Source: an optimization exercise on an open RTL-to-GDS flow (aim: small area). Production flows keep margins and buffers that such runs may drop.
The RTL was checked by simulation tests, not by an equivalence proof against the original design.
The series may have gaps, and a smaller design here may also do less where the tests do not look.
With no activity given, the tool overestimates toggling in this design, so its power and IR-drop figures are unreliable.

==> flow/design.v <==
module bcd_to_7seg(
    input wire [3:0] i_digit,  
    output reg [6:0] o_seg  
);
    always @(*) begin
        case(i_digit)
            4'd0: o_seg = 7'b1000000;  
            4'd1: o_seg = 7'b1111001;  
            4'd2: o_seg = 7'b0100100;  
            4'd3: o_seg = 7'b0110000;  
            4'd4: o_seg = 7'b0011001;  
            4'd5: o_seg = 7'b0010010;  
            4'd6: o_seg = 7'b0000010;  
            4'd7: o_seg = 7'b1111000;  
            4'd8: o_seg = 7'b0000000;  
            4'd9: o_seg = 7'b0010000;  
            default: o_seg = 7'b1111111;  
        endcase
    end
endmodule
module ssd_multiplex(
    input wire i_clk,
    input wire i_rst,
    input wire [3:0] i_d0, i_d1, i_d2, i_d3,
    output wire [6:0] o_seg,
    output reg [3:0] o_an
);
    reg [1:0] r_sel;
    reg [7:0] r_refresh_counter;
    reg [3:0] r_current_digit;
    bcd_to_7seg bcd_converter (
        .i_digit(r_current_digit),
        .o_seg(o_seg)
    );
    always @(posedge i_clk or posedge i_rst) begin
        if (i_rst) begin
            r_refresh_counter <= 8'd0;
            r_sel <= 2'd0;
        end else begin
            r_refresh_counter <= r_refresh_counter + 1'b1;
            r_sel <= r_refresh_counter[7:6];  
        end
    end
    always @(*) begin
        case (r_sel)
            2'd0: begin o_an = 4'b1110; r_current_digit = i_d0; end
            2'd1: begin o_an = 4'b1101; r_current_digit = i_d1; end
            2'd2: begin o_an = 4'b1011; r_current_digit = i_d2; end
            2'd3: begin o_an = 4'b0111; r_current_digit = i_d3; end
            default: begin o_an = 4'b1111; r_current_digit = 4'd0; end
        endcase
    end
endmodule
module clock_divider #(
    parameter p_DIVIDER_VALUE = 6'd50  
)(
    input wire i_clk,
    input wire i_rst,
    output reg o_clk_1hz,
    output wire o_tick  
);
    reg [5:0] r_counter;
    assign o_tick = (r_counter >= p_DIVIDER_VALUE - 1) && !o_clk_1hz;
    always @(posedge i_clk or posedge i_rst) begin
        if (i_rst) begin
            r_counter <= 6'd0;
            o_clk_1hz <= 1'b0;
        end else begin
            if (r_counter >= p_DIVIDER_VALUE -1) begin
                r_counter <= 6'd0;
                o_clk_1hz <= ~o_clk_1hz;
            end else begin
                r_counter <= r_counter + 1'b1;
            end
        end
    end
endmodule
module debounce(
    input wire i_clk,  
    input wire i_rst,  
    input wire i_btn_in,  
    output reg o_btn_out  
);
    reg [4:0] r_cnt;
    reg r_sync_0, r_sync_1;  
    always @(posedge i_clk or posedge i_rst) begin
        if (i_rst) begin
            r_sync_0 <= 1'b0;
            r_sync_1 <= 1'b0;
            r_cnt <= 5'd0;
            o_btn_out <= 1'b0;
        end else begin
        r_sync_0 <= i_btn_in;
        r_sync_1 <= r_sync_0;
        if (r_sync_1 == o_btn_out) begin
            r_cnt <= 5'd0;
        end else begin
            r_cnt <= r_cnt + 1'b1;
            if (r_cnt == 5'h1F) begin  
                o_btn_out <= r_sync_1;
            end
        end
        end
    end    
endmodule
module clock_logic(
    input wire i_clk,  
    input wire i_tick,  
    input wire i_rst,  
    input wire i_inc_hours,  
    input wire i_inc_minutes,  
    output reg [5:0] o_hours,
    output reg [5:0] o_minutes
);
    always @(posedge i_clk or posedge i_rst) begin
        if (i_rst) begin
            o_hours <= 6'd0;
            o_minutes <= 6'd0;
        end else if (i_tick) begin
            if (i_inc_minutes) begin
                if (o_minutes == 59)begin
                    o_minutes <= 6'd0;
                    o_hours <= (o_hours == 23) ? 6'd0: o_hours +1;
               end else begin
                    o_minutes <= o_minutes + 1'b1;
               end
            end
            if (i_inc_hours) begin
                if (o_hours == 23)
                    o_hours <= 6'd0;
                else
                    o_hours <= o_hours + 1'd1;
            end
        end
    end
endmodule
module led_controller(
    input wire i_clk,  
    input wire i_rst,  
    input wire [5:0] i_hour,  
    output wire [3:0] o_pwm_value,  
    output wire o_use_animation  
);
    localparam HOUR_MIDNIGHT = 6'd0;
    localparam HOUR_ANIM = 6'd3;
    localparam HOUR_DAWN = 6'd6;
    localparam HOUR_DUSK = 6'd18;
    localparam HOUR_EVENING = 6'd21;
    localparam BRIGHT_MAX = 4'd15;
    localparam BRIGHT_HIGH = 4'd10;
    localparam BRIGHT_MED = 4'd5;
    localparam BRIGHT_LOW = 4'd2;
    localparam BRIGHT_OFF = 4'd0;
    reg [3:0] r_pwm_reg;
    reg r_anim_reg;
    assign o_pwm_value = r_pwm_reg;
    assign o_use_animation = r_anim_reg;
    always @(posedge i_clk or posedge i_rst) begin
        if (i_rst) begin
            r_pwm_reg <= BRIGHT_OFF;
            r_anim_reg <= 1'b0;
        end else begin
            if(i_hour == HOUR_ANIM) begin
               r_pwm_reg <= BRIGHT_OFF;  
               r_anim_reg <= 1'b1;  
            end else begin
               r_anim_reg <= 1'b0;
               case (1'b1)
                    (i_hour >= HOUR_MIDNIGHT && i_hour < HOUR_ANIM): r_pwm_reg <= BRIGHT_MAX;
                    (i_hour > HOUR_ANIM && i_hour < HOUR_DAWN): r_pwm_reg <= BRIGHT_MED;
                    (i_hour >= HOUR_DAWN && i_hour < HOUR_DUSK): r_pwm_reg <= BRIGHT_LOW;
                    (i_hour >= HOUR_DUSK && i_hour < HOUR_EVENING): r_pwm_reg <= BRIGHT_MED;
                    (i_hour >= HOUR_EVENING && i_hour <= 6'd23): r_pwm_reg <= BRIGHT_HIGH;
                    default: r_pwm_reg <= BRIGHT_LOW;
               endcase     
            end
        end
    end     
endmodule
module led_animator(
    input wire i_clk,  
    input wire i_rst,  
    output reg [15:0] o_led_pattern  
);
    localparam STEP_DELAY = 6'd40;
    reg [3:0] r_pos; 
    reg [5:0] r_delay_cnt;
    always @(posedge i_clk or posedge i_rst) begin
        if (i_rst) begin
            r_pos <= 4'd0;
            r_delay_cnt <= 6'd0;
        end else begin
            if (r_delay_cnt >= STEP_DELAY) begin
                r_delay_cnt <= 6'd0;
                r_pos <= r_pos + 1'b1;  
            end else begin
                r_delay_cnt <= r_delay_cnt + 1'b1;
            end
        end
    end
    integer i;
    always @(*) begin
        for (i = 0; i < 16; i = i + 1) begin
            if((i >= r_pos -3 && i <= r_pos + 3))
                o_led_pattern[i] = 1'b1;
            else
                o_led_pattern[i] = 1'b0;    
        end
    end
endmodule
module pwm_led(
    input wire i_clk,
    input wire i_rst,
    input wire [3:0] i_brightness, 
    output reg o_led_out
);
reg [3:0] r_counter;
always @(posedge i_clk or posedge i_rst) begin
    if (i_rst) begin
        r_counter <= 4'd0;
        o_led_out <= 1'b0;
    end else begin
        r_counter <= r_counter + 1;
        o_led_out <= (r_counter < i_brightness) ? 1'b1 : 1'b0;
    end
end
endmodule
module top_module(
    input wire i_clk,  
    input wire i_rst,  
    input wire i_btn_hours,  
    input wire i_btn_minutes,  
    output wire [6:0] o_seg,  
    output wire [3:0] o_an,  
    output wire [15:0] o_leds  
);
    wire w_clk_1hz;
    wire w_tick;
    wire w_btn_h_clean; 
    wire w_btn_m_clean;
    wire [5:0] w_hours;
    wire [5:0] w_minutes;
    wire [3:0] w_pwm_value;
    wire w_use_animation;
    wire [15:0] w_anim_leds;
    clock_divider #(.p_DIVIDER_VALUE(6'd50)) clkdiv_inst (
        .i_clk(i_clk),
        .i_rst(i_rst),
        .o_clk_1hz(w_clk_1hz),
        .o_tick(w_tick)
    );
    debounce db_hour (
        .i_clk(i_clk),
        .i_rst(i_rst),
        .i_btn_in(i_btn_hours),
        .o_btn_out(w_btn_h_clean)
    );
    debounce db_min (
        .i_clk(i_clk),
        .i_rst(i_rst),
        .i_btn_in(i_btn_minutes),
        .o_btn_out(w_btn_m_clean)
    );
    clock_logic clock_inst (
        .i_clk(i_clk),
        .i_tick(w_tick),
        .i_rst(i_rst),
        .i_inc_hours(w_btn_h_clean),
        .i_inc_minutes(w_btn_m_clean),
        .o_hours(w_hours),
        .o_minutes(w_minutes)
    );
    ssd_multiplex display_inst (
        .i_clk(i_clk),
        .i_rst(i_rst),
        .i_d0(w_minutes % 10),
        .i_d1(w_minutes / 10),
        .i_d2(w_hours % 10),
        .i_d3(w_hours / 10),
        .o_seg(o_seg),
        .o_an(o_an)
    );
    led_controller led_ctrl (
        .i_clk(i_clk),
        .i_rst(i_rst),
        .i_hour(w_hours),
        .o_pwm_value(w_pwm_value),
        .o_use_animation(w_use_animation)
    );
    led_animator animator (
        .i_clk(i_clk),
        .i_rst(i_rst),
        .o_led_pattern(w_anim_leds)
    );
    genvar i;
    generate
        for (i = 0; i < 16; i = i + 1) begin : pwm_loop
            pwm_led pwm_inst (
                .i_clk(i_clk),
                .i_rst(i_rst),
                .i_brightness(w_use_animation ? (w_anim_leds[i] ? 4'd8 : 4'd0) : w_pwm_value),
                .o_led_out(o_leds[i])
            );
        end
    endgenerate
endmodule
==> flow/run.sh <==
#!/bin/bash
# synth_recipe.tcl (not shown) runs the flow's synth.tcl, then flattens the netlist and writes it again
# the make line also repeats each setting of config.mk as NAME=value (left out here)
make -C /OpenROAD-flow-scripts/flow DESIGN_CONFIG=/design/flow/config.mk WORK_HOME=/design/flow/orfs CLKGATE_MAP_FILE= SYNTH_SCRIPT=/design/flow/synth_recipe.tcl finish
==> flow/config.mk <==
export PLATFORM = sky130hd
export DESIGN_NAME = top_module
export DESIGN_NICKNAME = top_module
export VERILOG_FILES = /design/flow/design.v
export SDC_FILE = /design/flow/constraint.sdc
export NUM_CORES = 4
export LEC_CHECK = 0
export CAP_MARGIN = 20
export CORE_MARGIN = 2
export CORE_UTILIZATION = 40
export SLEW_MARGIN = 20
==> flow/constraint.sdc <==
create_clock -name core_clock -period 10.0 [get_ports {i_clk}]
set_input_delay 2.0000 -clock core_clock [delete_from_list [all_inputs] [get_ports {i_clk}]]
set_output_delay 2.0000 -clock core_clock [all_outputs]
set_load 0.01 [all_outputs]
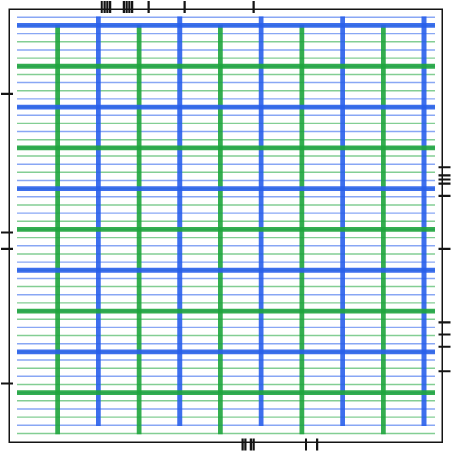
(run_1/floorplan.png)
Scale: 3 px per um. Pins as bars on the die edge.
[green] VSS
[blue] VDD
met1 rails: 52
signal pins: 31
met5 straps: 10
rows: 51
met4 straps: 10

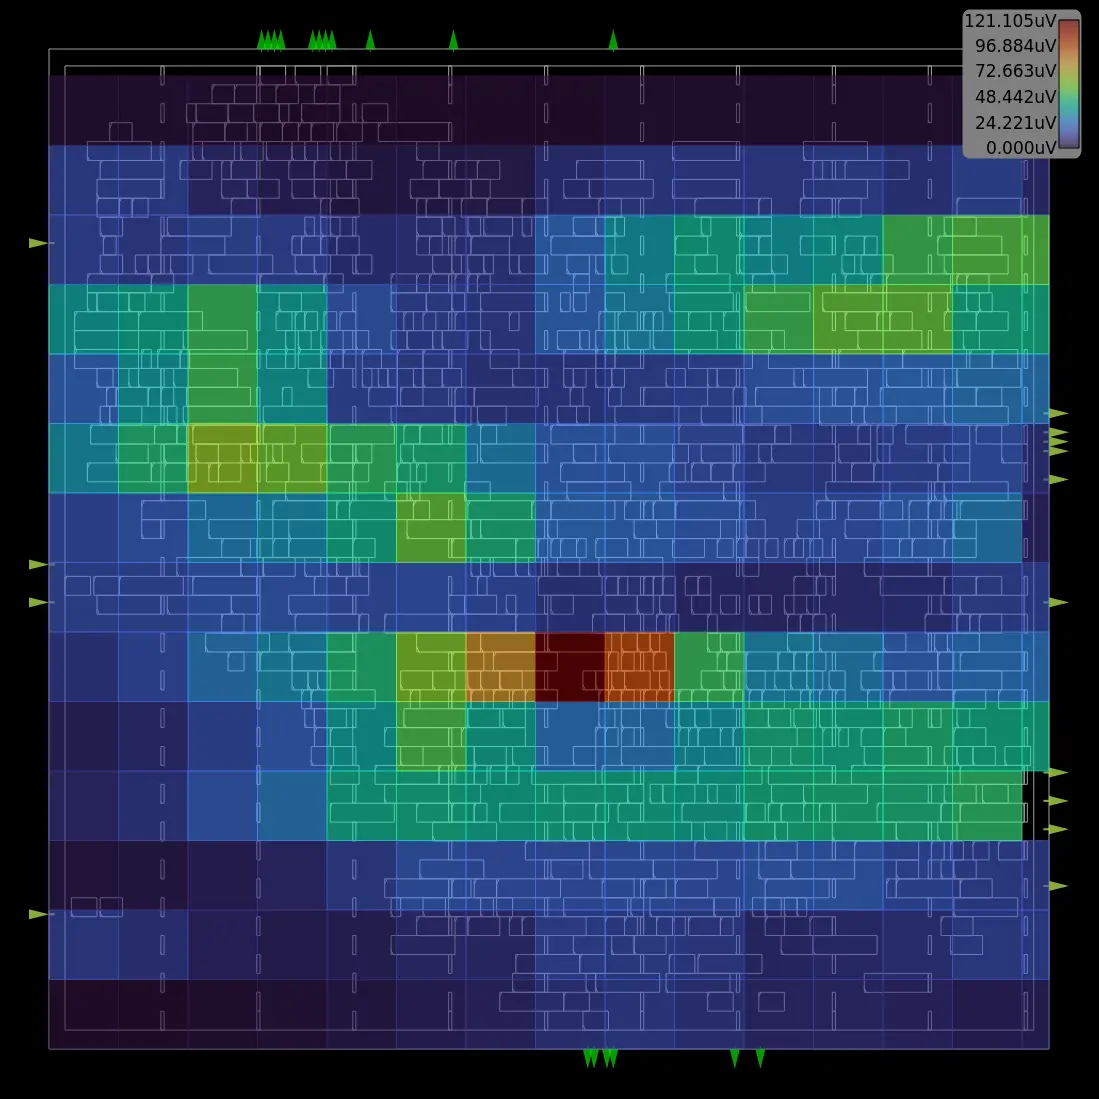
(run_1/ir_map.png)

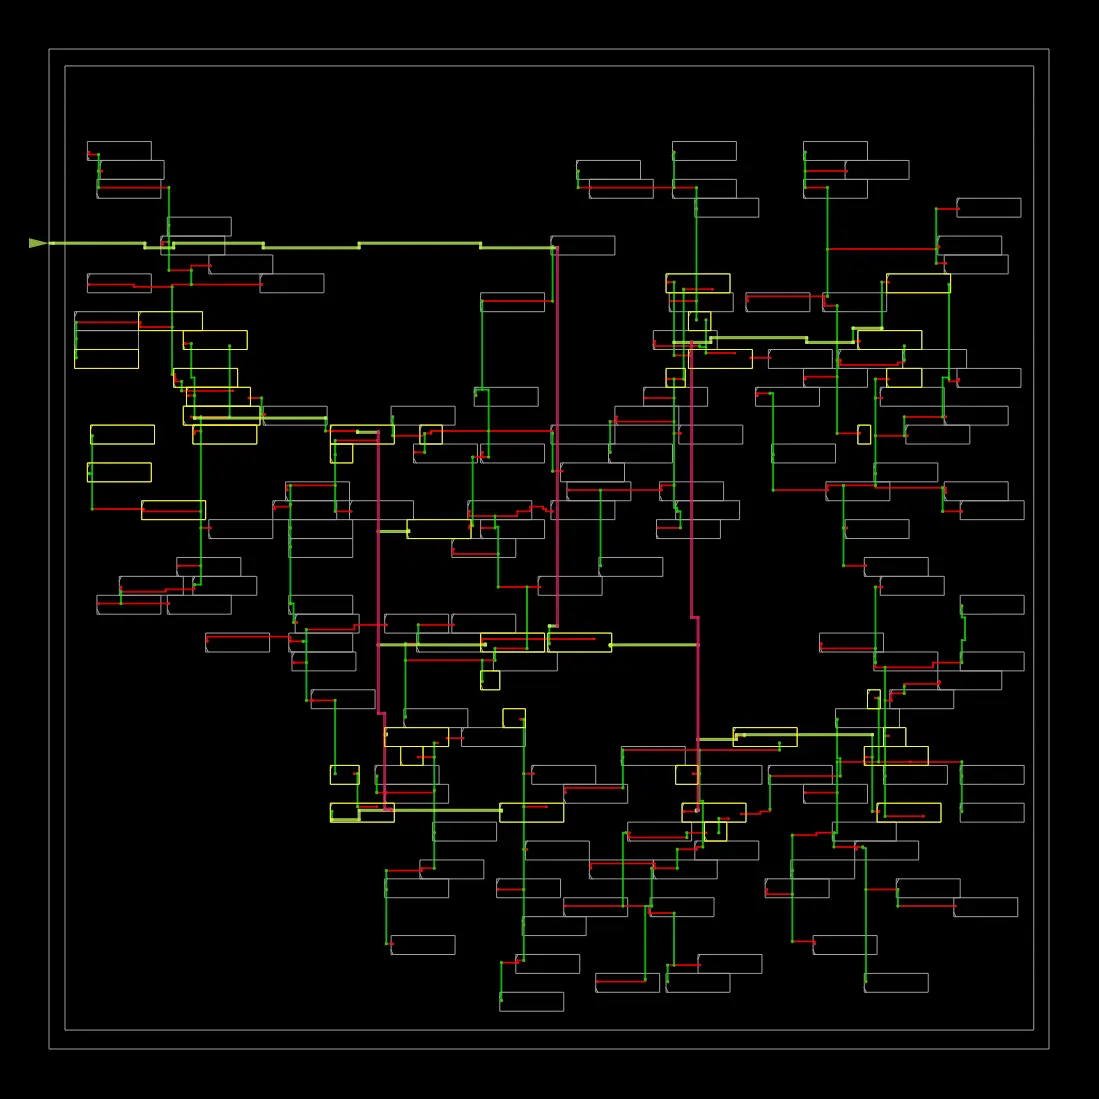
(run_1/clock_nets.png)
clock skew: 9.11 ps
CTS Buf Count: 17
total clock sinks: 139

==> qor.yml, run 1 <==
slowest_stage: "dfrtp_1"
cts_root_buf: "clkbuf_16"
synthSimpleGateAreaFrac: 0.128
syn_to_final_growth_pct: 12.3
finalSetupViolCount: 0
worst-path-buf-inv: 2
synth_ff_type: "dfrtp_1"
clkLatencyLatePin_ps: 420
grt_first_pass_wirelength_mm: 25.7
diodes: 0
dp.cells: 995
nClkBuffers: 18
final_cell_mix: "139 x dfrtp_1, 90 x ha_1, 48 x nor2_1"
gr-total-overflow: 0
vias: 5351
inverters: 38
synth_edf_count: 0
dr.pass1.iters: 5
reg2reg_from: "clkdiv_inst.r_counter[0]"
syn_inst: 746
antenna_found_initial: 0
use_met2: 0.263
yosys.area_share.adder: 0.144
die_w_um: 144
synth_top_family_by_area: "adder cells"
avgViaCountPerCell: 5.21
ys_seq_area_frac: 0.444
nets: 843
min_to: "db_hour.r_sync_1"
cts_setup_buffers: 0
hold_class: "register to register"
drtIter0Drc: 298
min_from: "db_hour.r_sync_0"
area.sequential_sq_um: 3480
die_h_um: 144
drive_gt1_frac: 0.0735
biggestRegsByFlops: "pwm_loop.pwm_inst.r_counter (64), pwm_loop.pwm_inst.o_led_out (16), display_inst.r_refresh_counter (8)"
multi_input_gates: 521
routabilityCongestion: 0.837
io_pins: 31
wl_per_cell_um: 14.1
r2r_slack_ps: 6960
finish.utilization: 0.455
muxShareOfSynthArea: 0.0304
outcome: "no timing/DRC/antenna violations"
crit_end: "o_seg[4]"
wirelength_mm: 14.4
grtUsageMet1: 0.191
buffers_excl_clock: 32
dominant-cell-class: "multi-input combinational cells"
crit_fanout: 18
final_cell_area_sq_um: 8790
post-route-period-util: 0.670
antenna_left: 0
hold_viol: 0
relSlewSlack: 0.296
syn_nets: 840
crit_path_max_incr_delay_ps: 700
cp-start-kind: "register"
final_cell_count_no_fill: 1027
rsz0062_at_grt: "no"
gr-usage-all-layers: 0.155
htree_levels: 4
worstPathRequired_ps: 8000
cts_tree: "built"
layout_setup_ws_ps: 3300
post_cts_resize_count: 0
grt_start_max_net_pins: 73
ys_types: 69
final_common_cell: "dfrtp_1"
crit_type: "register to output pin"
clk_pin_slew_worst_paths_ps: 60
multiInputGateArea_sq_um: 3940
seq_area_frac: 0.396
largest_register_ffs: 64
worst-endpoint-arrival_ps: 4700
period_needed_ps: 6700
grt_util_met3: 0.0357
met1Wirelength_mm: 6.55
holdPathStages: 0
cp_cell_sequence: "nor2b_4 -> inv_2 -> mux2_2 -> ha_1 -> o211a_1 -> o41ai_4 -> ha_1 -> nor2_1 -> a31oi_1 -> o31a_1 -> a31oi_1 -> nand2_2 -> o22a_1 -> clkdlybuf4s50_1"
worstSetupStartpoint: "display_inst.r_sel[0]"
end_kind: "output pin"
clk_share: 0.0655
place_area_sq_um: 8210
cts_hold_buf: 0
reg2regPathDepth: 7
multi_input_area_share: 0.448
tightest_slew_ps: 1050
seq_cells: 139
synth.avg_cell_area_sq_um: 10.5
busiest_layer: "met2"
drc: 0
synthArstFlopShare: 1.00
pre_cts_slack_ps: 3750
netlist_area_sq_um: 7830
tns_ps: 0
path_depth: 14
synthXorXnorAreaFrac: 0.0705
synth_compound_area_frac: 0.130
grt_pass1_vias: 5491
row_count: 51
r2r-end: "clock_inst.o_hours[1]"
ys_ff_latch: 139
cap_violations: 0
dr_wl_met3_um: 454
die-area_sq_um: 20700
crit_family: "compound AO/OA/AOI/OAI gates"
buffer_area_frac: 0.0359
place_hpwl_mm: 9.95
holdWs_ps: 349
top_layer_used: "met4"
port-buffer-count: 30
coreArea_sq_um: 19300
fill_cells: 1770
timing.fmax_ghz: 0.149
wl_met2_mm: 7.14
slew_violations: 0
run 1: synth_stat cells, drive strengths merged, types with 3 or more instances:
master,number,area [sq um]
o21ai,36,180
clkbuf,23,86.3
nand4,4,25.0
nor2b,21,139
xor2,25,219
o31a,3,26.3
and3,4,25.0
mux2,8,93.8
a21oi,40,200
dfrtp,139,3480
inv,37,139
o31ai,3,22.5
nor2,48,180
mux2i,14,144
xnor2,38,333
a21boi,3,22.5
o41ai,3,45.1
nor3,6,30.0
a2bb2oi,4,35.0
or3,4,25.0
o211ai,8,60.1
ha,90,1130
nand2,30,115
nand2b,23,144
o21a,17,128
a31oi,10,62.6
nand3,37,190
nor4b,3,26.3
buf,25,178
run 1: worst reg2reg max path, cell delays in order (launching register included):
cell and delay [ps]:
dfrtp_1 420, ha_1 210, nor4b_1 480, nor4b_1 210, and2_1 260, and4_1 260, a31oi_1 670, mux2_2 420
run 1: cell families after synthesis:
family / Yosys count
fa+ha+maj: 90
mux: 22
simple gates: 193
compound gates: 153
flops: 139
buf+inv: 86
xor+xnor: 63
==> run_1/ff_map.png <==
Scale: 4 px per um.
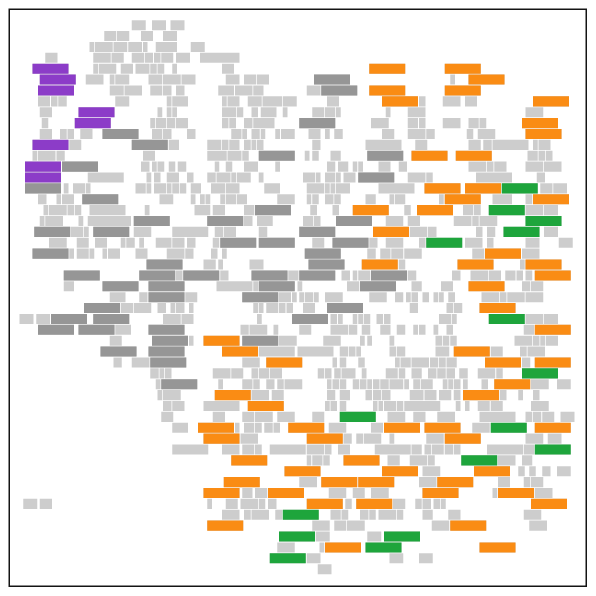

--- run 2 (changed files replaced; the others as in run 1) ---
==> flow/design.v <==
module bcd_to_7seg(
    input wire [3:0] i_digit,
    output reg [6:0] o_seg
);
    always @(*) begin
        case(i_digit)
            4'd0: o_seg = 7'b1000000;
            4'd1: o_seg = 7'b1111001;
            4'd2: o_seg = 7'b0100100;
            4'd3: o_seg = 7'b0110000;
            4'd4: o_seg = 7'b0011001;
            4'd5: o_seg = 7'b0010010;
            4'd6: o_seg = 7'b0000010;
            4'd7: o_seg = 7'b1111000;
            4'd8: o_seg = 7'b0000000;
            4'd9: o_seg = 7'b0010000;
            default: o_seg = 7'b1111111;
        endcase
    end
endmodule
module ssd_multiplex(
    input wire i_clk,
    input wire i_rst,
    input wire [3:0] i_d0, i_d1, i_d2, i_d3,
    output wire [5:0] o_n,
    output wire o_first,
    output wire [6:0] o_seg,
    output reg [3:0] o_an
);
    reg [1:0] r_sel;
    reg [5:0] r_refresh_counter;
    reg r_first;
    reg [3:0] r_current_digit;
    assign o_n = r_refresh_counter;
    assign o_first = r_first;
    bcd_to_7seg bcd_converter (
        .i_digit(r_current_digit),
        .o_seg(o_seg)
    );
    always @(posedge i_clk or posedge i_rst) begin
        if (i_rst) begin
            r_refresh_counter <= 6'd0;
            r_sel <= 2'd0;
            r_first <= 1'b1;
        end else begin
            r_refresh_counter <= r_refresh_counter + 1'b1;
            r_first <= 1'b0;
            if (r_refresh_counter == 6'd0 && !r_first)
                r_sel <= r_sel + 1'b1;
        end
    end
    always @(*) begin
        case (r_sel)
            2'd0: begin o_an = 4'b1110; r_current_digit = i_d0; end
            2'd1: begin o_an = 4'b1101; r_current_digit = i_d1; end
            2'd2: begin o_an = 4'b1011; r_current_digit = i_d2; end
            default: begin o_an = 4'b0111; r_current_digit = i_d3; end
        endcase
    end
endmodule
module clock_divider(
    input wire i_clk,
    input wire i_rst,
    input wire [1:0] i_n,
    output wire o_tick
);
    reg [4:0] r_q;
    wire w_top = r_q[4] & r_q[3];  
    assign o_tick = w_top && (i_n == 2'd1);
    always @(posedge i_clk or posedge i_rst) begin
        if (i_rst) begin
            r_q <= 5'd12;
        end else if (i_n == 2'd3) begin
            r_q <= w_top ? 5'd0 : r_q + 1'b1;
        end
    end
endmodule
module debounce(
    input wire i_clk,
    input wire i_rst,
    input wire i_btn_in,
    output reg o_btn_out
);
    reg [4:0] r_cnt;
    reg r_sync_0, r_sync_1;
    always @(posedge i_clk or posedge i_rst) begin
        if (i_rst) begin
            r_sync_0 <= 1'b0;
            r_sync_1 <= 1'b0;
            r_cnt <= 5'd0;
            o_btn_out <= 1'b0;
        end else begin
            r_sync_0 <= i_btn_in;
            r_sync_1 <= r_sync_0;
            if (r_sync_1 == o_btn_out) begin
                r_cnt <= 5'd0;
            end else begin
                r_cnt <= r_cnt + 1'b1;
                if (r_cnt == 5'h1F)
                    o_btn_out <= r_sync_1;
            end
        end
    end
endmodule
module clock_logic(
    input wire i_clk,
    input wire i_tick,
    input wire i_rst,
    input wire i_inc_hours,
    input wire i_inc_minutes,
    output reg [1:0] o_ht,
    output reg [3:0] o_hu,
    output reg [2:0] o_mt,
    output reg [3:0] o_mu,
    output reg o_hchg
);
    wire w_mu9  = (o_mu == 4'd9);
    wire w_m59  = w_mu9 && (o_mt == 3'd5);
    wire w_minc = i_tick && i_inc_minutes;
    wire w_hinc = i_tick && (i_inc_hours || (i_inc_minutes && w_m59));
    always @(posedge i_clk or posedge i_rst) begin
        if (i_rst) begin
            o_ht <= 2'd0;
            o_hu <= 4'd0;
            o_mt <= 3'd0;
            o_mu <= 4'd0;
            o_hchg <= 1'b0;
        end else begin
            o_hchg <= w_hinc;
            if (w_minc) begin
                if (w_mu9) begin
                    o_mu <= 4'd0;
                    o_mt <= (o_mt == 3'd5) ? 3'd0 : o_mt + 1'b1;
                end else begin
                    o_mu <= o_mu + 1'b1;
                end
            end
            if (w_hinc) begin
                if (o_ht == 2'd2 && o_hu == 4'd3) begin
                    o_ht <= 2'd0;
                    o_hu <= 4'd0;
                end else if (o_hu == 4'd9) begin
                    o_ht <= o_ht + 1'b1;
                    o_hu <= 4'd0;
                end else begin
                    o_hu <= o_hu + 1'b1;
                end
            end
        end
    end
endmodule
module led_controller(
    input wire i_clk,
    input wire i_rst,
    input wire [1:0] i_ht,
    input wire [3:0] i_hu,
    input wire i_hchg,
    input wire i_first,
    input wire [3:0] i_cnt,
    output reg o_pwm_on,
    output reg o_anim_on
);
    reg [4:0] r_hour;    
    reg [3:0] r_pwm;
    reg r_anim;
    always @(*) begin
        r_hour = {i_ht, 3'b000} + {2'b00, i_ht, 1'b0} + {1'b0, i_hu};
        if (i_hchg)
            r_hour = (r_hour == 5'd0) ? 5'd23 : r_hour - 1'b1;
        r_anim = 1'b0;
        if (i_first)
            r_pwm = 4'd0;
        else if (r_hour == 5'd3) begin
            r_pwm = 4'd0;
            r_anim = 1'b1;
        end else if (r_hour < 5'd3)
            r_pwm = 4'd15;
        else if (r_hour < 5'd6)
            r_pwm = 4'd5;
        else if (r_hour < 5'd18)
            r_pwm = 4'd2;
        else if (r_hour < 5'd21)
            r_pwm = 4'd5;
        else
            r_pwm = 4'd10;
    end
    always @(posedge i_clk or posedge i_rst) begin
        if (i_rst) begin
            o_pwm_on <= 1'b0;
            o_anim_on <= 1'b0;
        end else begin
            o_pwm_on <= (i_cnt < r_pwm);
            o_anim_on <= r_anim && !i_first && !i_cnt[3];
        end
    end
endmodule
module led_animator(
    input wire i_clk,
    input wire i_rst,
    input wire [3:0] i_n,
    output reg [15:0] o_led_pattern
);
    localparam STEP_DELAY = 6'd40;
    reg [5:0] r_delay_cnt;
    wire [3:0] w_t = i_n + ~r_delay_cnt[3:0];
    wire [3:0] r_pos = {w_t[3] ^ w_t[0], w_t[2:0]};
    always @(posedge i_clk or posedge i_rst) begin
        if (i_rst) begin
            r_delay_cnt <= STEP_DELAY;
        end else begin
            if (r_delay_cnt[5] & r_delay_cnt[3])  
                r_delay_cnt <= 6'd0;
            else
                r_delay_cnt <= r_delay_cnt + 1'b1;
        end
    end
    integer i;
    always @(*) begin
        for (i = 0; i < 16; i = i + 1) begin
            if ((i >= r_pos - 3 && i <= r_pos + 3))
                o_led_pattern[i] = 1'b1;
            else
                o_led_pattern[i] = 1'b0;
        end
    end
endmodule
module pwm_led(
    input wire i_pwm_on,
    input wire i_anim_on,
    input wire [15:0] i_pattern,
    output wire [15:0] o_leds
);
    assign o_leds = {16{i_pwm_on}} | ({16{i_anim_on}} & i_pattern);
endmodule
module top_module(
    input wire i_clk,
    input wire i_rst,
    input wire i_btn_hours,
    input wire i_btn_minutes,
    output wire [6:0] o_seg,
    output wire [3:0] o_an,
    output wire [15:0] o_leds
);
    wire [5:0] w_n;        
    wire       w_first;    
    wire       w_tick;
    wire       w_btn_h_clean, w_btn_m_clean;
    wire [1:0] w_ht;
    wire [3:0] w_hu;
    wire [2:0] w_mt;
    wire [3:0] w_mu;
    wire       w_hchg;
    wire       w_pwm_on, w_anim_on;
    wire [15:0] w_pattern;
    ssd_multiplex display_inst (
        .i_clk(i_clk), .i_rst(i_rst),
        .i_d0(w_mu), .i_d1({1'b0, w_mt}), .i_d2(w_hu), .i_d3({2'b00, w_ht}),
        .o_n(w_n), .o_first(w_first),
        .o_seg(o_seg), .o_an(o_an)
    );
    clock_divider clkdiv_inst (
        .i_clk(i_clk), .i_rst(i_rst), .i_n(w_n[1:0]), .o_tick(w_tick)
    );
    debounce db_hour (
        .i_clk(i_clk), .i_rst(i_rst), .i_btn_in(i_btn_hours), .o_btn_out(w_btn_h_clean)
    );
    debounce db_min (
        .i_clk(i_clk), .i_rst(i_rst), .i_btn_in(i_btn_minutes), .o_btn_out(w_btn_m_clean)
    );
    clock_logic clock_inst (
        .i_clk(i_clk), .i_tick(w_tick), .i_rst(i_rst),
        .i_inc_hours(w_btn_h_clean), .i_inc_minutes(w_btn_m_clean),
        .o_ht(w_ht), .o_hu(w_hu), .o_mt(w_mt), .o_mu(w_mu), .o_hchg(w_hchg)
    );
    led_controller led_ctrl (
        .i_clk(i_clk), .i_rst(i_rst),
        .i_ht(w_ht), .i_hu(w_hu), .i_hchg(w_hchg), .i_first(w_first),
        .i_cnt(w_n[3:0]),
        .o_pwm_on(w_pwm_on), .o_anim_on(w_anim_on)
    );
    led_animator animator (
        .i_clk(i_clk), .i_rst(i_rst), .i_n(w_n[3:0]), .o_led_pattern(w_pattern)
    );
    pwm_led pwm_inst (
        .i_pwm_on(w_pwm_on), .i_anim_on(w_anim_on), .i_pattern(w_pattern),
        .o_leds(o_leds)
    );
endmodule
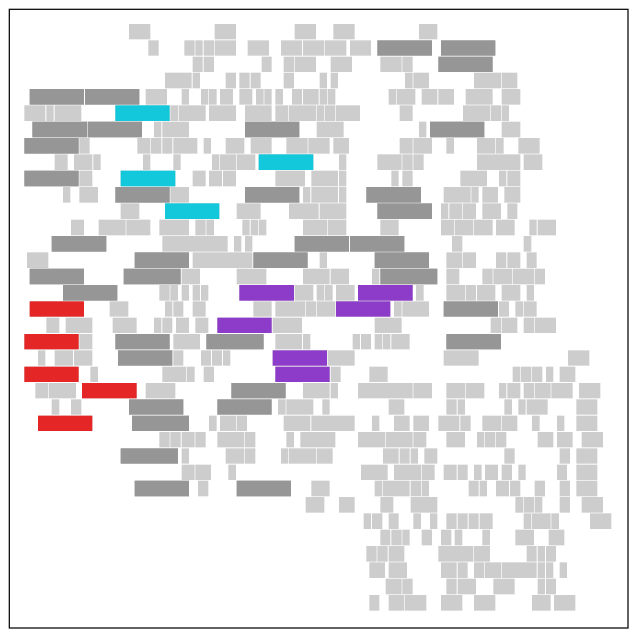
(run_2/ff_map.png)
Scale: 6 px per um.
[red] db_min.r_cnt | placed flops: 5 | where: left middle
[purple] display_inst.r_refresh_counter | placed flops: 6 | where: middle
[cyan] clock_inst.o_mu | placed flops: 4 | where: top left
not coloured: 37

==> qor.yml, run 2 <==
outcome: "no timing/DRC/antenna violations"
grt_util_met3: 0.0190  # -0.0167
clk_pin_slew_worst_paths_ps: 90  # +30 ps
crit_fanout: 21  # +3
gr-total-overflow: 0  # unchanged
rsz0062_at_grt: "no"
crit_path_max_incr_delay_ps: 660  # -40 ps
area.sequential_sq_um: 1310  # -62%
dr_wl_met3_um: 238  # -48%
ys_types: 63  # -8.7%
fin_skew_ps: 7.34  # -1.78 ps
ys_seq_area_frac: 0.334  # -0.110
cts_hold_buf: 0  # unchanged
crit_end: "o_leds[13]"
die-area_sq_um: 10600  # -49%
row_count: 36  # -29%
dr.pass1.iters: 4  # -1
syn_nets: 484  # -42%
wirelength_mm: 7.67  # -47%
layout_setup_ws_ps: 4380  # +1080 ps
seq_area_frac: 0.295  # -0.101
inverters: 30  # -21%
place_hpwl_mm: 5.73  # -42%
vias: 3129  # -42%
numCtsBuffers: 5  # -12
tightest_slew_ps: 874  # -180 ps
cts_setup_buffers: 0  # unchanged
avgViaCountPerCell: 5.24  # +0.59%
timing.fmax_ghz: 0.178  # +19%
biggestRegsByFlops: "animator.r_delay_cnt (6), display_inst.r_refresh_counter (6)"
synth.avg_cell_area_sq_um: 8.85  # -16%
antenna_left: 0  # unchanged
ys_ff_latch: 52  # -63%
clk_share: 0.0285  # -0.0370
crit_type: "register to output pin"
grtUsageMet1: 0.218  # +0.0273
synth_most_common_cell: "dfrtp_1"
cp-start-kind: "register"
cts_tree: "built"
die_w_um: 103  # -28%
use_met2: 0.226  # -0.0369
holdPathStages: 0  # unchanged
grt_start_max_net_pins: 53  # -27%
fill_cells: 968  # -45%
dp.cells: 589  # -41%
routabilityCongestion: 0.828  # -1.1%
synth_common_cells: "47 x dfrtp_1, 42 x nand2_1, 37 x o21ai_0"
buffer_area_frac: 0.0711  # +0.0352
pre_cts_slack_ps: 4730  # +979 ps
buffers_excl_clock: 32  # unchanged
holdWs_ps: 355  # +6.77 ps
finish.utilization: 0.460  # +0.00542
syn_to_final_growth_pct: 13.4
drc: 0  # unchanged
nets: 505  # -40%
synth_top_cell_by_area: "dfrtp_1"
top_layer_used: "met4"
reg2reg_from: "clock_inst.o_ht[0]"
htree_levels: 2  # -2
crit_family: "adder cells"
busiest_layer: "met2"
drive_gt1_frac: 0.0733  # -0.000215
port-buffer-count: 30  # unchanged
netlist_area_sq_um: 3910  # -50%
seq_cells: 52  # -63%
syn_inst: 442  # -41%
wl_per_cell_um: 12.8  # -8.7%
min_to: "db_hour.r_sync_1"
tns_ps: 0  # unchanged
gr-usage-all-layers: 0.148  # -0.00673
worst-endpoint-arrival_ps: 3620  # -1080 ps
io_pins: 31  # unchanged
hold_class: "register to register"
reg2regPathDepth: 12  # +5
yosysTopAreaCellShare: 0.301  # -0.144
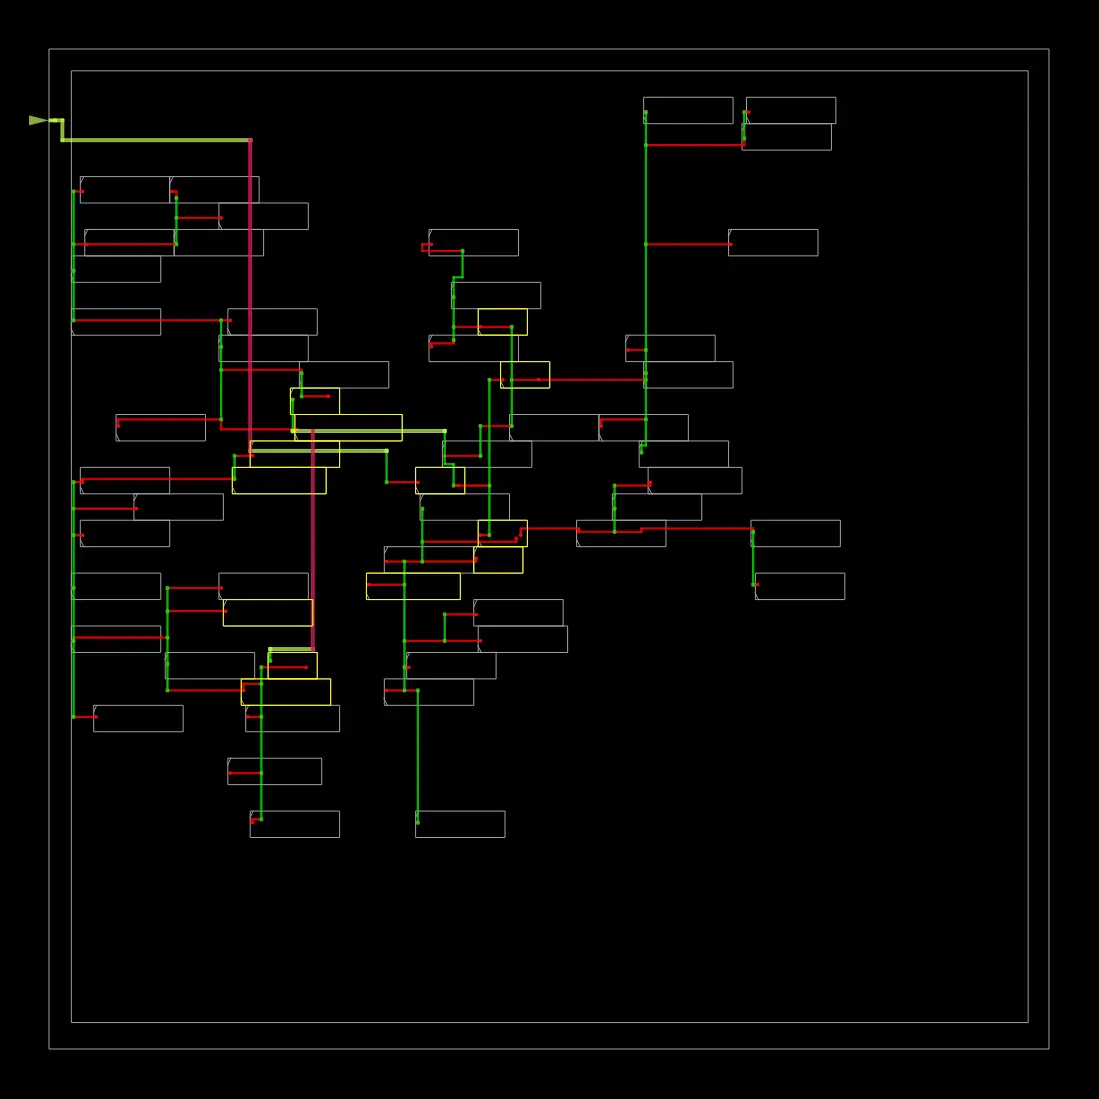
(run_2/clock_nets.png)
total clock sinks: 52
Layout clock buffers: 7
worst-skew pair later-pin latency: 300 ps

## run 2: cell count changes in the layout (fill, tap and decap cells not counted), sizes merged, moves of 10 or more
cell,previous run,this run
dfrtp,139,47
nor2b,21,9
o21a,17,1
xor2,25,11
mux2i,14,4
clkbuf,18,7
nand2,30,42
nand2b,23,4
nor2,48,34
nand3,37,22
xnor2,38,22
a21oi,40,23
inv,42,29
ha,90,36
## run 2: cell families after synthesis
| kind of cell | after synthesis | synth area share |
|---|---|---|
| xor gates and xnor gates | 34 | 0.0822 |
| other | 1 | 0.000959 |
| DFF | 52 | 0.334 |
| and+or+nand+nor | 147 | 0.184 |
| AOI/OAI and AO/OA | 110 | 0.189 |
| muxes | 12 | 0.0333 |
| buffers and inverters | 48 | 0.0509 |
| adders and majority gates | 38 | 0.125 |
## run 2: worst reg2reg max path, cell delays in order (launching register included)
cell	delay, ps
dfrtp_1	490
ha_1	240
inv_1	60
fa_1	680
nor4bb_1	380
xnor2_1	270
o21ba_2	220
a41oi_1	240
o21ai_0	160
ha_1	300
o21ai_0	140
nand2_1	60
o221ai_1	70
--- run 3 (diff from run 2) ---
--- a/flow/design.v
+++ b/flow/design.v
@@ -84,4 +84,8 @@
     reg [4:0] r_cnt;
     reg r_sync_0, r_sync_1;
+    wire w_differ = r_sync_1 ^ o_btn_out;
+    wire w_low0   = (r_cnt[3:0] == 4'd0);
+    wire w_fb     = r_cnt[4] ^ r_cnt[1] ^ w_low0;
+    wire w_last   = r_cnt[4] & w_low0;    
     always @(posedge i_clk or posedge i_rst) begin
         if (i_rst) begin
@@ -93,11 +97,7 @@
             r_sync_0 <= i_btn_in;
             r_sync_1 <= r_sync_0;
-            if (r_sync_1 == o_btn_out) begin
-                r_cnt <= 5'd0;
-            end else begin
-                r_cnt <= r_cnt + 1'b1;
-                if (r_cnt == 5'h1F)
-                    o_btn_out <= r_sync_1;
-            end
+            r_cnt <= w_differ ? {r_cnt[3:0], w_fb} : 5'd0;
+            if (w_differ && w_last)
+                o_btn_out <= r_sync_1;
         end
     end
@@ -161,28 +161,31 @@
     output reg o_anim_on
 );
-    reg [4:0] r_hour;    
-    reg [3:0] r_pwm;
-    reg r_anim;
-    always @(*) begin
-        r_hour = {i_ht, 3'b000} + {2'b00, i_ht, 1'b0} + {1'b0, i_hu};
-        if (i_hchg)
-            r_hour = (r_hour == 5'd0) ? 5'd23 : r_hour - 1'b1;
-        r_anim = 1'b0;
-        if (i_first)
-            r_pwm = 4'd0;
-        else if (r_hour == 5'd3) begin
-            r_pwm = 4'd0;
-            r_anim = 1'b1;
-        end else if (r_hour < 5'd3)
-            r_pwm = 4'd15;
-        else if (r_hour < 5'd6)
-            r_pwm = 4'd5;
-        else if (r_hour < 5'd18)
-            r_pwm = 4'd2;
-        else if (r_hour < 5'd21)
-            r_pwm = 4'd5;
-        else
-            r_pwm = 4'd10;
-    end
+    wire t0 = (i_ht == 2'd0);
+    wire t1 = (i_ht == 2'd1);
+    wire t2 = i_ht[1];
+    wire h_0_2   = t0 && (i_hu <= 4'd2);
+    wire h_3     = t0 && (i_hu == 4'd3);
+    wire h_4     = t0 && (i_hu == 4'd4);
+    wire h_5     = t0 && (i_hu == 4'd5);
+    wire h_6     = t0 && (i_hu == 4'd6);
+    wire h_6_17  = (t0 && (i_hu >= 4'd6)) || (t1 && (i_hu <= 4'd7));
+    wire h_18    = t1 && (i_hu == 4'd8);
+    wire h_18_20 = (t1 && (i_hu >= 4'd8)) || (t2 && (i_hu == 4'd0));
+    wire h_21    = t2 && (i_hu == 4'd1);
+    wire h_0     = t0 && (i_hu == 4'd0);
+    wire h_1_3   = t0 && (i_hu >= 4'd1) && (i_hu <= 4'd3);
+    wire h_7_18  = (t0 && (i_hu >= 4'd7)) || (t1 && (i_hu <= 4'd8));
+    wire h_19_21 = (t1 && (i_hu == 4'd9)) || (t2 && (i_hu <= 4'd1));
+    wire h_21_23 = t2 && (i_hu >= 4'd1);
+    wire h_22_23 = t2 && (i_hu >= 4'd2);
+    wire b15  = i_hchg ? h_1_3 : h_0_2;
+    wire anim = i_hchg ? h_4 : h_3;
+    wire b5   = i_hchg ? (h_5 || h_6 || h_19_21) : (h_4 || h_5 || h_18_20);
+    wire b2   = i_hchg ? h_7_18 : h_6_17;
+    wire b10  = i_hchg ? (h_22_23 || h_0) : h_21_23;
+    wire lt15 = (i_cnt != 4'd15);
+    wire lt10 = (i_cnt < 4'd10);
+    wire lt5  = (i_cnt < 4'd5);
+    wire lt2  = (i_cnt < 4'd2);
     always @(posedge i_clk or posedge i_rst) begin
         if (i_rst) begin
@@ -190,6 +193,6 @@
             o_anim_on <= 1'b0;
         end else begin
-            o_pwm_on <= (i_cnt < r_pwm);
-            o_anim_on <= r_anim && !i_first && !i_cnt[3];
+            o_pwm_on <= !i_first && ((b15 && lt15) || (b10 && lt10) || (b5 && lt5) || (b2 && lt2));
+            o_anim_on <= !i_first && anim && !i_cnt[3];
         end
     end
@@ -199,10 +202,10 @@
     input wire i_rst,
     input wire [3:0] i_n,
-    output reg [15:0] o_led_pattern
+    output wire [15:0] o_led_pattern
 );
     localparam STEP_DELAY = 6'd40;
     reg [5:0] r_delay_cnt;
     wire [3:0] w_t = i_n + ~r_delay_cnt[3:0];
-    wire [3:0] r_pos = {w_t[3] ^ w_t[0], w_t[2:0]};
+    wire [3:0] w_pos = {w_t[3] ^ w_t[0], w_t[2:0]};
     always @(posedge i_clk or posedge i_rst) begin
         if (i_rst) begin
@@ -215,13 +218,16 @@
         end
     end
-    integer i;
-    always @(*) begin
-        for (i = 0; i < 16; i = i + 1) begin
-            if ((i >= r_pos - 3 && i <= r_pos + 3))
-                o_led_pattern[i] = 1'b1;
-            else
-                o_led_pattern[i] = 1'b0;
-        end
-    end
+    genvar i;
+    generate
+        for (i = 0; i < 16; i = i + 1) begin : g_pat
+            localparam [3:0] LO = (i < 6) ? 4'd3 : i - 3;
+            if (i + 3 >= 15) begin : g_top
+                assign o_led_pattern[i] = (w_pos >= LO);
+            end else begin : g_mid
+                localparam [3:0] HI = i + 3;
+                assign o_led_pattern[i] = (w_pos >= LO) && (w_pos <= HI);
+            end
+        end
+    endgenerate
 endmodule
 module pwm_led(
==> flow/flow/run.sh (new file) <==
#!/bin/bash
# Layout flow: the standard ORFS flow with three changes.
#  - Synthesis: the standard script (synth_recipe.tcl), but without the
#    half/full-adder extraction and with an area-oriented ABC script
#    (flow/abc_area.script). Registers and their names are unchanged.
#  - Port buffers: buf_1 instead of the default buffer cell.
#  - CTS: small clock buffers and no dummy clock loads.
# Each tool's output goes to the ORFS logs under orfs/logs, and make's own
# output to flow_make.log in the work folder.
set -euo pipefail
WORK=$PWD
ORFS_RESULTS=$WORK/orfs/results/${FLOW_PLATFORM}/top_module/base

# synthesis script: the standard flow's, with the ABC script swapped
{
  head -n 1 "$WORK/synth_recipe.tcl"
  cat <<EOF
rename abc my_abc_orig
proc abc {args} {
  set i [lsearch -exact \$args -script]
  if { \$i >= 0 } { lset args [expr {\$i + 1}] $WORK/flow/abc_area.script }
  my_abc_orig {*}\$args
}
EOF
  tail -n +2 "$WORK/synth_recipe.tcl"
} > "$WORK/flow_synth.tcl"

export BUFFER_PORTS_ARGS="-buffer_cell sky130_fd_sc_hd__buf_1"
export CTS_ARGS="-sink_clustering_enable -repair_clock_nets -dont_use_dummy_load -buf_list {sky130_fd_sc_hd__clkbuf_2 sky130_fd_sc_hd__clkbuf_4 sky130_fd_sc_hd__clkbuf_8}"

make -C "$FLOW_HOME" DESIGN_CONFIG="$WORK/config.mk" WORK_HOME="$WORK/orfs" \
  CLKGATE_MAP_FILE= ADDER_MAP_FILE= SYNTH_SCRIPT="$WORK/flow_synth.tcl" \
  finish > "$WORK/flow_make.log" 2>&1

: # left out here: write the final layout as DEF
==> flow/flow/abc_area.script (new file) <==
strash
dc2
dch -f
amap
topo
dnsize
==> flow/standard.sh (new file) <==
#!/bin/bash
# synth_recipe.tcl (not shown) runs the flow's synth.tcl, then flattens the netlist and writes it again
# the make line also repeats each setting of config.mk as NAME=value (left out here)
make -C /OpenROAD-flow-scripts/flow DESIGN_CONFIG=/design/flow/config.mk WORK_HOME=/design/flow/orfs CLKGATE_MAP_FILE= SYNTH_SCRIPT=/design/flow/synth_recipe.tcl "${@:-finish}"
--- a/flow/config.mk
+++ b/flow/config.mk
@@ -6,4 +6,5 @@
 export NUM_CORES = 4
 export LEC_CHECK = 0
+export ABC_AREA = 1
 export CAP_MARGIN = 20
 export CORE_MARGIN = 2
removed: flow/run.sh
==> qor.yml, run 3 <==
haltStage: "1_2_yosys"
yosysWarnings: 7
error: "ERROR: TCL interpreter returned an error: can't rename \"abc\": command doesn't exist"
outcome: "aborted with a tool error"
--- run 4 (diff from run 3) ---
--- a/flow/flow/run.sh
+++ b/flow/flow/run.sh
@@ -16,9 +16,8 @@
   head -n 1 "$WORK/synth_recipe.tcl"
   cat <<EOF
-rename abc my_abc_orig
 proc abc {args} {
   set i [lsearch -exact \$args -script]
   if { \$i >= 0 } { lset args [expr {\$i + 1}] $WORK/flow/abc_area.script }
-  my_abc_orig {*}\$args
+  yosys abc {*}\$args
 }
 EOF
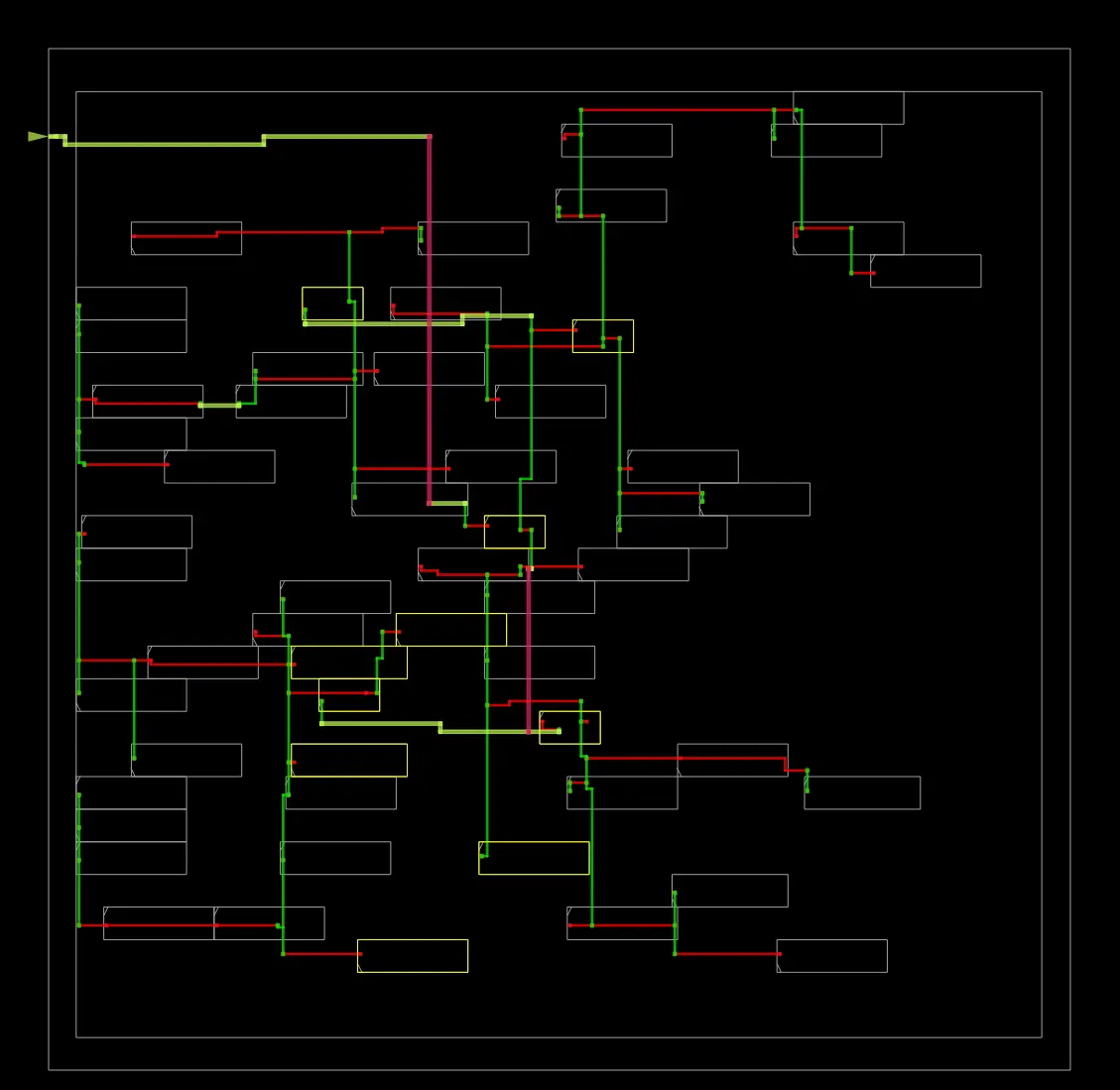
(run_4/clock_nets.png)
CTS Buf Count: 5
Seq cells: 52

==> qor.yml, run 4 <==
outcome: "no timing/DRC/antenna violations"
antenna_found_initial: 0
crit_fanout: 7
yosysTopAreaCellShare: 0.446
cts.path.max_buffers: 2
r2r-end: "clock_inst.o_hu[3]"
multi_input_area_share: 0.398
n_tap_cell: 77
antenna_left: 0
dominant-cell-class: "registers"
hold_class: "register to register"
slowest_stage: "dfrtp_1"
end_kind: "output pin"
ys_seq_area_frac: 0.496
reg2reg_from: "clkdiv_inst.r_q[3]"
slew_violations: 0
wl_per_cell_um: 11.9
clk_pin_slew_worst_paths_ps: 80
drive_gt1_frac: 0.0301
die_w_um: 85.2
cts_root_buf: "clkbuf_8"
r2r_slack_ps: 7110
final_cell_mix: "73 x nor2_1, 47 x dfrtp_1, 44 x clkinv_1"
buffer_area_frac: 0.0386
grt_start_max_net_pins: 53
ys_ff_latch: 52
clkLatencyLatePin_ps: 300
tns_ps: 0
place_hpwl_mm: 4.00
relSlewSlack: 0.411
finalSetupViolCount: 0
tightest_slew_ps: 883
rsz0062_at_grt: "no"
wirelength_mm: 5.28
cts_setup_buffers: 0
ys_types: 33
syn_nets: 334
die-area_sq_um: 7260
multi_input_gates: 233
gr-total-overflow: 0
holdWs_ps: 351
hold_viol: 0
nets: 371
synth_ff_type: "dfrtp_1"
synth_most_common_cell: "nor2_1"
final_common_cell: "nor2_1"
clk_share: 0.0236
seq_area_frac: 0.448
yosys-top-cells-area: "dfrtp_1 45%, nor2_1 10%, clkinv_1 6.4%"
synth_top_cell_by_area: "dfrtp_1"
inverters: 45
cp_cell_sequence: "clkinv_1 -> a21oi_1 -> nand2_1 -> o21ai_0 -> nand2_1 -> o21ai_0 -> nor2_1 -> a21oi_1 -> nor2_1 -> a21oi_1 -> clkinv_1 -> o31ai_1 -> o21bai_1 -> buf_1"
netlist_area_sq_um: 2640
place_area_sq_um: 2850
routabilityCongestion: 0.940
dr.pass1.iters: 4
crit_family: "compound AO/OA/AOI/OAI gates"
layout_setup_ws_ps: 4810
grt_pass1_vias: 2139
yosysWarnings: 7  # unchanged
pre_cts_slack_ps: 5180
crit_type: "register to output pin"
path_depth: 14
synth_edf_count: 0
worst-endpoint-arrival_ps: 3190
coreArea_sq_um: 6350
vias: 2323
worstPathRequired_ps: 8000
start_util: 0.415
syn_to_final_growth_pct: 10.6
cts_tree: "built"
die_h_um: 85.2
nClkBuffers: 5
post-route-period-util: 0.519
final_cell_area_sq_um: 2920
worstSetupStartpoint: "display_inst.r_refresh_counter[1]"
area.sequential_sq_um: 1310
multiInputGateArea_sq_um: 1160
gr-usage-all-layers: 0.156
grt_first_pass_wirelength_mm: 9.27
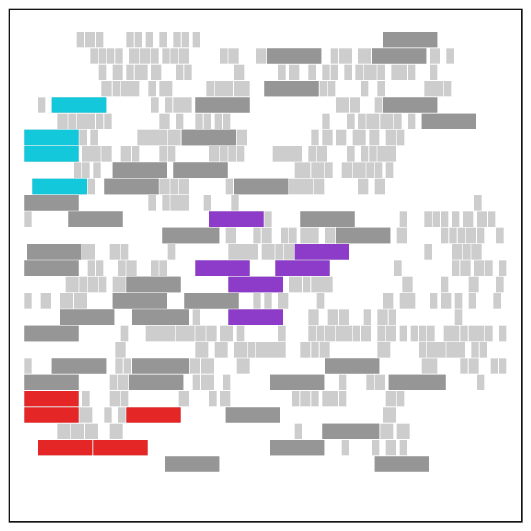
(run_4/ff_map.png)
Scale: 6 px per um.
[red] db_min.r_cnt | placed flops: 5 | where: bottom left
[cyan] clock_inst.o_mu | placed flops: 4 | where: top left
[purple] display_inst.r_refresh_counter | placed flops: 6 | where: middle

[run 4: logic make-up after synthesis]
| family | share of synthesized area |
|---|---|
| AND/OR/NAND/NOR | 0.247 |
| other | 0.00142 |
| buffers and inverters | 0.0641 |
| flip-flops | 0.496 |
| AO/OA/AOI/OAI | 0.191 |
[run 4: worst min path at each step]
| stage | endpoint | slack (ps) | cells past startpoint | startpoint |
|---|---|---|---|---|
| 4_1_cts | db_hour.r_sync_1 | 350 | 0 | db_hour.r_sync_0 |
| 2_1_floorplan | db_hour.r_sync_1 | 330 | 0 | db_hour.r_sync_0 |
| 5_1_grt | db_hour.r_sync_1 | 360 | 0 | db_hour.r_sync_0 |
| 6_report | db_hour.r_sync_1 | 350 | 0 | db_hour.r_sync_0 |
| 3_5_place_dp | db_hour.r_sync_1 | 340 | 0 | db_hour.r_sync_0 |
| 3_3_place_gp | db_hour.r_sync_1 | 330 | 0 | db_hour.r_sync_0 |
[run 4: routing by layer]
layer	up-vias	wire length, um	track usage	part of all wire
met1	1051	2710	0.220	0.51
li1	1215	-	-	-
met4	0	44	0.0447	0.0083
met3	4	227	0.0302	0.043
met2	53	2300	0.246	0.43
met5	-	0	0	0
==> run_4/gates.png <==
Scale: 6 px per um.
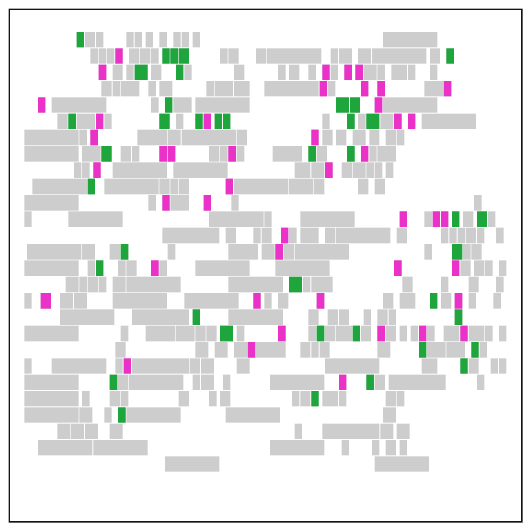

--- run 5 (diff from run 4) ---
--- a/flow/design.v
+++ b/flow/design.v
@@ -22,7 +22,7 @@
     input wire i_clk,
     input wire i_rst,
+    input wire i_first,
     input wire [3:0] i_d0, i_d1, i_d2, i_d3,
     output wire [5:0] o_n,
-    output wire o_first,
     output wire [6:0] o_seg,
     output reg [3:0] o_an
@@ -30,8 +30,6 @@
     reg [1:0] r_sel;
     reg [5:0] r_refresh_counter;
-    reg r_first;
     reg [3:0] r_current_digit;
     assign o_n = r_refresh_counter;
-    assign o_first = r_first;
     bcd_to_7seg bcd_converter (
         .i_digit(r_current_digit),
@@ -42,9 +40,7 @@
             r_refresh_counter <= 6'd0;
             r_sel <= 2'd0;
-            r_first <= 1'b1;
         end else begin
             r_refresh_counter <= r_refresh_counter + 1'b1;
-            r_first <= 1'b0;
-            if (r_refresh_counter == 6'd0 && !r_first)
+            if (r_refresh_counter == 6'd0 && !i_first)
                 r_sel <= r_sel + 1'b1;
         end
@@ -69,9 +65,8 @@
     assign o_tick = w_top && (i_n == 2'd1);
     always @(posedge i_clk or posedge i_rst) begin
-        if (i_rst) begin
-            r_q <= 5'd12;
-        end else if (i_n == 2'd3) begin
+        if (i_rst)
+            r_q <= 5'd0;
+        else
             r_q <= w_top ? 5'd0 : r_q + 1'b1;
-        end
     end
 endmodule
@@ -112,6 +107,5 @@
     output reg [3:0] o_hu,
     output reg [2:0] o_mt,
-    output reg [3:0] o_mu,
-    output reg o_hchg
+    output reg [3:0] o_mu
 );
     wire w_mu9  = (o_mu == 4'd9);
@@ -125,7 +119,5 @@
             o_mt <= 3'd0;
             o_mu <= 4'd0;
-            o_hchg <= 1'b0;
-        end else begin
-            o_hchg <= w_hinc;
+        end else begin
             if (w_minc) begin
                 if (w_mu9) begin
@@ -155,44 +147,53 @@
     input wire [1:0] i_ht,
     input wire [3:0] i_hu,
-    input wire i_hchg,
-    input wire i_first,
     input wire [3:0] i_cnt,
+    output wire o_first,
     output reg o_pwm_on,
     output reg o_anim_on
 );
-    wire t0 = (i_ht == 2'd0);
-    wire t1 = (i_ht == 2'd1);
-    wire t2 = i_ht[1];
-    wire h_0_2   = t0 && (i_hu <= 4'd2);
-    wire h_3     = t0 && (i_hu == 4'd3);
-    wire h_4     = t0 && (i_hu == 4'd4);
-    wire h_5     = t0 && (i_hu == 4'd5);
-    wire h_6     = t0 && (i_hu == 4'd6);
-    wire h_6_17  = (t0 && (i_hu >= 4'd6)) || (t1 && (i_hu <= 4'd7));
-    wire h_18    = t1 && (i_hu == 4'd8);
-    wire h_18_20 = (t1 && (i_hu >= 4'd8)) || (t2 && (i_hu == 4'd0));
-    wire h_21    = t2 && (i_hu == 4'd1);
-    wire h_0     = t0 && (i_hu == 4'd0);
-    wire h_1_3   = t0 && (i_hu >= 4'd1) && (i_hu <= 4'd3);
-    wire h_7_18  = (t0 && (i_hu >= 4'd7)) || (t1 && (i_hu <= 4'd8));
-    wire h_19_21 = (t1 && (i_hu == 4'd9)) || (t2 && (i_hu <= 4'd1));
-    wire h_21_23 = t2 && (i_hu >= 4'd1);
-    wire h_22_23 = t2 && (i_hu >= 4'd2);
-    wire b15  = i_hchg ? h_1_3 : h_0_2;
-    wire anim = i_hchg ? h_4 : h_3;
-    wire b5   = i_hchg ? (h_5 || h_6 || h_19_21) : (h_4 || h_5 || h_18_20);
-    wire b2   = i_hchg ? h_7_18 : h_6_17;
-    wire b10  = i_hchg ? (h_22_23 || h_0) : h_21_23;
+    reg [2:0] r_cls;
+    reg [2:0] w_cls;
+    assign o_first = (r_cls == 3'b000);  
+    always @(*) begin
+        case (i_ht)
+            2'd0: begin
+                if (i_hu <= 4'd2)      w_cls = 3'b101;  
+                else if (i_hu == 4'd3) w_cls = 3'b100;  
+                else if (i_hu <= 4'd5) w_cls = 3'b011;  
+                else                   w_cls = 3'b001;  
+            end
+            2'd1: begin
+                if (i_hu <= 4'd7)      w_cls = 3'b001;  
+                else                   w_cls = 3'b011;  
+            end
+            default: begin
+                if (i_hu == 4'd0)      w_cls = 3'b011;  
+                else                   w_cls = 3'b111;  
+            end
+        endcase
+    end
     wire lt15 = (i_cnt != 4'd15);
     wire lt10 = (i_cnt < 4'd10);
     wire lt5  = (i_cnt < 4'd5);
     wire lt2  = (i_cnt < 4'd2);
-    always @(posedge i_clk or posedge i_rst) begin
-        if (i_rst) begin
+    reg w_on;
+    always @(*) begin
+        case (r_cls)
+            3'b001: w_on = lt2;
+            3'b011: w_on = lt5;
+            3'b111: w_on = lt10;
+            3'b101: w_on = lt15;
+            default: w_on = 1'b0;
+        endcase
+    end
+    always @(posedge i_clk or posedge i_rst) begin
+        if (i_rst) begin
+            r_cls <= 3'b000;
             o_pwm_on <= 1'b0;
             o_anim_on <= 1'b0;
         end else begin
-            o_pwm_on <= !i_first && ((b15 && lt15) || (b10 && lt10) || (b5 && lt5) || (b2 && lt2));
-            o_anim_on <= !i_first && anim && !i_cnt[3];
+            r_cls <= w_cls;
+            o_pwm_on <= w_on;
+            o_anim_on <= (r_cls == 3'b100) && !i_cnt[3];
         end
     end
@@ -256,5 +257,4 @@
     wire [2:0] w_mt;
     wire [3:0] w_mu;
-    wire       w_hchg;
     wire       w_pwm_on, w_anim_on;
     wire [15:0] w_pattern;
@@ -262,5 +262,5 @@
         .i_clk(i_clk), .i_rst(i_rst),
         .i_d0(w_mu), .i_d1({1'b0, w_mt}), .i_d2(w_hu), .i_d3({2'b00, w_ht}),
-        .o_n(w_n), .o_first(w_first),
+        .i_first(w_first), .o_n(w_n),
         .o_seg(o_seg), .o_an(o_an)
     );
@@ -277,11 +277,11 @@
         .i_clk(i_clk), .i_tick(w_tick), .i_rst(i_rst),
         .i_inc_hours(w_btn_h_clean), .i_inc_minutes(w_btn_m_clean),
-        .o_ht(w_ht), .o_hu(w_hu), .o_mt(w_mt), .o_mu(w_mu), .o_hchg(w_hchg)
+        .o_ht(w_ht), .o_hu(w_hu), .o_mt(w_mt), .o_mu(w_mu)
     );
     led_controller led_ctrl (
         .i_clk(i_clk), .i_rst(i_rst),
-        .i_ht(w_ht), .i_hu(w_hu), .i_hchg(w_hchg), .i_first(w_first),
+        .i_ht(w_ht), .i_hu(w_hu),
         .i_cnt(w_n[3:0]),
-        .o_pwm_on(w_pwm_on), .o_anim_on(w_anim_on)
+        .o_first(w_first), .o_pwm_on(w_pwm_on), .o_anim_on(w_anim_on)
     );
     led_animator animator (
==> flow/flow/abc_area.script (replaced) <==
strash
&get -n
&deepsyn -J 20 -T 60
&put
dch -f
amap
topo
dnsize
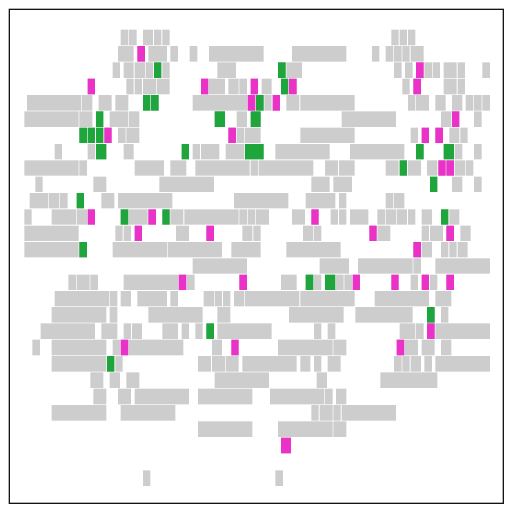
(run_5/gates.png)
Scale: 6 px per um.
[magenta] inv cells | cells: 35
[green] nand cells | cells: 29

==> qor.yml, run 5 <==
outcome: "no timing/DRC/antenna violations"
gr-total-overflow: 0  # unchanged
yosysTopAreaCellShare: 0.523  # +0.0769
finalSetupViolCount: 0  # unchanged
multiInputGateArea_sq_um: 980  # -16%
yosys-top-cells-area: "dfrtp_1 52%, nor2_1 10%, clkinv_1 5.4%"
grt_pass1_vias: 1740  # -19%
dr_wl_met3_um: 127  # -44%
nClkBuffers: 5  # unchanged
grt_util_met3: 0.0315  # +0.00137
netlist_area_sq_um: 2440  # -7.5%
drive_gt1_frac: 0.0252  # -0.00490
grt_start_max_net_pins: 54  # +1.9%
seq_cells: 53  # +1.9%
use_met2: 0.233  # -0.0139
ys_seq_area_frac: 0.545  # +0.0486
synth_edf_count: 0  # unchanged
met1Wirelength_mm: 2.30  # -15%
tns_ps: 0  # unchanged
cts_root_buf: "clkbuf_8"
cts_setup_buffers: 0  # unchanged
final_cell_mix: "67 x nor2_1, 51 x dfrtp_1, 34 x clkinv_1"
end_kind: "output pin"
grtUsageMet1: 0.189  # -0.0312
wl_per_cell_um: 11.5  # -4.0%
buffer_area_frac: 0.0415  # +0.00283
wirelength_mm: 4.49  # -15%
r2r_slack_ps: 6950  # -160 ps
area.sequential_sq_um: 1330  # +1.6%
syn_to_final_growth_pct: 11.3
worst-endpoint-arrival_ps: 2650  # -540 ps
seq_area_frac: 0.489  # +0.0407
inverters: 35  # -22%
rsz0062_at_grt: "no"
wl_met2_mm: 2.02  # -12%
clk_share: 0.0253  # +0.00173
buffers_excl_clock: 30
worstPathRequired_ps: 8000  # about the same
grt_first_pass_wirelength_mm: 7.45  # -20%
multi_input_gates: 194  # -17%
vias: 1941  # -16%
pre_cts_slack_ps: 5690  # +516 ps
final_cell_area_sq_um: 2720  # -6.8%
cp_common_cell: "nand2_1"
ys_ff_latch: 53  # +1.9%
place_hpwl_mm: 3.35  # -16%
gr-usage-all-layers: 0.143  # -0.0132
hold_class: "register to register"
n_tap_cell: 75  # -2.6%
hold_viol: 0  # unchanged
cts_tree: "built"
clk_pin_slew_worst_paths_ps: 90  # about the same
slowest_stage: "dfrtp_1"
nets: 323  # -13%
cts.path.max_buffers: 2  # unchanged
post-route-period-util: 0.465  # -0.0543
crit_fanout: 5  # -2
routabilityCongestion: 0.846  # -10%
multi_input_area_share: 0.361  # -0.0372
die-area_sq_um: 6740  # -7.1%
syn_nets: 286  # -14%
busiest_layer: "met2"
top_layer_used: "met4"
yosysWarnings: 7  # unchanged
start_util: 0.412  # -0.00308
synth_top_cell_by_area: "dfrtp_1"
layout_setup_ws_ps: 5350  # +543 ps
dominant-cell-class: "registers"
holdWs_ps: 358  # +7.17 ps
final_common_cell: "nor2_1"
synth_ff_type: "dfrtp_1"
clkLatencyLatePin_ps: 300  # about the same
tightest_slew_ps: 925  # +42.2 ps
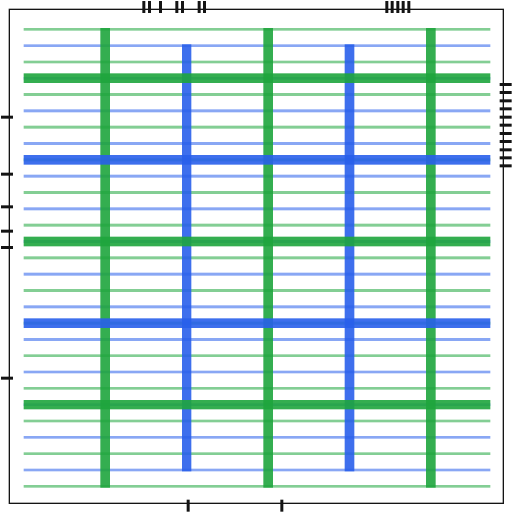
(run_5/floorplan.png)
Scale: 6 px per um. Pins as bars on the die edge.
Die Wd: 82.1 um
Core ar.: 5920 sq um

run 5: cell count changes in the layout (fill, tap and decap cells not counted), moves of 5 or more:
cell,delta
o21ai_0,-12
a21oi_1,-10
clkinv_1,-10
o22ai_1,+7
nand2_1,-6
nor2_1,-6
nor3_1,-5
o21a_1,+5
run 5: cells by family after synthesis:
| family | Yosys count | synth area share |
|---|---|---|
| buffers and inverters | 35 | 0.0538 |
| AO/OA/AOI/OAI | 65 | 0.168 |
| flip-flops | 53 | 0.545 |
| AND/OR/NAND/NOR | 129 | 0.234 |
run 5: path summary, 6_finish.rpt:
check,startpoint,to,cells after the start
setup / recovery,display_inst.r_sel[1],o_seg[1],11
hold / removal,db_min.r_sync_0,db_min.r_sync_1,0
setup reg to reg,clkdiv_inst.r_q[3],clock_inst.o_ht[1],16
hold reg to reg,db_min.r_sync_0,db_min.r_sync_1,0
max in group asynchronous,i_rst,led_ctrl.o_anim_on,2
min in group asynchronous,i_rst,clkdiv_inst.r_q[0],2
run 5: worst max-delay path: cells and delay by family (launching register included):
kind,cells,cell delay (ps)
AOI/OAI and AO/OA,5,1000
DFF,1,420
and+or+nand+nor,3,520
buffers and inverters,3,400
==> run_5/blocks.png <==
Scale: 4 px per um.
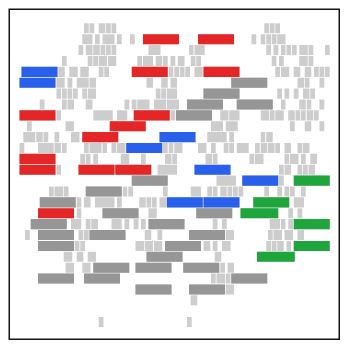

## Run 6: files that changed since run 5, shown whole
==> flow/design.v <==
module bcd_to_7seg(
    input wire [3:0] i_digit,
    output wire [6:0] o_seg
);
    wire [3:0] d = i_digit;
    assign o_seg[0] = !((d[3]) | (d[0] & d[2]) | (!d[0] & !d[2]) | (d[1]));
    assign o_seg[1] = !((!d[0] & !d[1]) | (!d[2]) | (d[0] & d[1]));
    assign o_seg[2] = (!d[0] & d[1] & !d[2]);
    assign o_seg[3] = (d[0] & !d[1] & !d[2] & !d[3]) | (d[0] & d[1] & d[2]) | (!d[0] & !d[1] & d[2]);
    assign o_seg[4] = (d[0]) | (!d[1] & d[2]);
    assign o_seg[5] = (d[0] & !d[2] & !d[3]) | (d[1] & !d[2]) | (d[0] & d[1]);
    assign o_seg[6] = (!d[1] & !d[2] & !d[3]) | (d[0] & d[1] & d[2]);
endmodule
module ssd_multiplex(
    input wire i_clk,
    input wire i_rst,
    input wire i_first,
    input wire [3:0] i_d0, i_d1, i_d2, i_d3,
    output wire [5:0] o_n,
    output wire [6:0] o_seg,
    output reg [3:0] o_an
);
    reg [1:0] r_sel;
    reg [5:0] r_refresh_counter;
    reg [3:0] r_current_digit;
    assign o_n = r_refresh_counter;
    bcd_to_7seg bcd_converter (
        .i_digit(r_current_digit),
        .o_seg(o_seg)
    );
    always @(posedge i_clk or posedge i_rst) begin
        if (i_rst) begin
            r_refresh_counter <= 6'd0;
            r_sel <= 2'd0;
        end else begin
            r_refresh_counter <= r_refresh_counter + 1'b1;
            if (r_refresh_counter == 6'd0 && !i_first)
                r_sel <= r_sel + 1'b1;
        end
    end
    always @(*) begin
        case (r_sel)
            2'd0: begin o_an = 4'b1110; r_current_digit = i_d0; end
            2'd1: begin o_an = 4'b1101; r_current_digit = i_d1; end
            2'd2: begin o_an = 4'b1011; r_current_digit = i_d2; end
            default: begin o_an = 4'b0111; r_current_digit = i_d3; end
        endcase
    end
endmodule
module clock_divider(
    input wire i_clk,
    input wire i_rst,
    input wire [1:0] i_n,
    output wire o_tick
);
    reg [4:0] r_q;
    wire w_g  = !((r_q[0] & r_q[3]) | r_q[2] | r_q[4]);
    wire w_fb = !((r_q[2] & r_q[4]) | w_g);
    assign o_tick = (r_q[3:0] == 4'b0000) && (i_n == 2'd1);
    always @(posedge i_clk or posedge i_rst) begin
        if (i_rst)
            r_q <= 5'b00001;
        else
            r_q <= {r_q[3:0], w_fb};
    end
endmodule
module debounce(
    input wire i_clk,
    input wire i_rst,
    input wire i_btn_in,
    output reg o_btn_out
);
    reg [4:0] r_cnt;
    reg r_sync_0, r_sync_1;
    wire w_differ = r_sync_1 ^ o_btn_out;
    wire w_low0   = (r_cnt[3:0] == 4'd0);
    wire w_fb     = r_cnt[4] ^ r_cnt[1] ^ w_low0;
    wire w_last   = r_cnt[4] & w_low0;    
    always @(posedge i_clk or posedge i_rst) begin
        if (i_rst) begin
            r_sync_0 <= 1'b0;
            r_sync_1 <= 1'b0;
            r_cnt <= 5'd0;
            o_btn_out <= 1'b0;
        end else begin
            r_sync_0 <= i_btn_in;
            r_sync_1 <= r_sync_0;
            r_cnt <= w_differ ? {r_cnt[3:0], w_fb} : 5'd0;
            if (w_differ && w_last)
                o_btn_out <= r_sync_1;
        end
    end
endmodule
module clock_logic(
    input wire i_clk,
    input wire i_tick,
    input wire i_rst,
    input wire i_inc_hours,
    input wire i_inc_minutes,
    output reg [1:0] o_ht,
    output reg [3:0] o_hu,
    output reg [2:0] o_mt,
    output reg [3:0] o_mu
);
    wire w_mu9  = o_mu[3] & o_mu[0];                  
    wire w_mt5  = o_mt[2] & o_mt[0];                  
    wire w_m59  = w_mu9 && w_mt5;
    wire w_hu9  = o_hu[3] & o_hu[0];                  
    wire w_h23  = o_ht[1] & o_hu[1] & o_hu[0];        
    wire w_minc = i_tick && i_inc_minutes;
    wire w_hinc = i_tick && (i_inc_hours || (i_inc_minutes && w_m59));
    always @(posedge i_clk or posedge i_rst) begin
        if (i_rst) begin
            o_ht <= 2'd0;
            o_hu <= 4'd0;
            o_mt <= 3'd0;
            o_mu <= 4'd0;
        end else begin
            if (w_minc) begin
                if (w_mu9) begin
                    o_mu <= 4'd0;
                    o_mt <= w_mt5 ? 3'd0 : o_mt + 1'b1;
                end else begin
                    o_mu <= o_mu + 1'b1;
                end
            end
            if (w_hinc) begin
                if (w_h23) begin
                    o_ht <= 2'd0;
                    o_hu <= 4'd0;
                end else if (w_hu9) begin
                    o_ht <= {o_ht[0], !o_ht[0]};  
                    o_hu <= 4'd0;
                end else begin
                    o_hu <= o_hu + 1'b1;
                end
            end
        end
    end
endmodule
module led_controller(
    input wire i_clk,
    input wire i_rst,
    input wire [1:0] i_ht,
    input wire [3:0] i_hu,
    input wire [3:0] i_cnt,
    output wire o_first,
    output reg o_pwm_off,
    output reg o_anim_on
);
    reg [2:0] r_cls;
    wire [2:0] w_cls;
    wire w_on, w_anim;
    assign w_cls[0] = !((i_hu[0] & i_hu[1] & !i_hu[2] & !i_ht[0] & !i_ht[1]));
    assign w_cls[1] = (!i_hu[1] & i_hu[2] & !i_ht[0]) | (i_hu[3] & i_ht[0]) | (i_ht[1]);
    assign w_cls[2] = !((i_hu[2]) | (i_hu[3]) | (i_ht[0]) | (!i_hu[0] & !i_hu[1] & i_ht[1]));
    assign w_on = !((!r_cls[0]) | (i_cnt[1] & !r_cls[1] & !r_cls[2]) | (i_cnt[2] & !r_cls[1] & !r_cls[2])
                  | (i_cnt[3] & !r_cls[2]) | (i_cnt[0] & i_cnt[2] & !r_cls[2]) | (i_cnt[1] & i_cnt[2] & !r_cls[2])
                  | (i_cnt[0] & i_cnt[1] & i_cnt[2] & i_cnt[3]) | (i_cnt[1] & i_cnt[3] & r_cls[1])
                  | (i_cnt[2] & i_cnt[3] & r_cls[1]));
    assign w_anim = (!r_cls[0] & r_cls[2]);
    assign o_first = (!r_cls[0] & !r_cls[2]);  
    always @(posedge i_clk or posedge i_rst) begin
        if (i_rst) begin
            r_cls <= 3'b000;
            o_pwm_off <= 1'b1;
            o_anim_on <= 1'b0;
        end else begin
            r_cls <= w_cls;
            o_pwm_off <= !w_on;
            o_anim_on <= w_anim && !i_cnt[3];
        end
    end
endmodule
module led_animator(
    input wire i_clk,
    input wire i_rst,
    input wire [3:0] i_n,
    output wire [3:0] o_pos
);
    localparam STEP_DELAY = 6'd40;
    reg [5:0] r_delay_cnt;
    wire [3:0] w_t = i_n + ~r_delay_cnt[3:0];
    assign o_pos = {w_t[3] ^ w_t[0], w_t[2:0]};
    always @(posedge i_clk or posedge i_rst) begin
        if (i_rst) begin
            r_delay_cnt <= STEP_DELAY;
        end else begin
            if (r_delay_cnt[5] & r_delay_cnt[3])  
                r_delay_cnt <= 6'd0;
            else
                r_delay_cnt <= r_delay_cnt + 1'b1;
        end
    end
endmodule
module pwm_led(
    input wire i_pwm_off,
    input wire i_anim_on,
    input wire [3:0] i_pos,
    output wire [15:0] o_leds
);
    wire [16:0] w_ge;    
    wire [16:0] w_nga;   
    genvar k;
    generate
        for (k = 0; k < 17; k = k + 1) begin : g_thr
            assign w_ge[k]  = (i_pos >= k);
            assign w_nga[k] = !(i_anim_on && w_ge[k]);
        end
        for (k = 0; k < 16; k = k + 1) begin : g_led
            if (k >= 12) begin : g_top
                assign o_leds[k] = !(i_pwm_off && w_nga[k - 3]);
            end else begin : g_mid
                assign o_leds[k] = !((w_nga[(k < 6) ? 3 : k - 3] || w_ge[k + 4]) && i_pwm_off);
            end
        end
    endgenerate
endmodule
module top_module(
    input wire i_clk,
    input wire i_rst,
    input wire i_btn_hours,
    input wire i_btn_minutes,
    output wire [6:0] o_seg,
    output wire [3:0] o_an,
    output wire [15:0] o_leds
);
    wire [5:0] w_n;        
    wire       w_first;    
    wire       w_tick;
    wire       w_btn_h_clean, w_btn_m_clean;
    wire [1:0] w_ht;
    wire [3:0] w_hu;
    wire [2:0] w_mt;
    wire [3:0] w_mu;
    wire       w_pwm_off, w_anim_on;
    wire [3:0] w_pos;
    ssd_multiplex display_inst (
        .i_clk(i_clk), .i_rst(i_rst),
        .i_d0(w_mu), .i_d1({1'b0, w_mt}), .i_d2(w_hu), .i_d3({2'b00, w_ht}),
        .i_first(w_first), .o_n(w_n),
        .o_seg(o_seg), .o_an(o_an)
    );
    clock_divider clkdiv_inst (
        .i_clk(i_clk), .i_rst(i_rst), .i_n(w_n[1:0]), .o_tick(w_tick)
    );
    debounce db_hour (
        .i_clk(i_clk), .i_rst(i_rst), .i_btn_in(i_btn_hours), .o_btn_out(w_btn_h_clean)
    );
    debounce db_min (
        .i_clk(i_clk), .i_rst(i_rst), .i_btn_in(i_btn_minutes), .o_btn_out(w_btn_m_clean)
    );
    clock_logic clock_inst (
        .i_clk(i_clk), .i_tick(w_tick), .i_rst(i_rst),
        .i_inc_hours(w_btn_h_clean), .i_inc_minutes(w_btn_m_clean),
        .o_ht(w_ht), .o_hu(w_hu), .o_mt(w_mt), .o_mu(w_mu)
    );
    led_controller led_ctrl (
        .i_clk(i_clk), .i_rst(i_rst),
        .i_ht(w_ht), .i_hu(w_hu),
        .i_cnt(w_n[3:0]),
        .o_first(w_first), .o_pwm_off(w_pwm_off), .o_anim_on(w_anim_on)
    );
    led_animator animator (
        .i_clk(i_clk), .i_rst(i_rst), .i_n(w_n[3:0]), .o_pos(w_pos)
    );
    pwm_led pwm_inst (
        .i_pwm_off(w_pwm_off), .i_anim_on(w_anim_on), .i_pos(w_pos),
        .o_leds(o_leds)
    );
endmodule
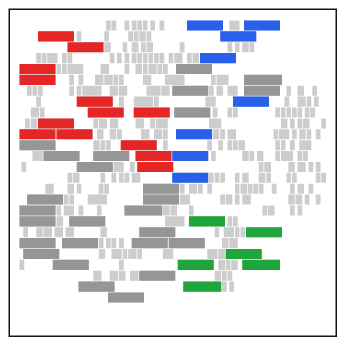
(run_6/blocks.png)
Scale: 4 px per um.
[red] clock_inst | placed flops: 13
[blue] display_inst | placed flops: 8
[green] animator | placed flops: 6
not coloured: 26

==> qor.yml, run 6 <==
clkLatencyLatePin_ps: 290  # about the same
cp_cell_sequence: "clkinv_1 -> nor2_1 -> clkinv_1 -> o21ai_0 -> clkinv_1 -> a21oi_1 -> nor2_1 -> a21oi_1 -> nand2_1 -> o21ai_0 -> clkinv_1 -> o22ai_1 -> clkinv_1 -> o32ai_1 -> buf_1"
ys_types: 26
hold_viol: 0  # unchanged
synth_edf_count: 0  # unchanged
ys_seq_area_frac: 0.556  # +0.0110
yosysWarnings: 6  # -1
finalSetupViolCount: 0  # unchanged
dominant-cell-class: "registers"
outcome: "no timing/DRC/antenna violations"
min_to: "db_min.r_sync_1"
multi_input_gates: 188  # -3.1%
synth_top_cell_by_area: "dfrtp_1"
final_cell_area_sq_um: 2670  # -1.6%
wirelength_mm: 4.37  # -2.7%
crit_family: "compound AO/OA/AOI/OAI gates"
seq_cells: 53  # unchanged
ys_ff_latch: 53  # unchanged
worstPathRequired_ps: 8000  # about the same
multi_input_area_share: 0.345  # -0.0156
holdWs_ps: 350  # -7.87 ps
grt_first_pass_wirelength_mm: 7.59  # +1.9%
final_common_cell: "nor2_1"
dr_wl_met3_um: 169  # +33%
syn_to_final_growth_pct: 11.5
clk_pin_slew_worst_paths_ps: 80  # about the same
cp-start-kind: "register"
use_met2: 0.257  # +0.0249
io_pins: 31
rsz0062_at_grt: "no"
buffer_area_frac: 0.0421  # +0.000679
avgViaCountPerCell: 4.98
nClkBuffers: 5  # unchanged
wl_met2_mm: 2.01  # -0.54%
slowest_stage: "dfrtp_1"
inverters: 38  # +8.6%
layout_setup_ws_ps: 4870  # -481 ps
grt_pass1_vias: 1787  # +2.7%
holdPathStages: 0  # unchanged
multiInputGateArea_sq_um: 922  # -5.9%
netlist_area_sq_um: 2400  # -1.8%
tns_ps: 0  # unchanged
hold_class: "register to register"
post-route-period-util: 0.513  # +0.0481
synth_common_cells: "74 x nor2_1, 49 x dfrtp_1, 38 x clkinv_1"
cts_sinks: 53
grt_start_max_net_pins: 54  # unchanged
start_util: 0.410  # -0.00255
synth_ff_type: "dfrtp_1"
diodes: 0
tightest_slew_ps: 861  # -64.0 ps
seq_area_frac: 0.498  # +0.00896
finish.utilization: 0.457
post_cts_resize_count: 0
cp_common_cell: "clkinv_1"
numCtsBuffers: 5
yosysTopAreaCellShare: 0.512  # -0.0113
crit_fanout: 7  # +2
vias: 1939  # -0.10%
place_area_sq_um: 2600
clk_share: 0.0257  # +0.000415
drc: 0
drive_gt1_frac: 0.0318  # +0.00661
top_layer_used: "met4"
place_hpwl_mm: 3.25  # -3.1%
r2r-end: "clock_inst.o_hu[3]"
reg2regPathDepth: 12  # -4
grt_util_met3: 0.0333  # +0.00181
syn_nets: 283  # -1.0%
min_from: "db_min.r_sync_0"
die-area_sq_um: 6630  # -1.7%
cts.path.max_buffers: 2  # unchanged
reg2reg_from: "clkdiv_inst.r_q[3]"
n_tap_cell: 75  # unchanged
area.sequential_sq_um: 1330  # +0.19%
dp.cells: 384
worstSetupStartpoint: "display_inst.r_refresh_counter[0]"
worst-endpoint-arrival_ps: 3130  # +480 ps
biggestRegsByFlops: "animator.r_delay_cnt (6), display_inst.r_refresh_counter (6)"
wl_per_cell_um: 11.2  # -1.9%
gr-usage-all-layers: 0.148  # +0.00484
htree_levels: 2
cts_root_buf: "clkbuf_8"
met1Wirelength_mm: 2.18  # -5.3%
busiest_layer: "met2"
final_cell_mix: "74 x nor2_1, 49 x dfrtp_1, 37 x clkinv_1"
fill_cells: 565
grtUsageMet1: 0.186  # -0.00295
nets: 320  # -0.93%
synth_most_common_cell: "nor2_1"
gr-total-overflow: 0  # unchanged
r2r_slack_ps: 7650  # +700 ps
dr.pass1.iters: 4
yosys-top-cells-area: "dfrtp_1 51%, nor2_1 12%, clkinv_1 6.0%"
pre_cts_slack_ps: 5260  # -433 ps
period_needed_ps: 5130
cts_tree: "built"
cts_setup_buffers: 0  # unchanged
drtIter0Drc: 76
end_kind: "output pin"
routabilityCongestion: 0.748  # -12%
worst-path-buf-inv: 6  # +3
buffers_excl_clock: 30  # unchanged
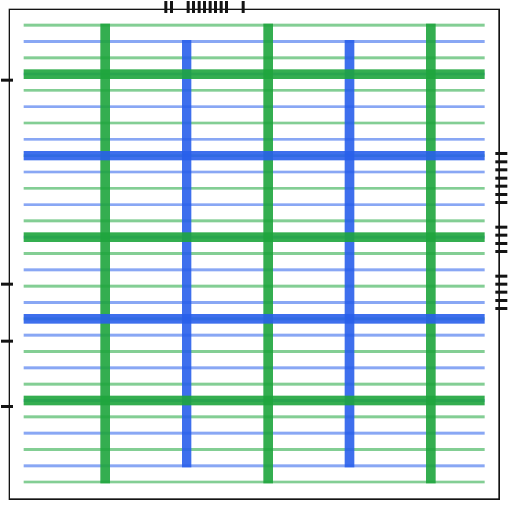
(run_6/floorplan.png)
Scale: 6 px per um. Pins as bars on the die edge.
Core ar.: 5850 sq um
Die Wd: 81.4 um
Die Y-Extent: 81.4 um

==> run 6: cell count changes after synthesis, moves of 3 or more <==
cell,previous run,this run
nand3_1,5,1
and2_0,5,1
nor2_1,67,74
clkinv_1,35,38
nand4_1,0,3
nor2b_1,12,9
o21a_1,5,2
a21oi_1,17,22
==> run 6: how the worst max path moves through the flow <==
stage	cells past startpoint	slack [ps]	end
detailed placement	15	5260	o_leds[10]
finish	15	4870	o_leds[10]
CTS	15	4910	o_leds[10]
floorplan	14	5270	o_leds[10]
global placement	15	5370	o_leds[10]
global route	15	4480	o_leds[10]
==> run 6: kinds of logic (layout without fill, tap and decap cells) <==
family | after synthesis | after routing | share of synthesized area
AO/OA/AOI/OAI | 66 | 66 | 0.168
buffers and inverters | 38 | 73 | 0.0595
flip-flops | 53 | 53 | 0.556
AND/OR/NAND/NOR | 122 | 122 | 0.217

## Gallery

Selected gate families.
picture 1
Scale: 4 px per um.
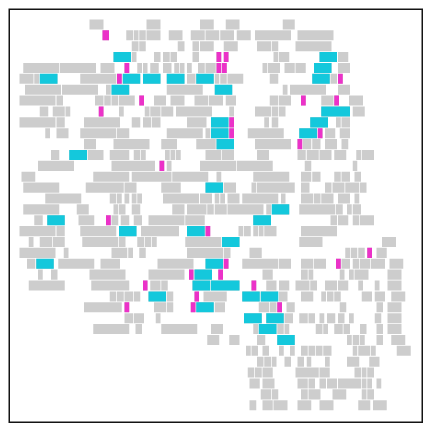
picture 2
Scale: 6 px per um.
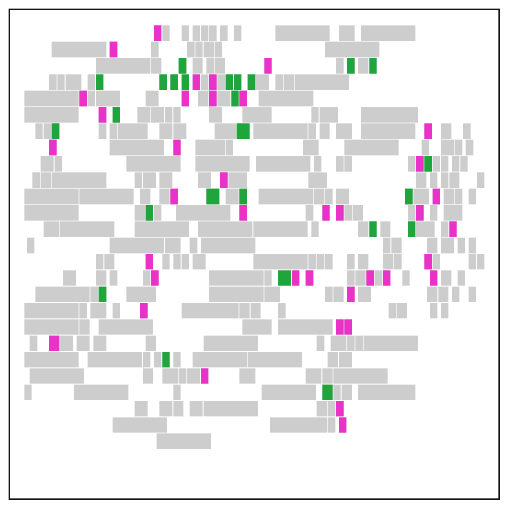
picture 3
Scale: 3 px per um.
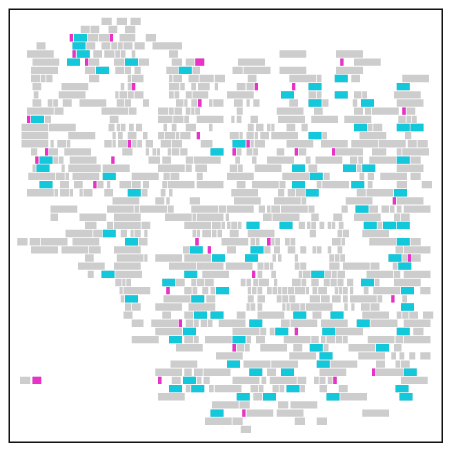
Run 2 is picture 1.
Run 1 is picture 3.
Run 6 is picture 2.
- largest die: picture 3

Key to picture 2:
[magenta] inv cells | cells: 38
[green] nand cells | cells: 25


==> gallery <==
IR drop over the die.
image #1
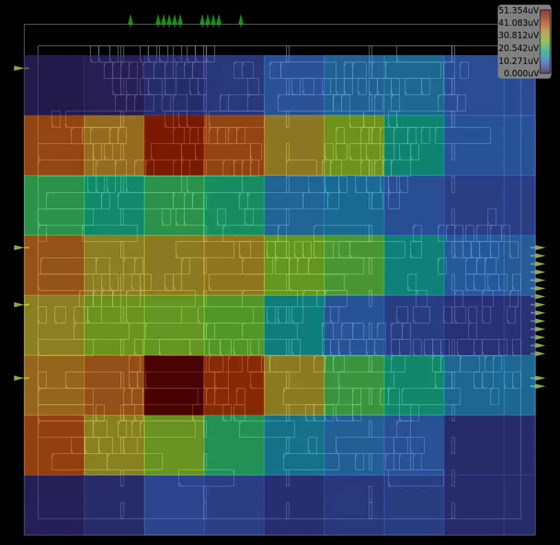
image #2
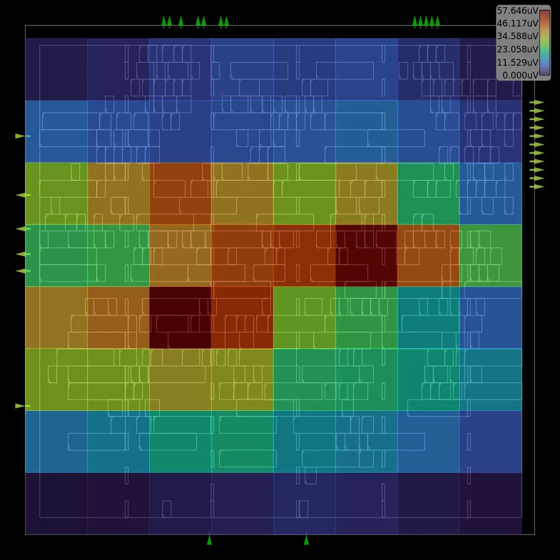
image #3
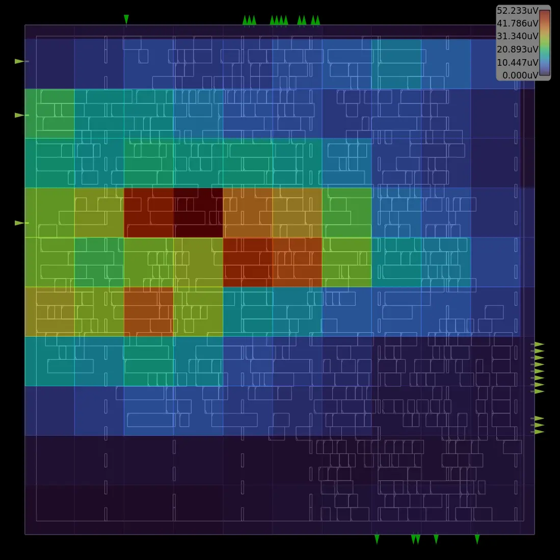
image #4
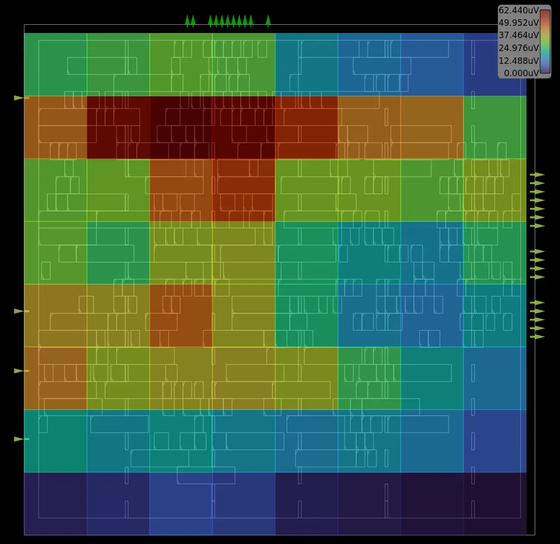
Image #1 comes from run 4.
Image #4 comes from run 6.
Image #3 comes from run 2.
Image #2 comes from run 5.

-- port drivers added, routing unchanged --
The results above use ideal ports. As a check the final layouts listed here were re-extracted and re-timed, cells and wires unchanged. Step 1: set_driving_cell puts a clkbuf_16 on i_clk and a buf_2 on each other input, an assumption about the parent block. Step 2 adds t to the input delays and takes it off the output delays; t is the mean of the earliest and latest rising clock arrival at the registers after step 1. Input paths then give back, and output paths get back, about the clock's delay inside the block. Slacks: no drivers / after step 1 / after step 2; pairs: no drivers / after step 1.
run | t (ns) | slack for setup (ns) | worst setup path after step 2 | slew at the worst register clock pin (ns) | worst data-port slew with drivers (ns)
run 1 | 0.459 | 3.302 / 3.257 / 3.716 | register to output | 0.06 / 0.06 | 0.03
run 2 | 0.320 | 4.379 / 4.351 / 4.671 | register to output | 0.09 / 0.09 | 0.03
run 4 | 0.325 | 4.806 / 4.778 / 5.102 | register to output | 0.09 / 0.09 | 0.03
run 5 | 0.317 | 5.349 / 5.323 / 5.640 | register to output | 0.09 / 0.09 | 0.03
run 6 | 0.313 | 4.869 / 4.844 / 5.157 | register to output | 0.08 / 0.08 | 0.03
After both steps every run listed still meets setup and hold.
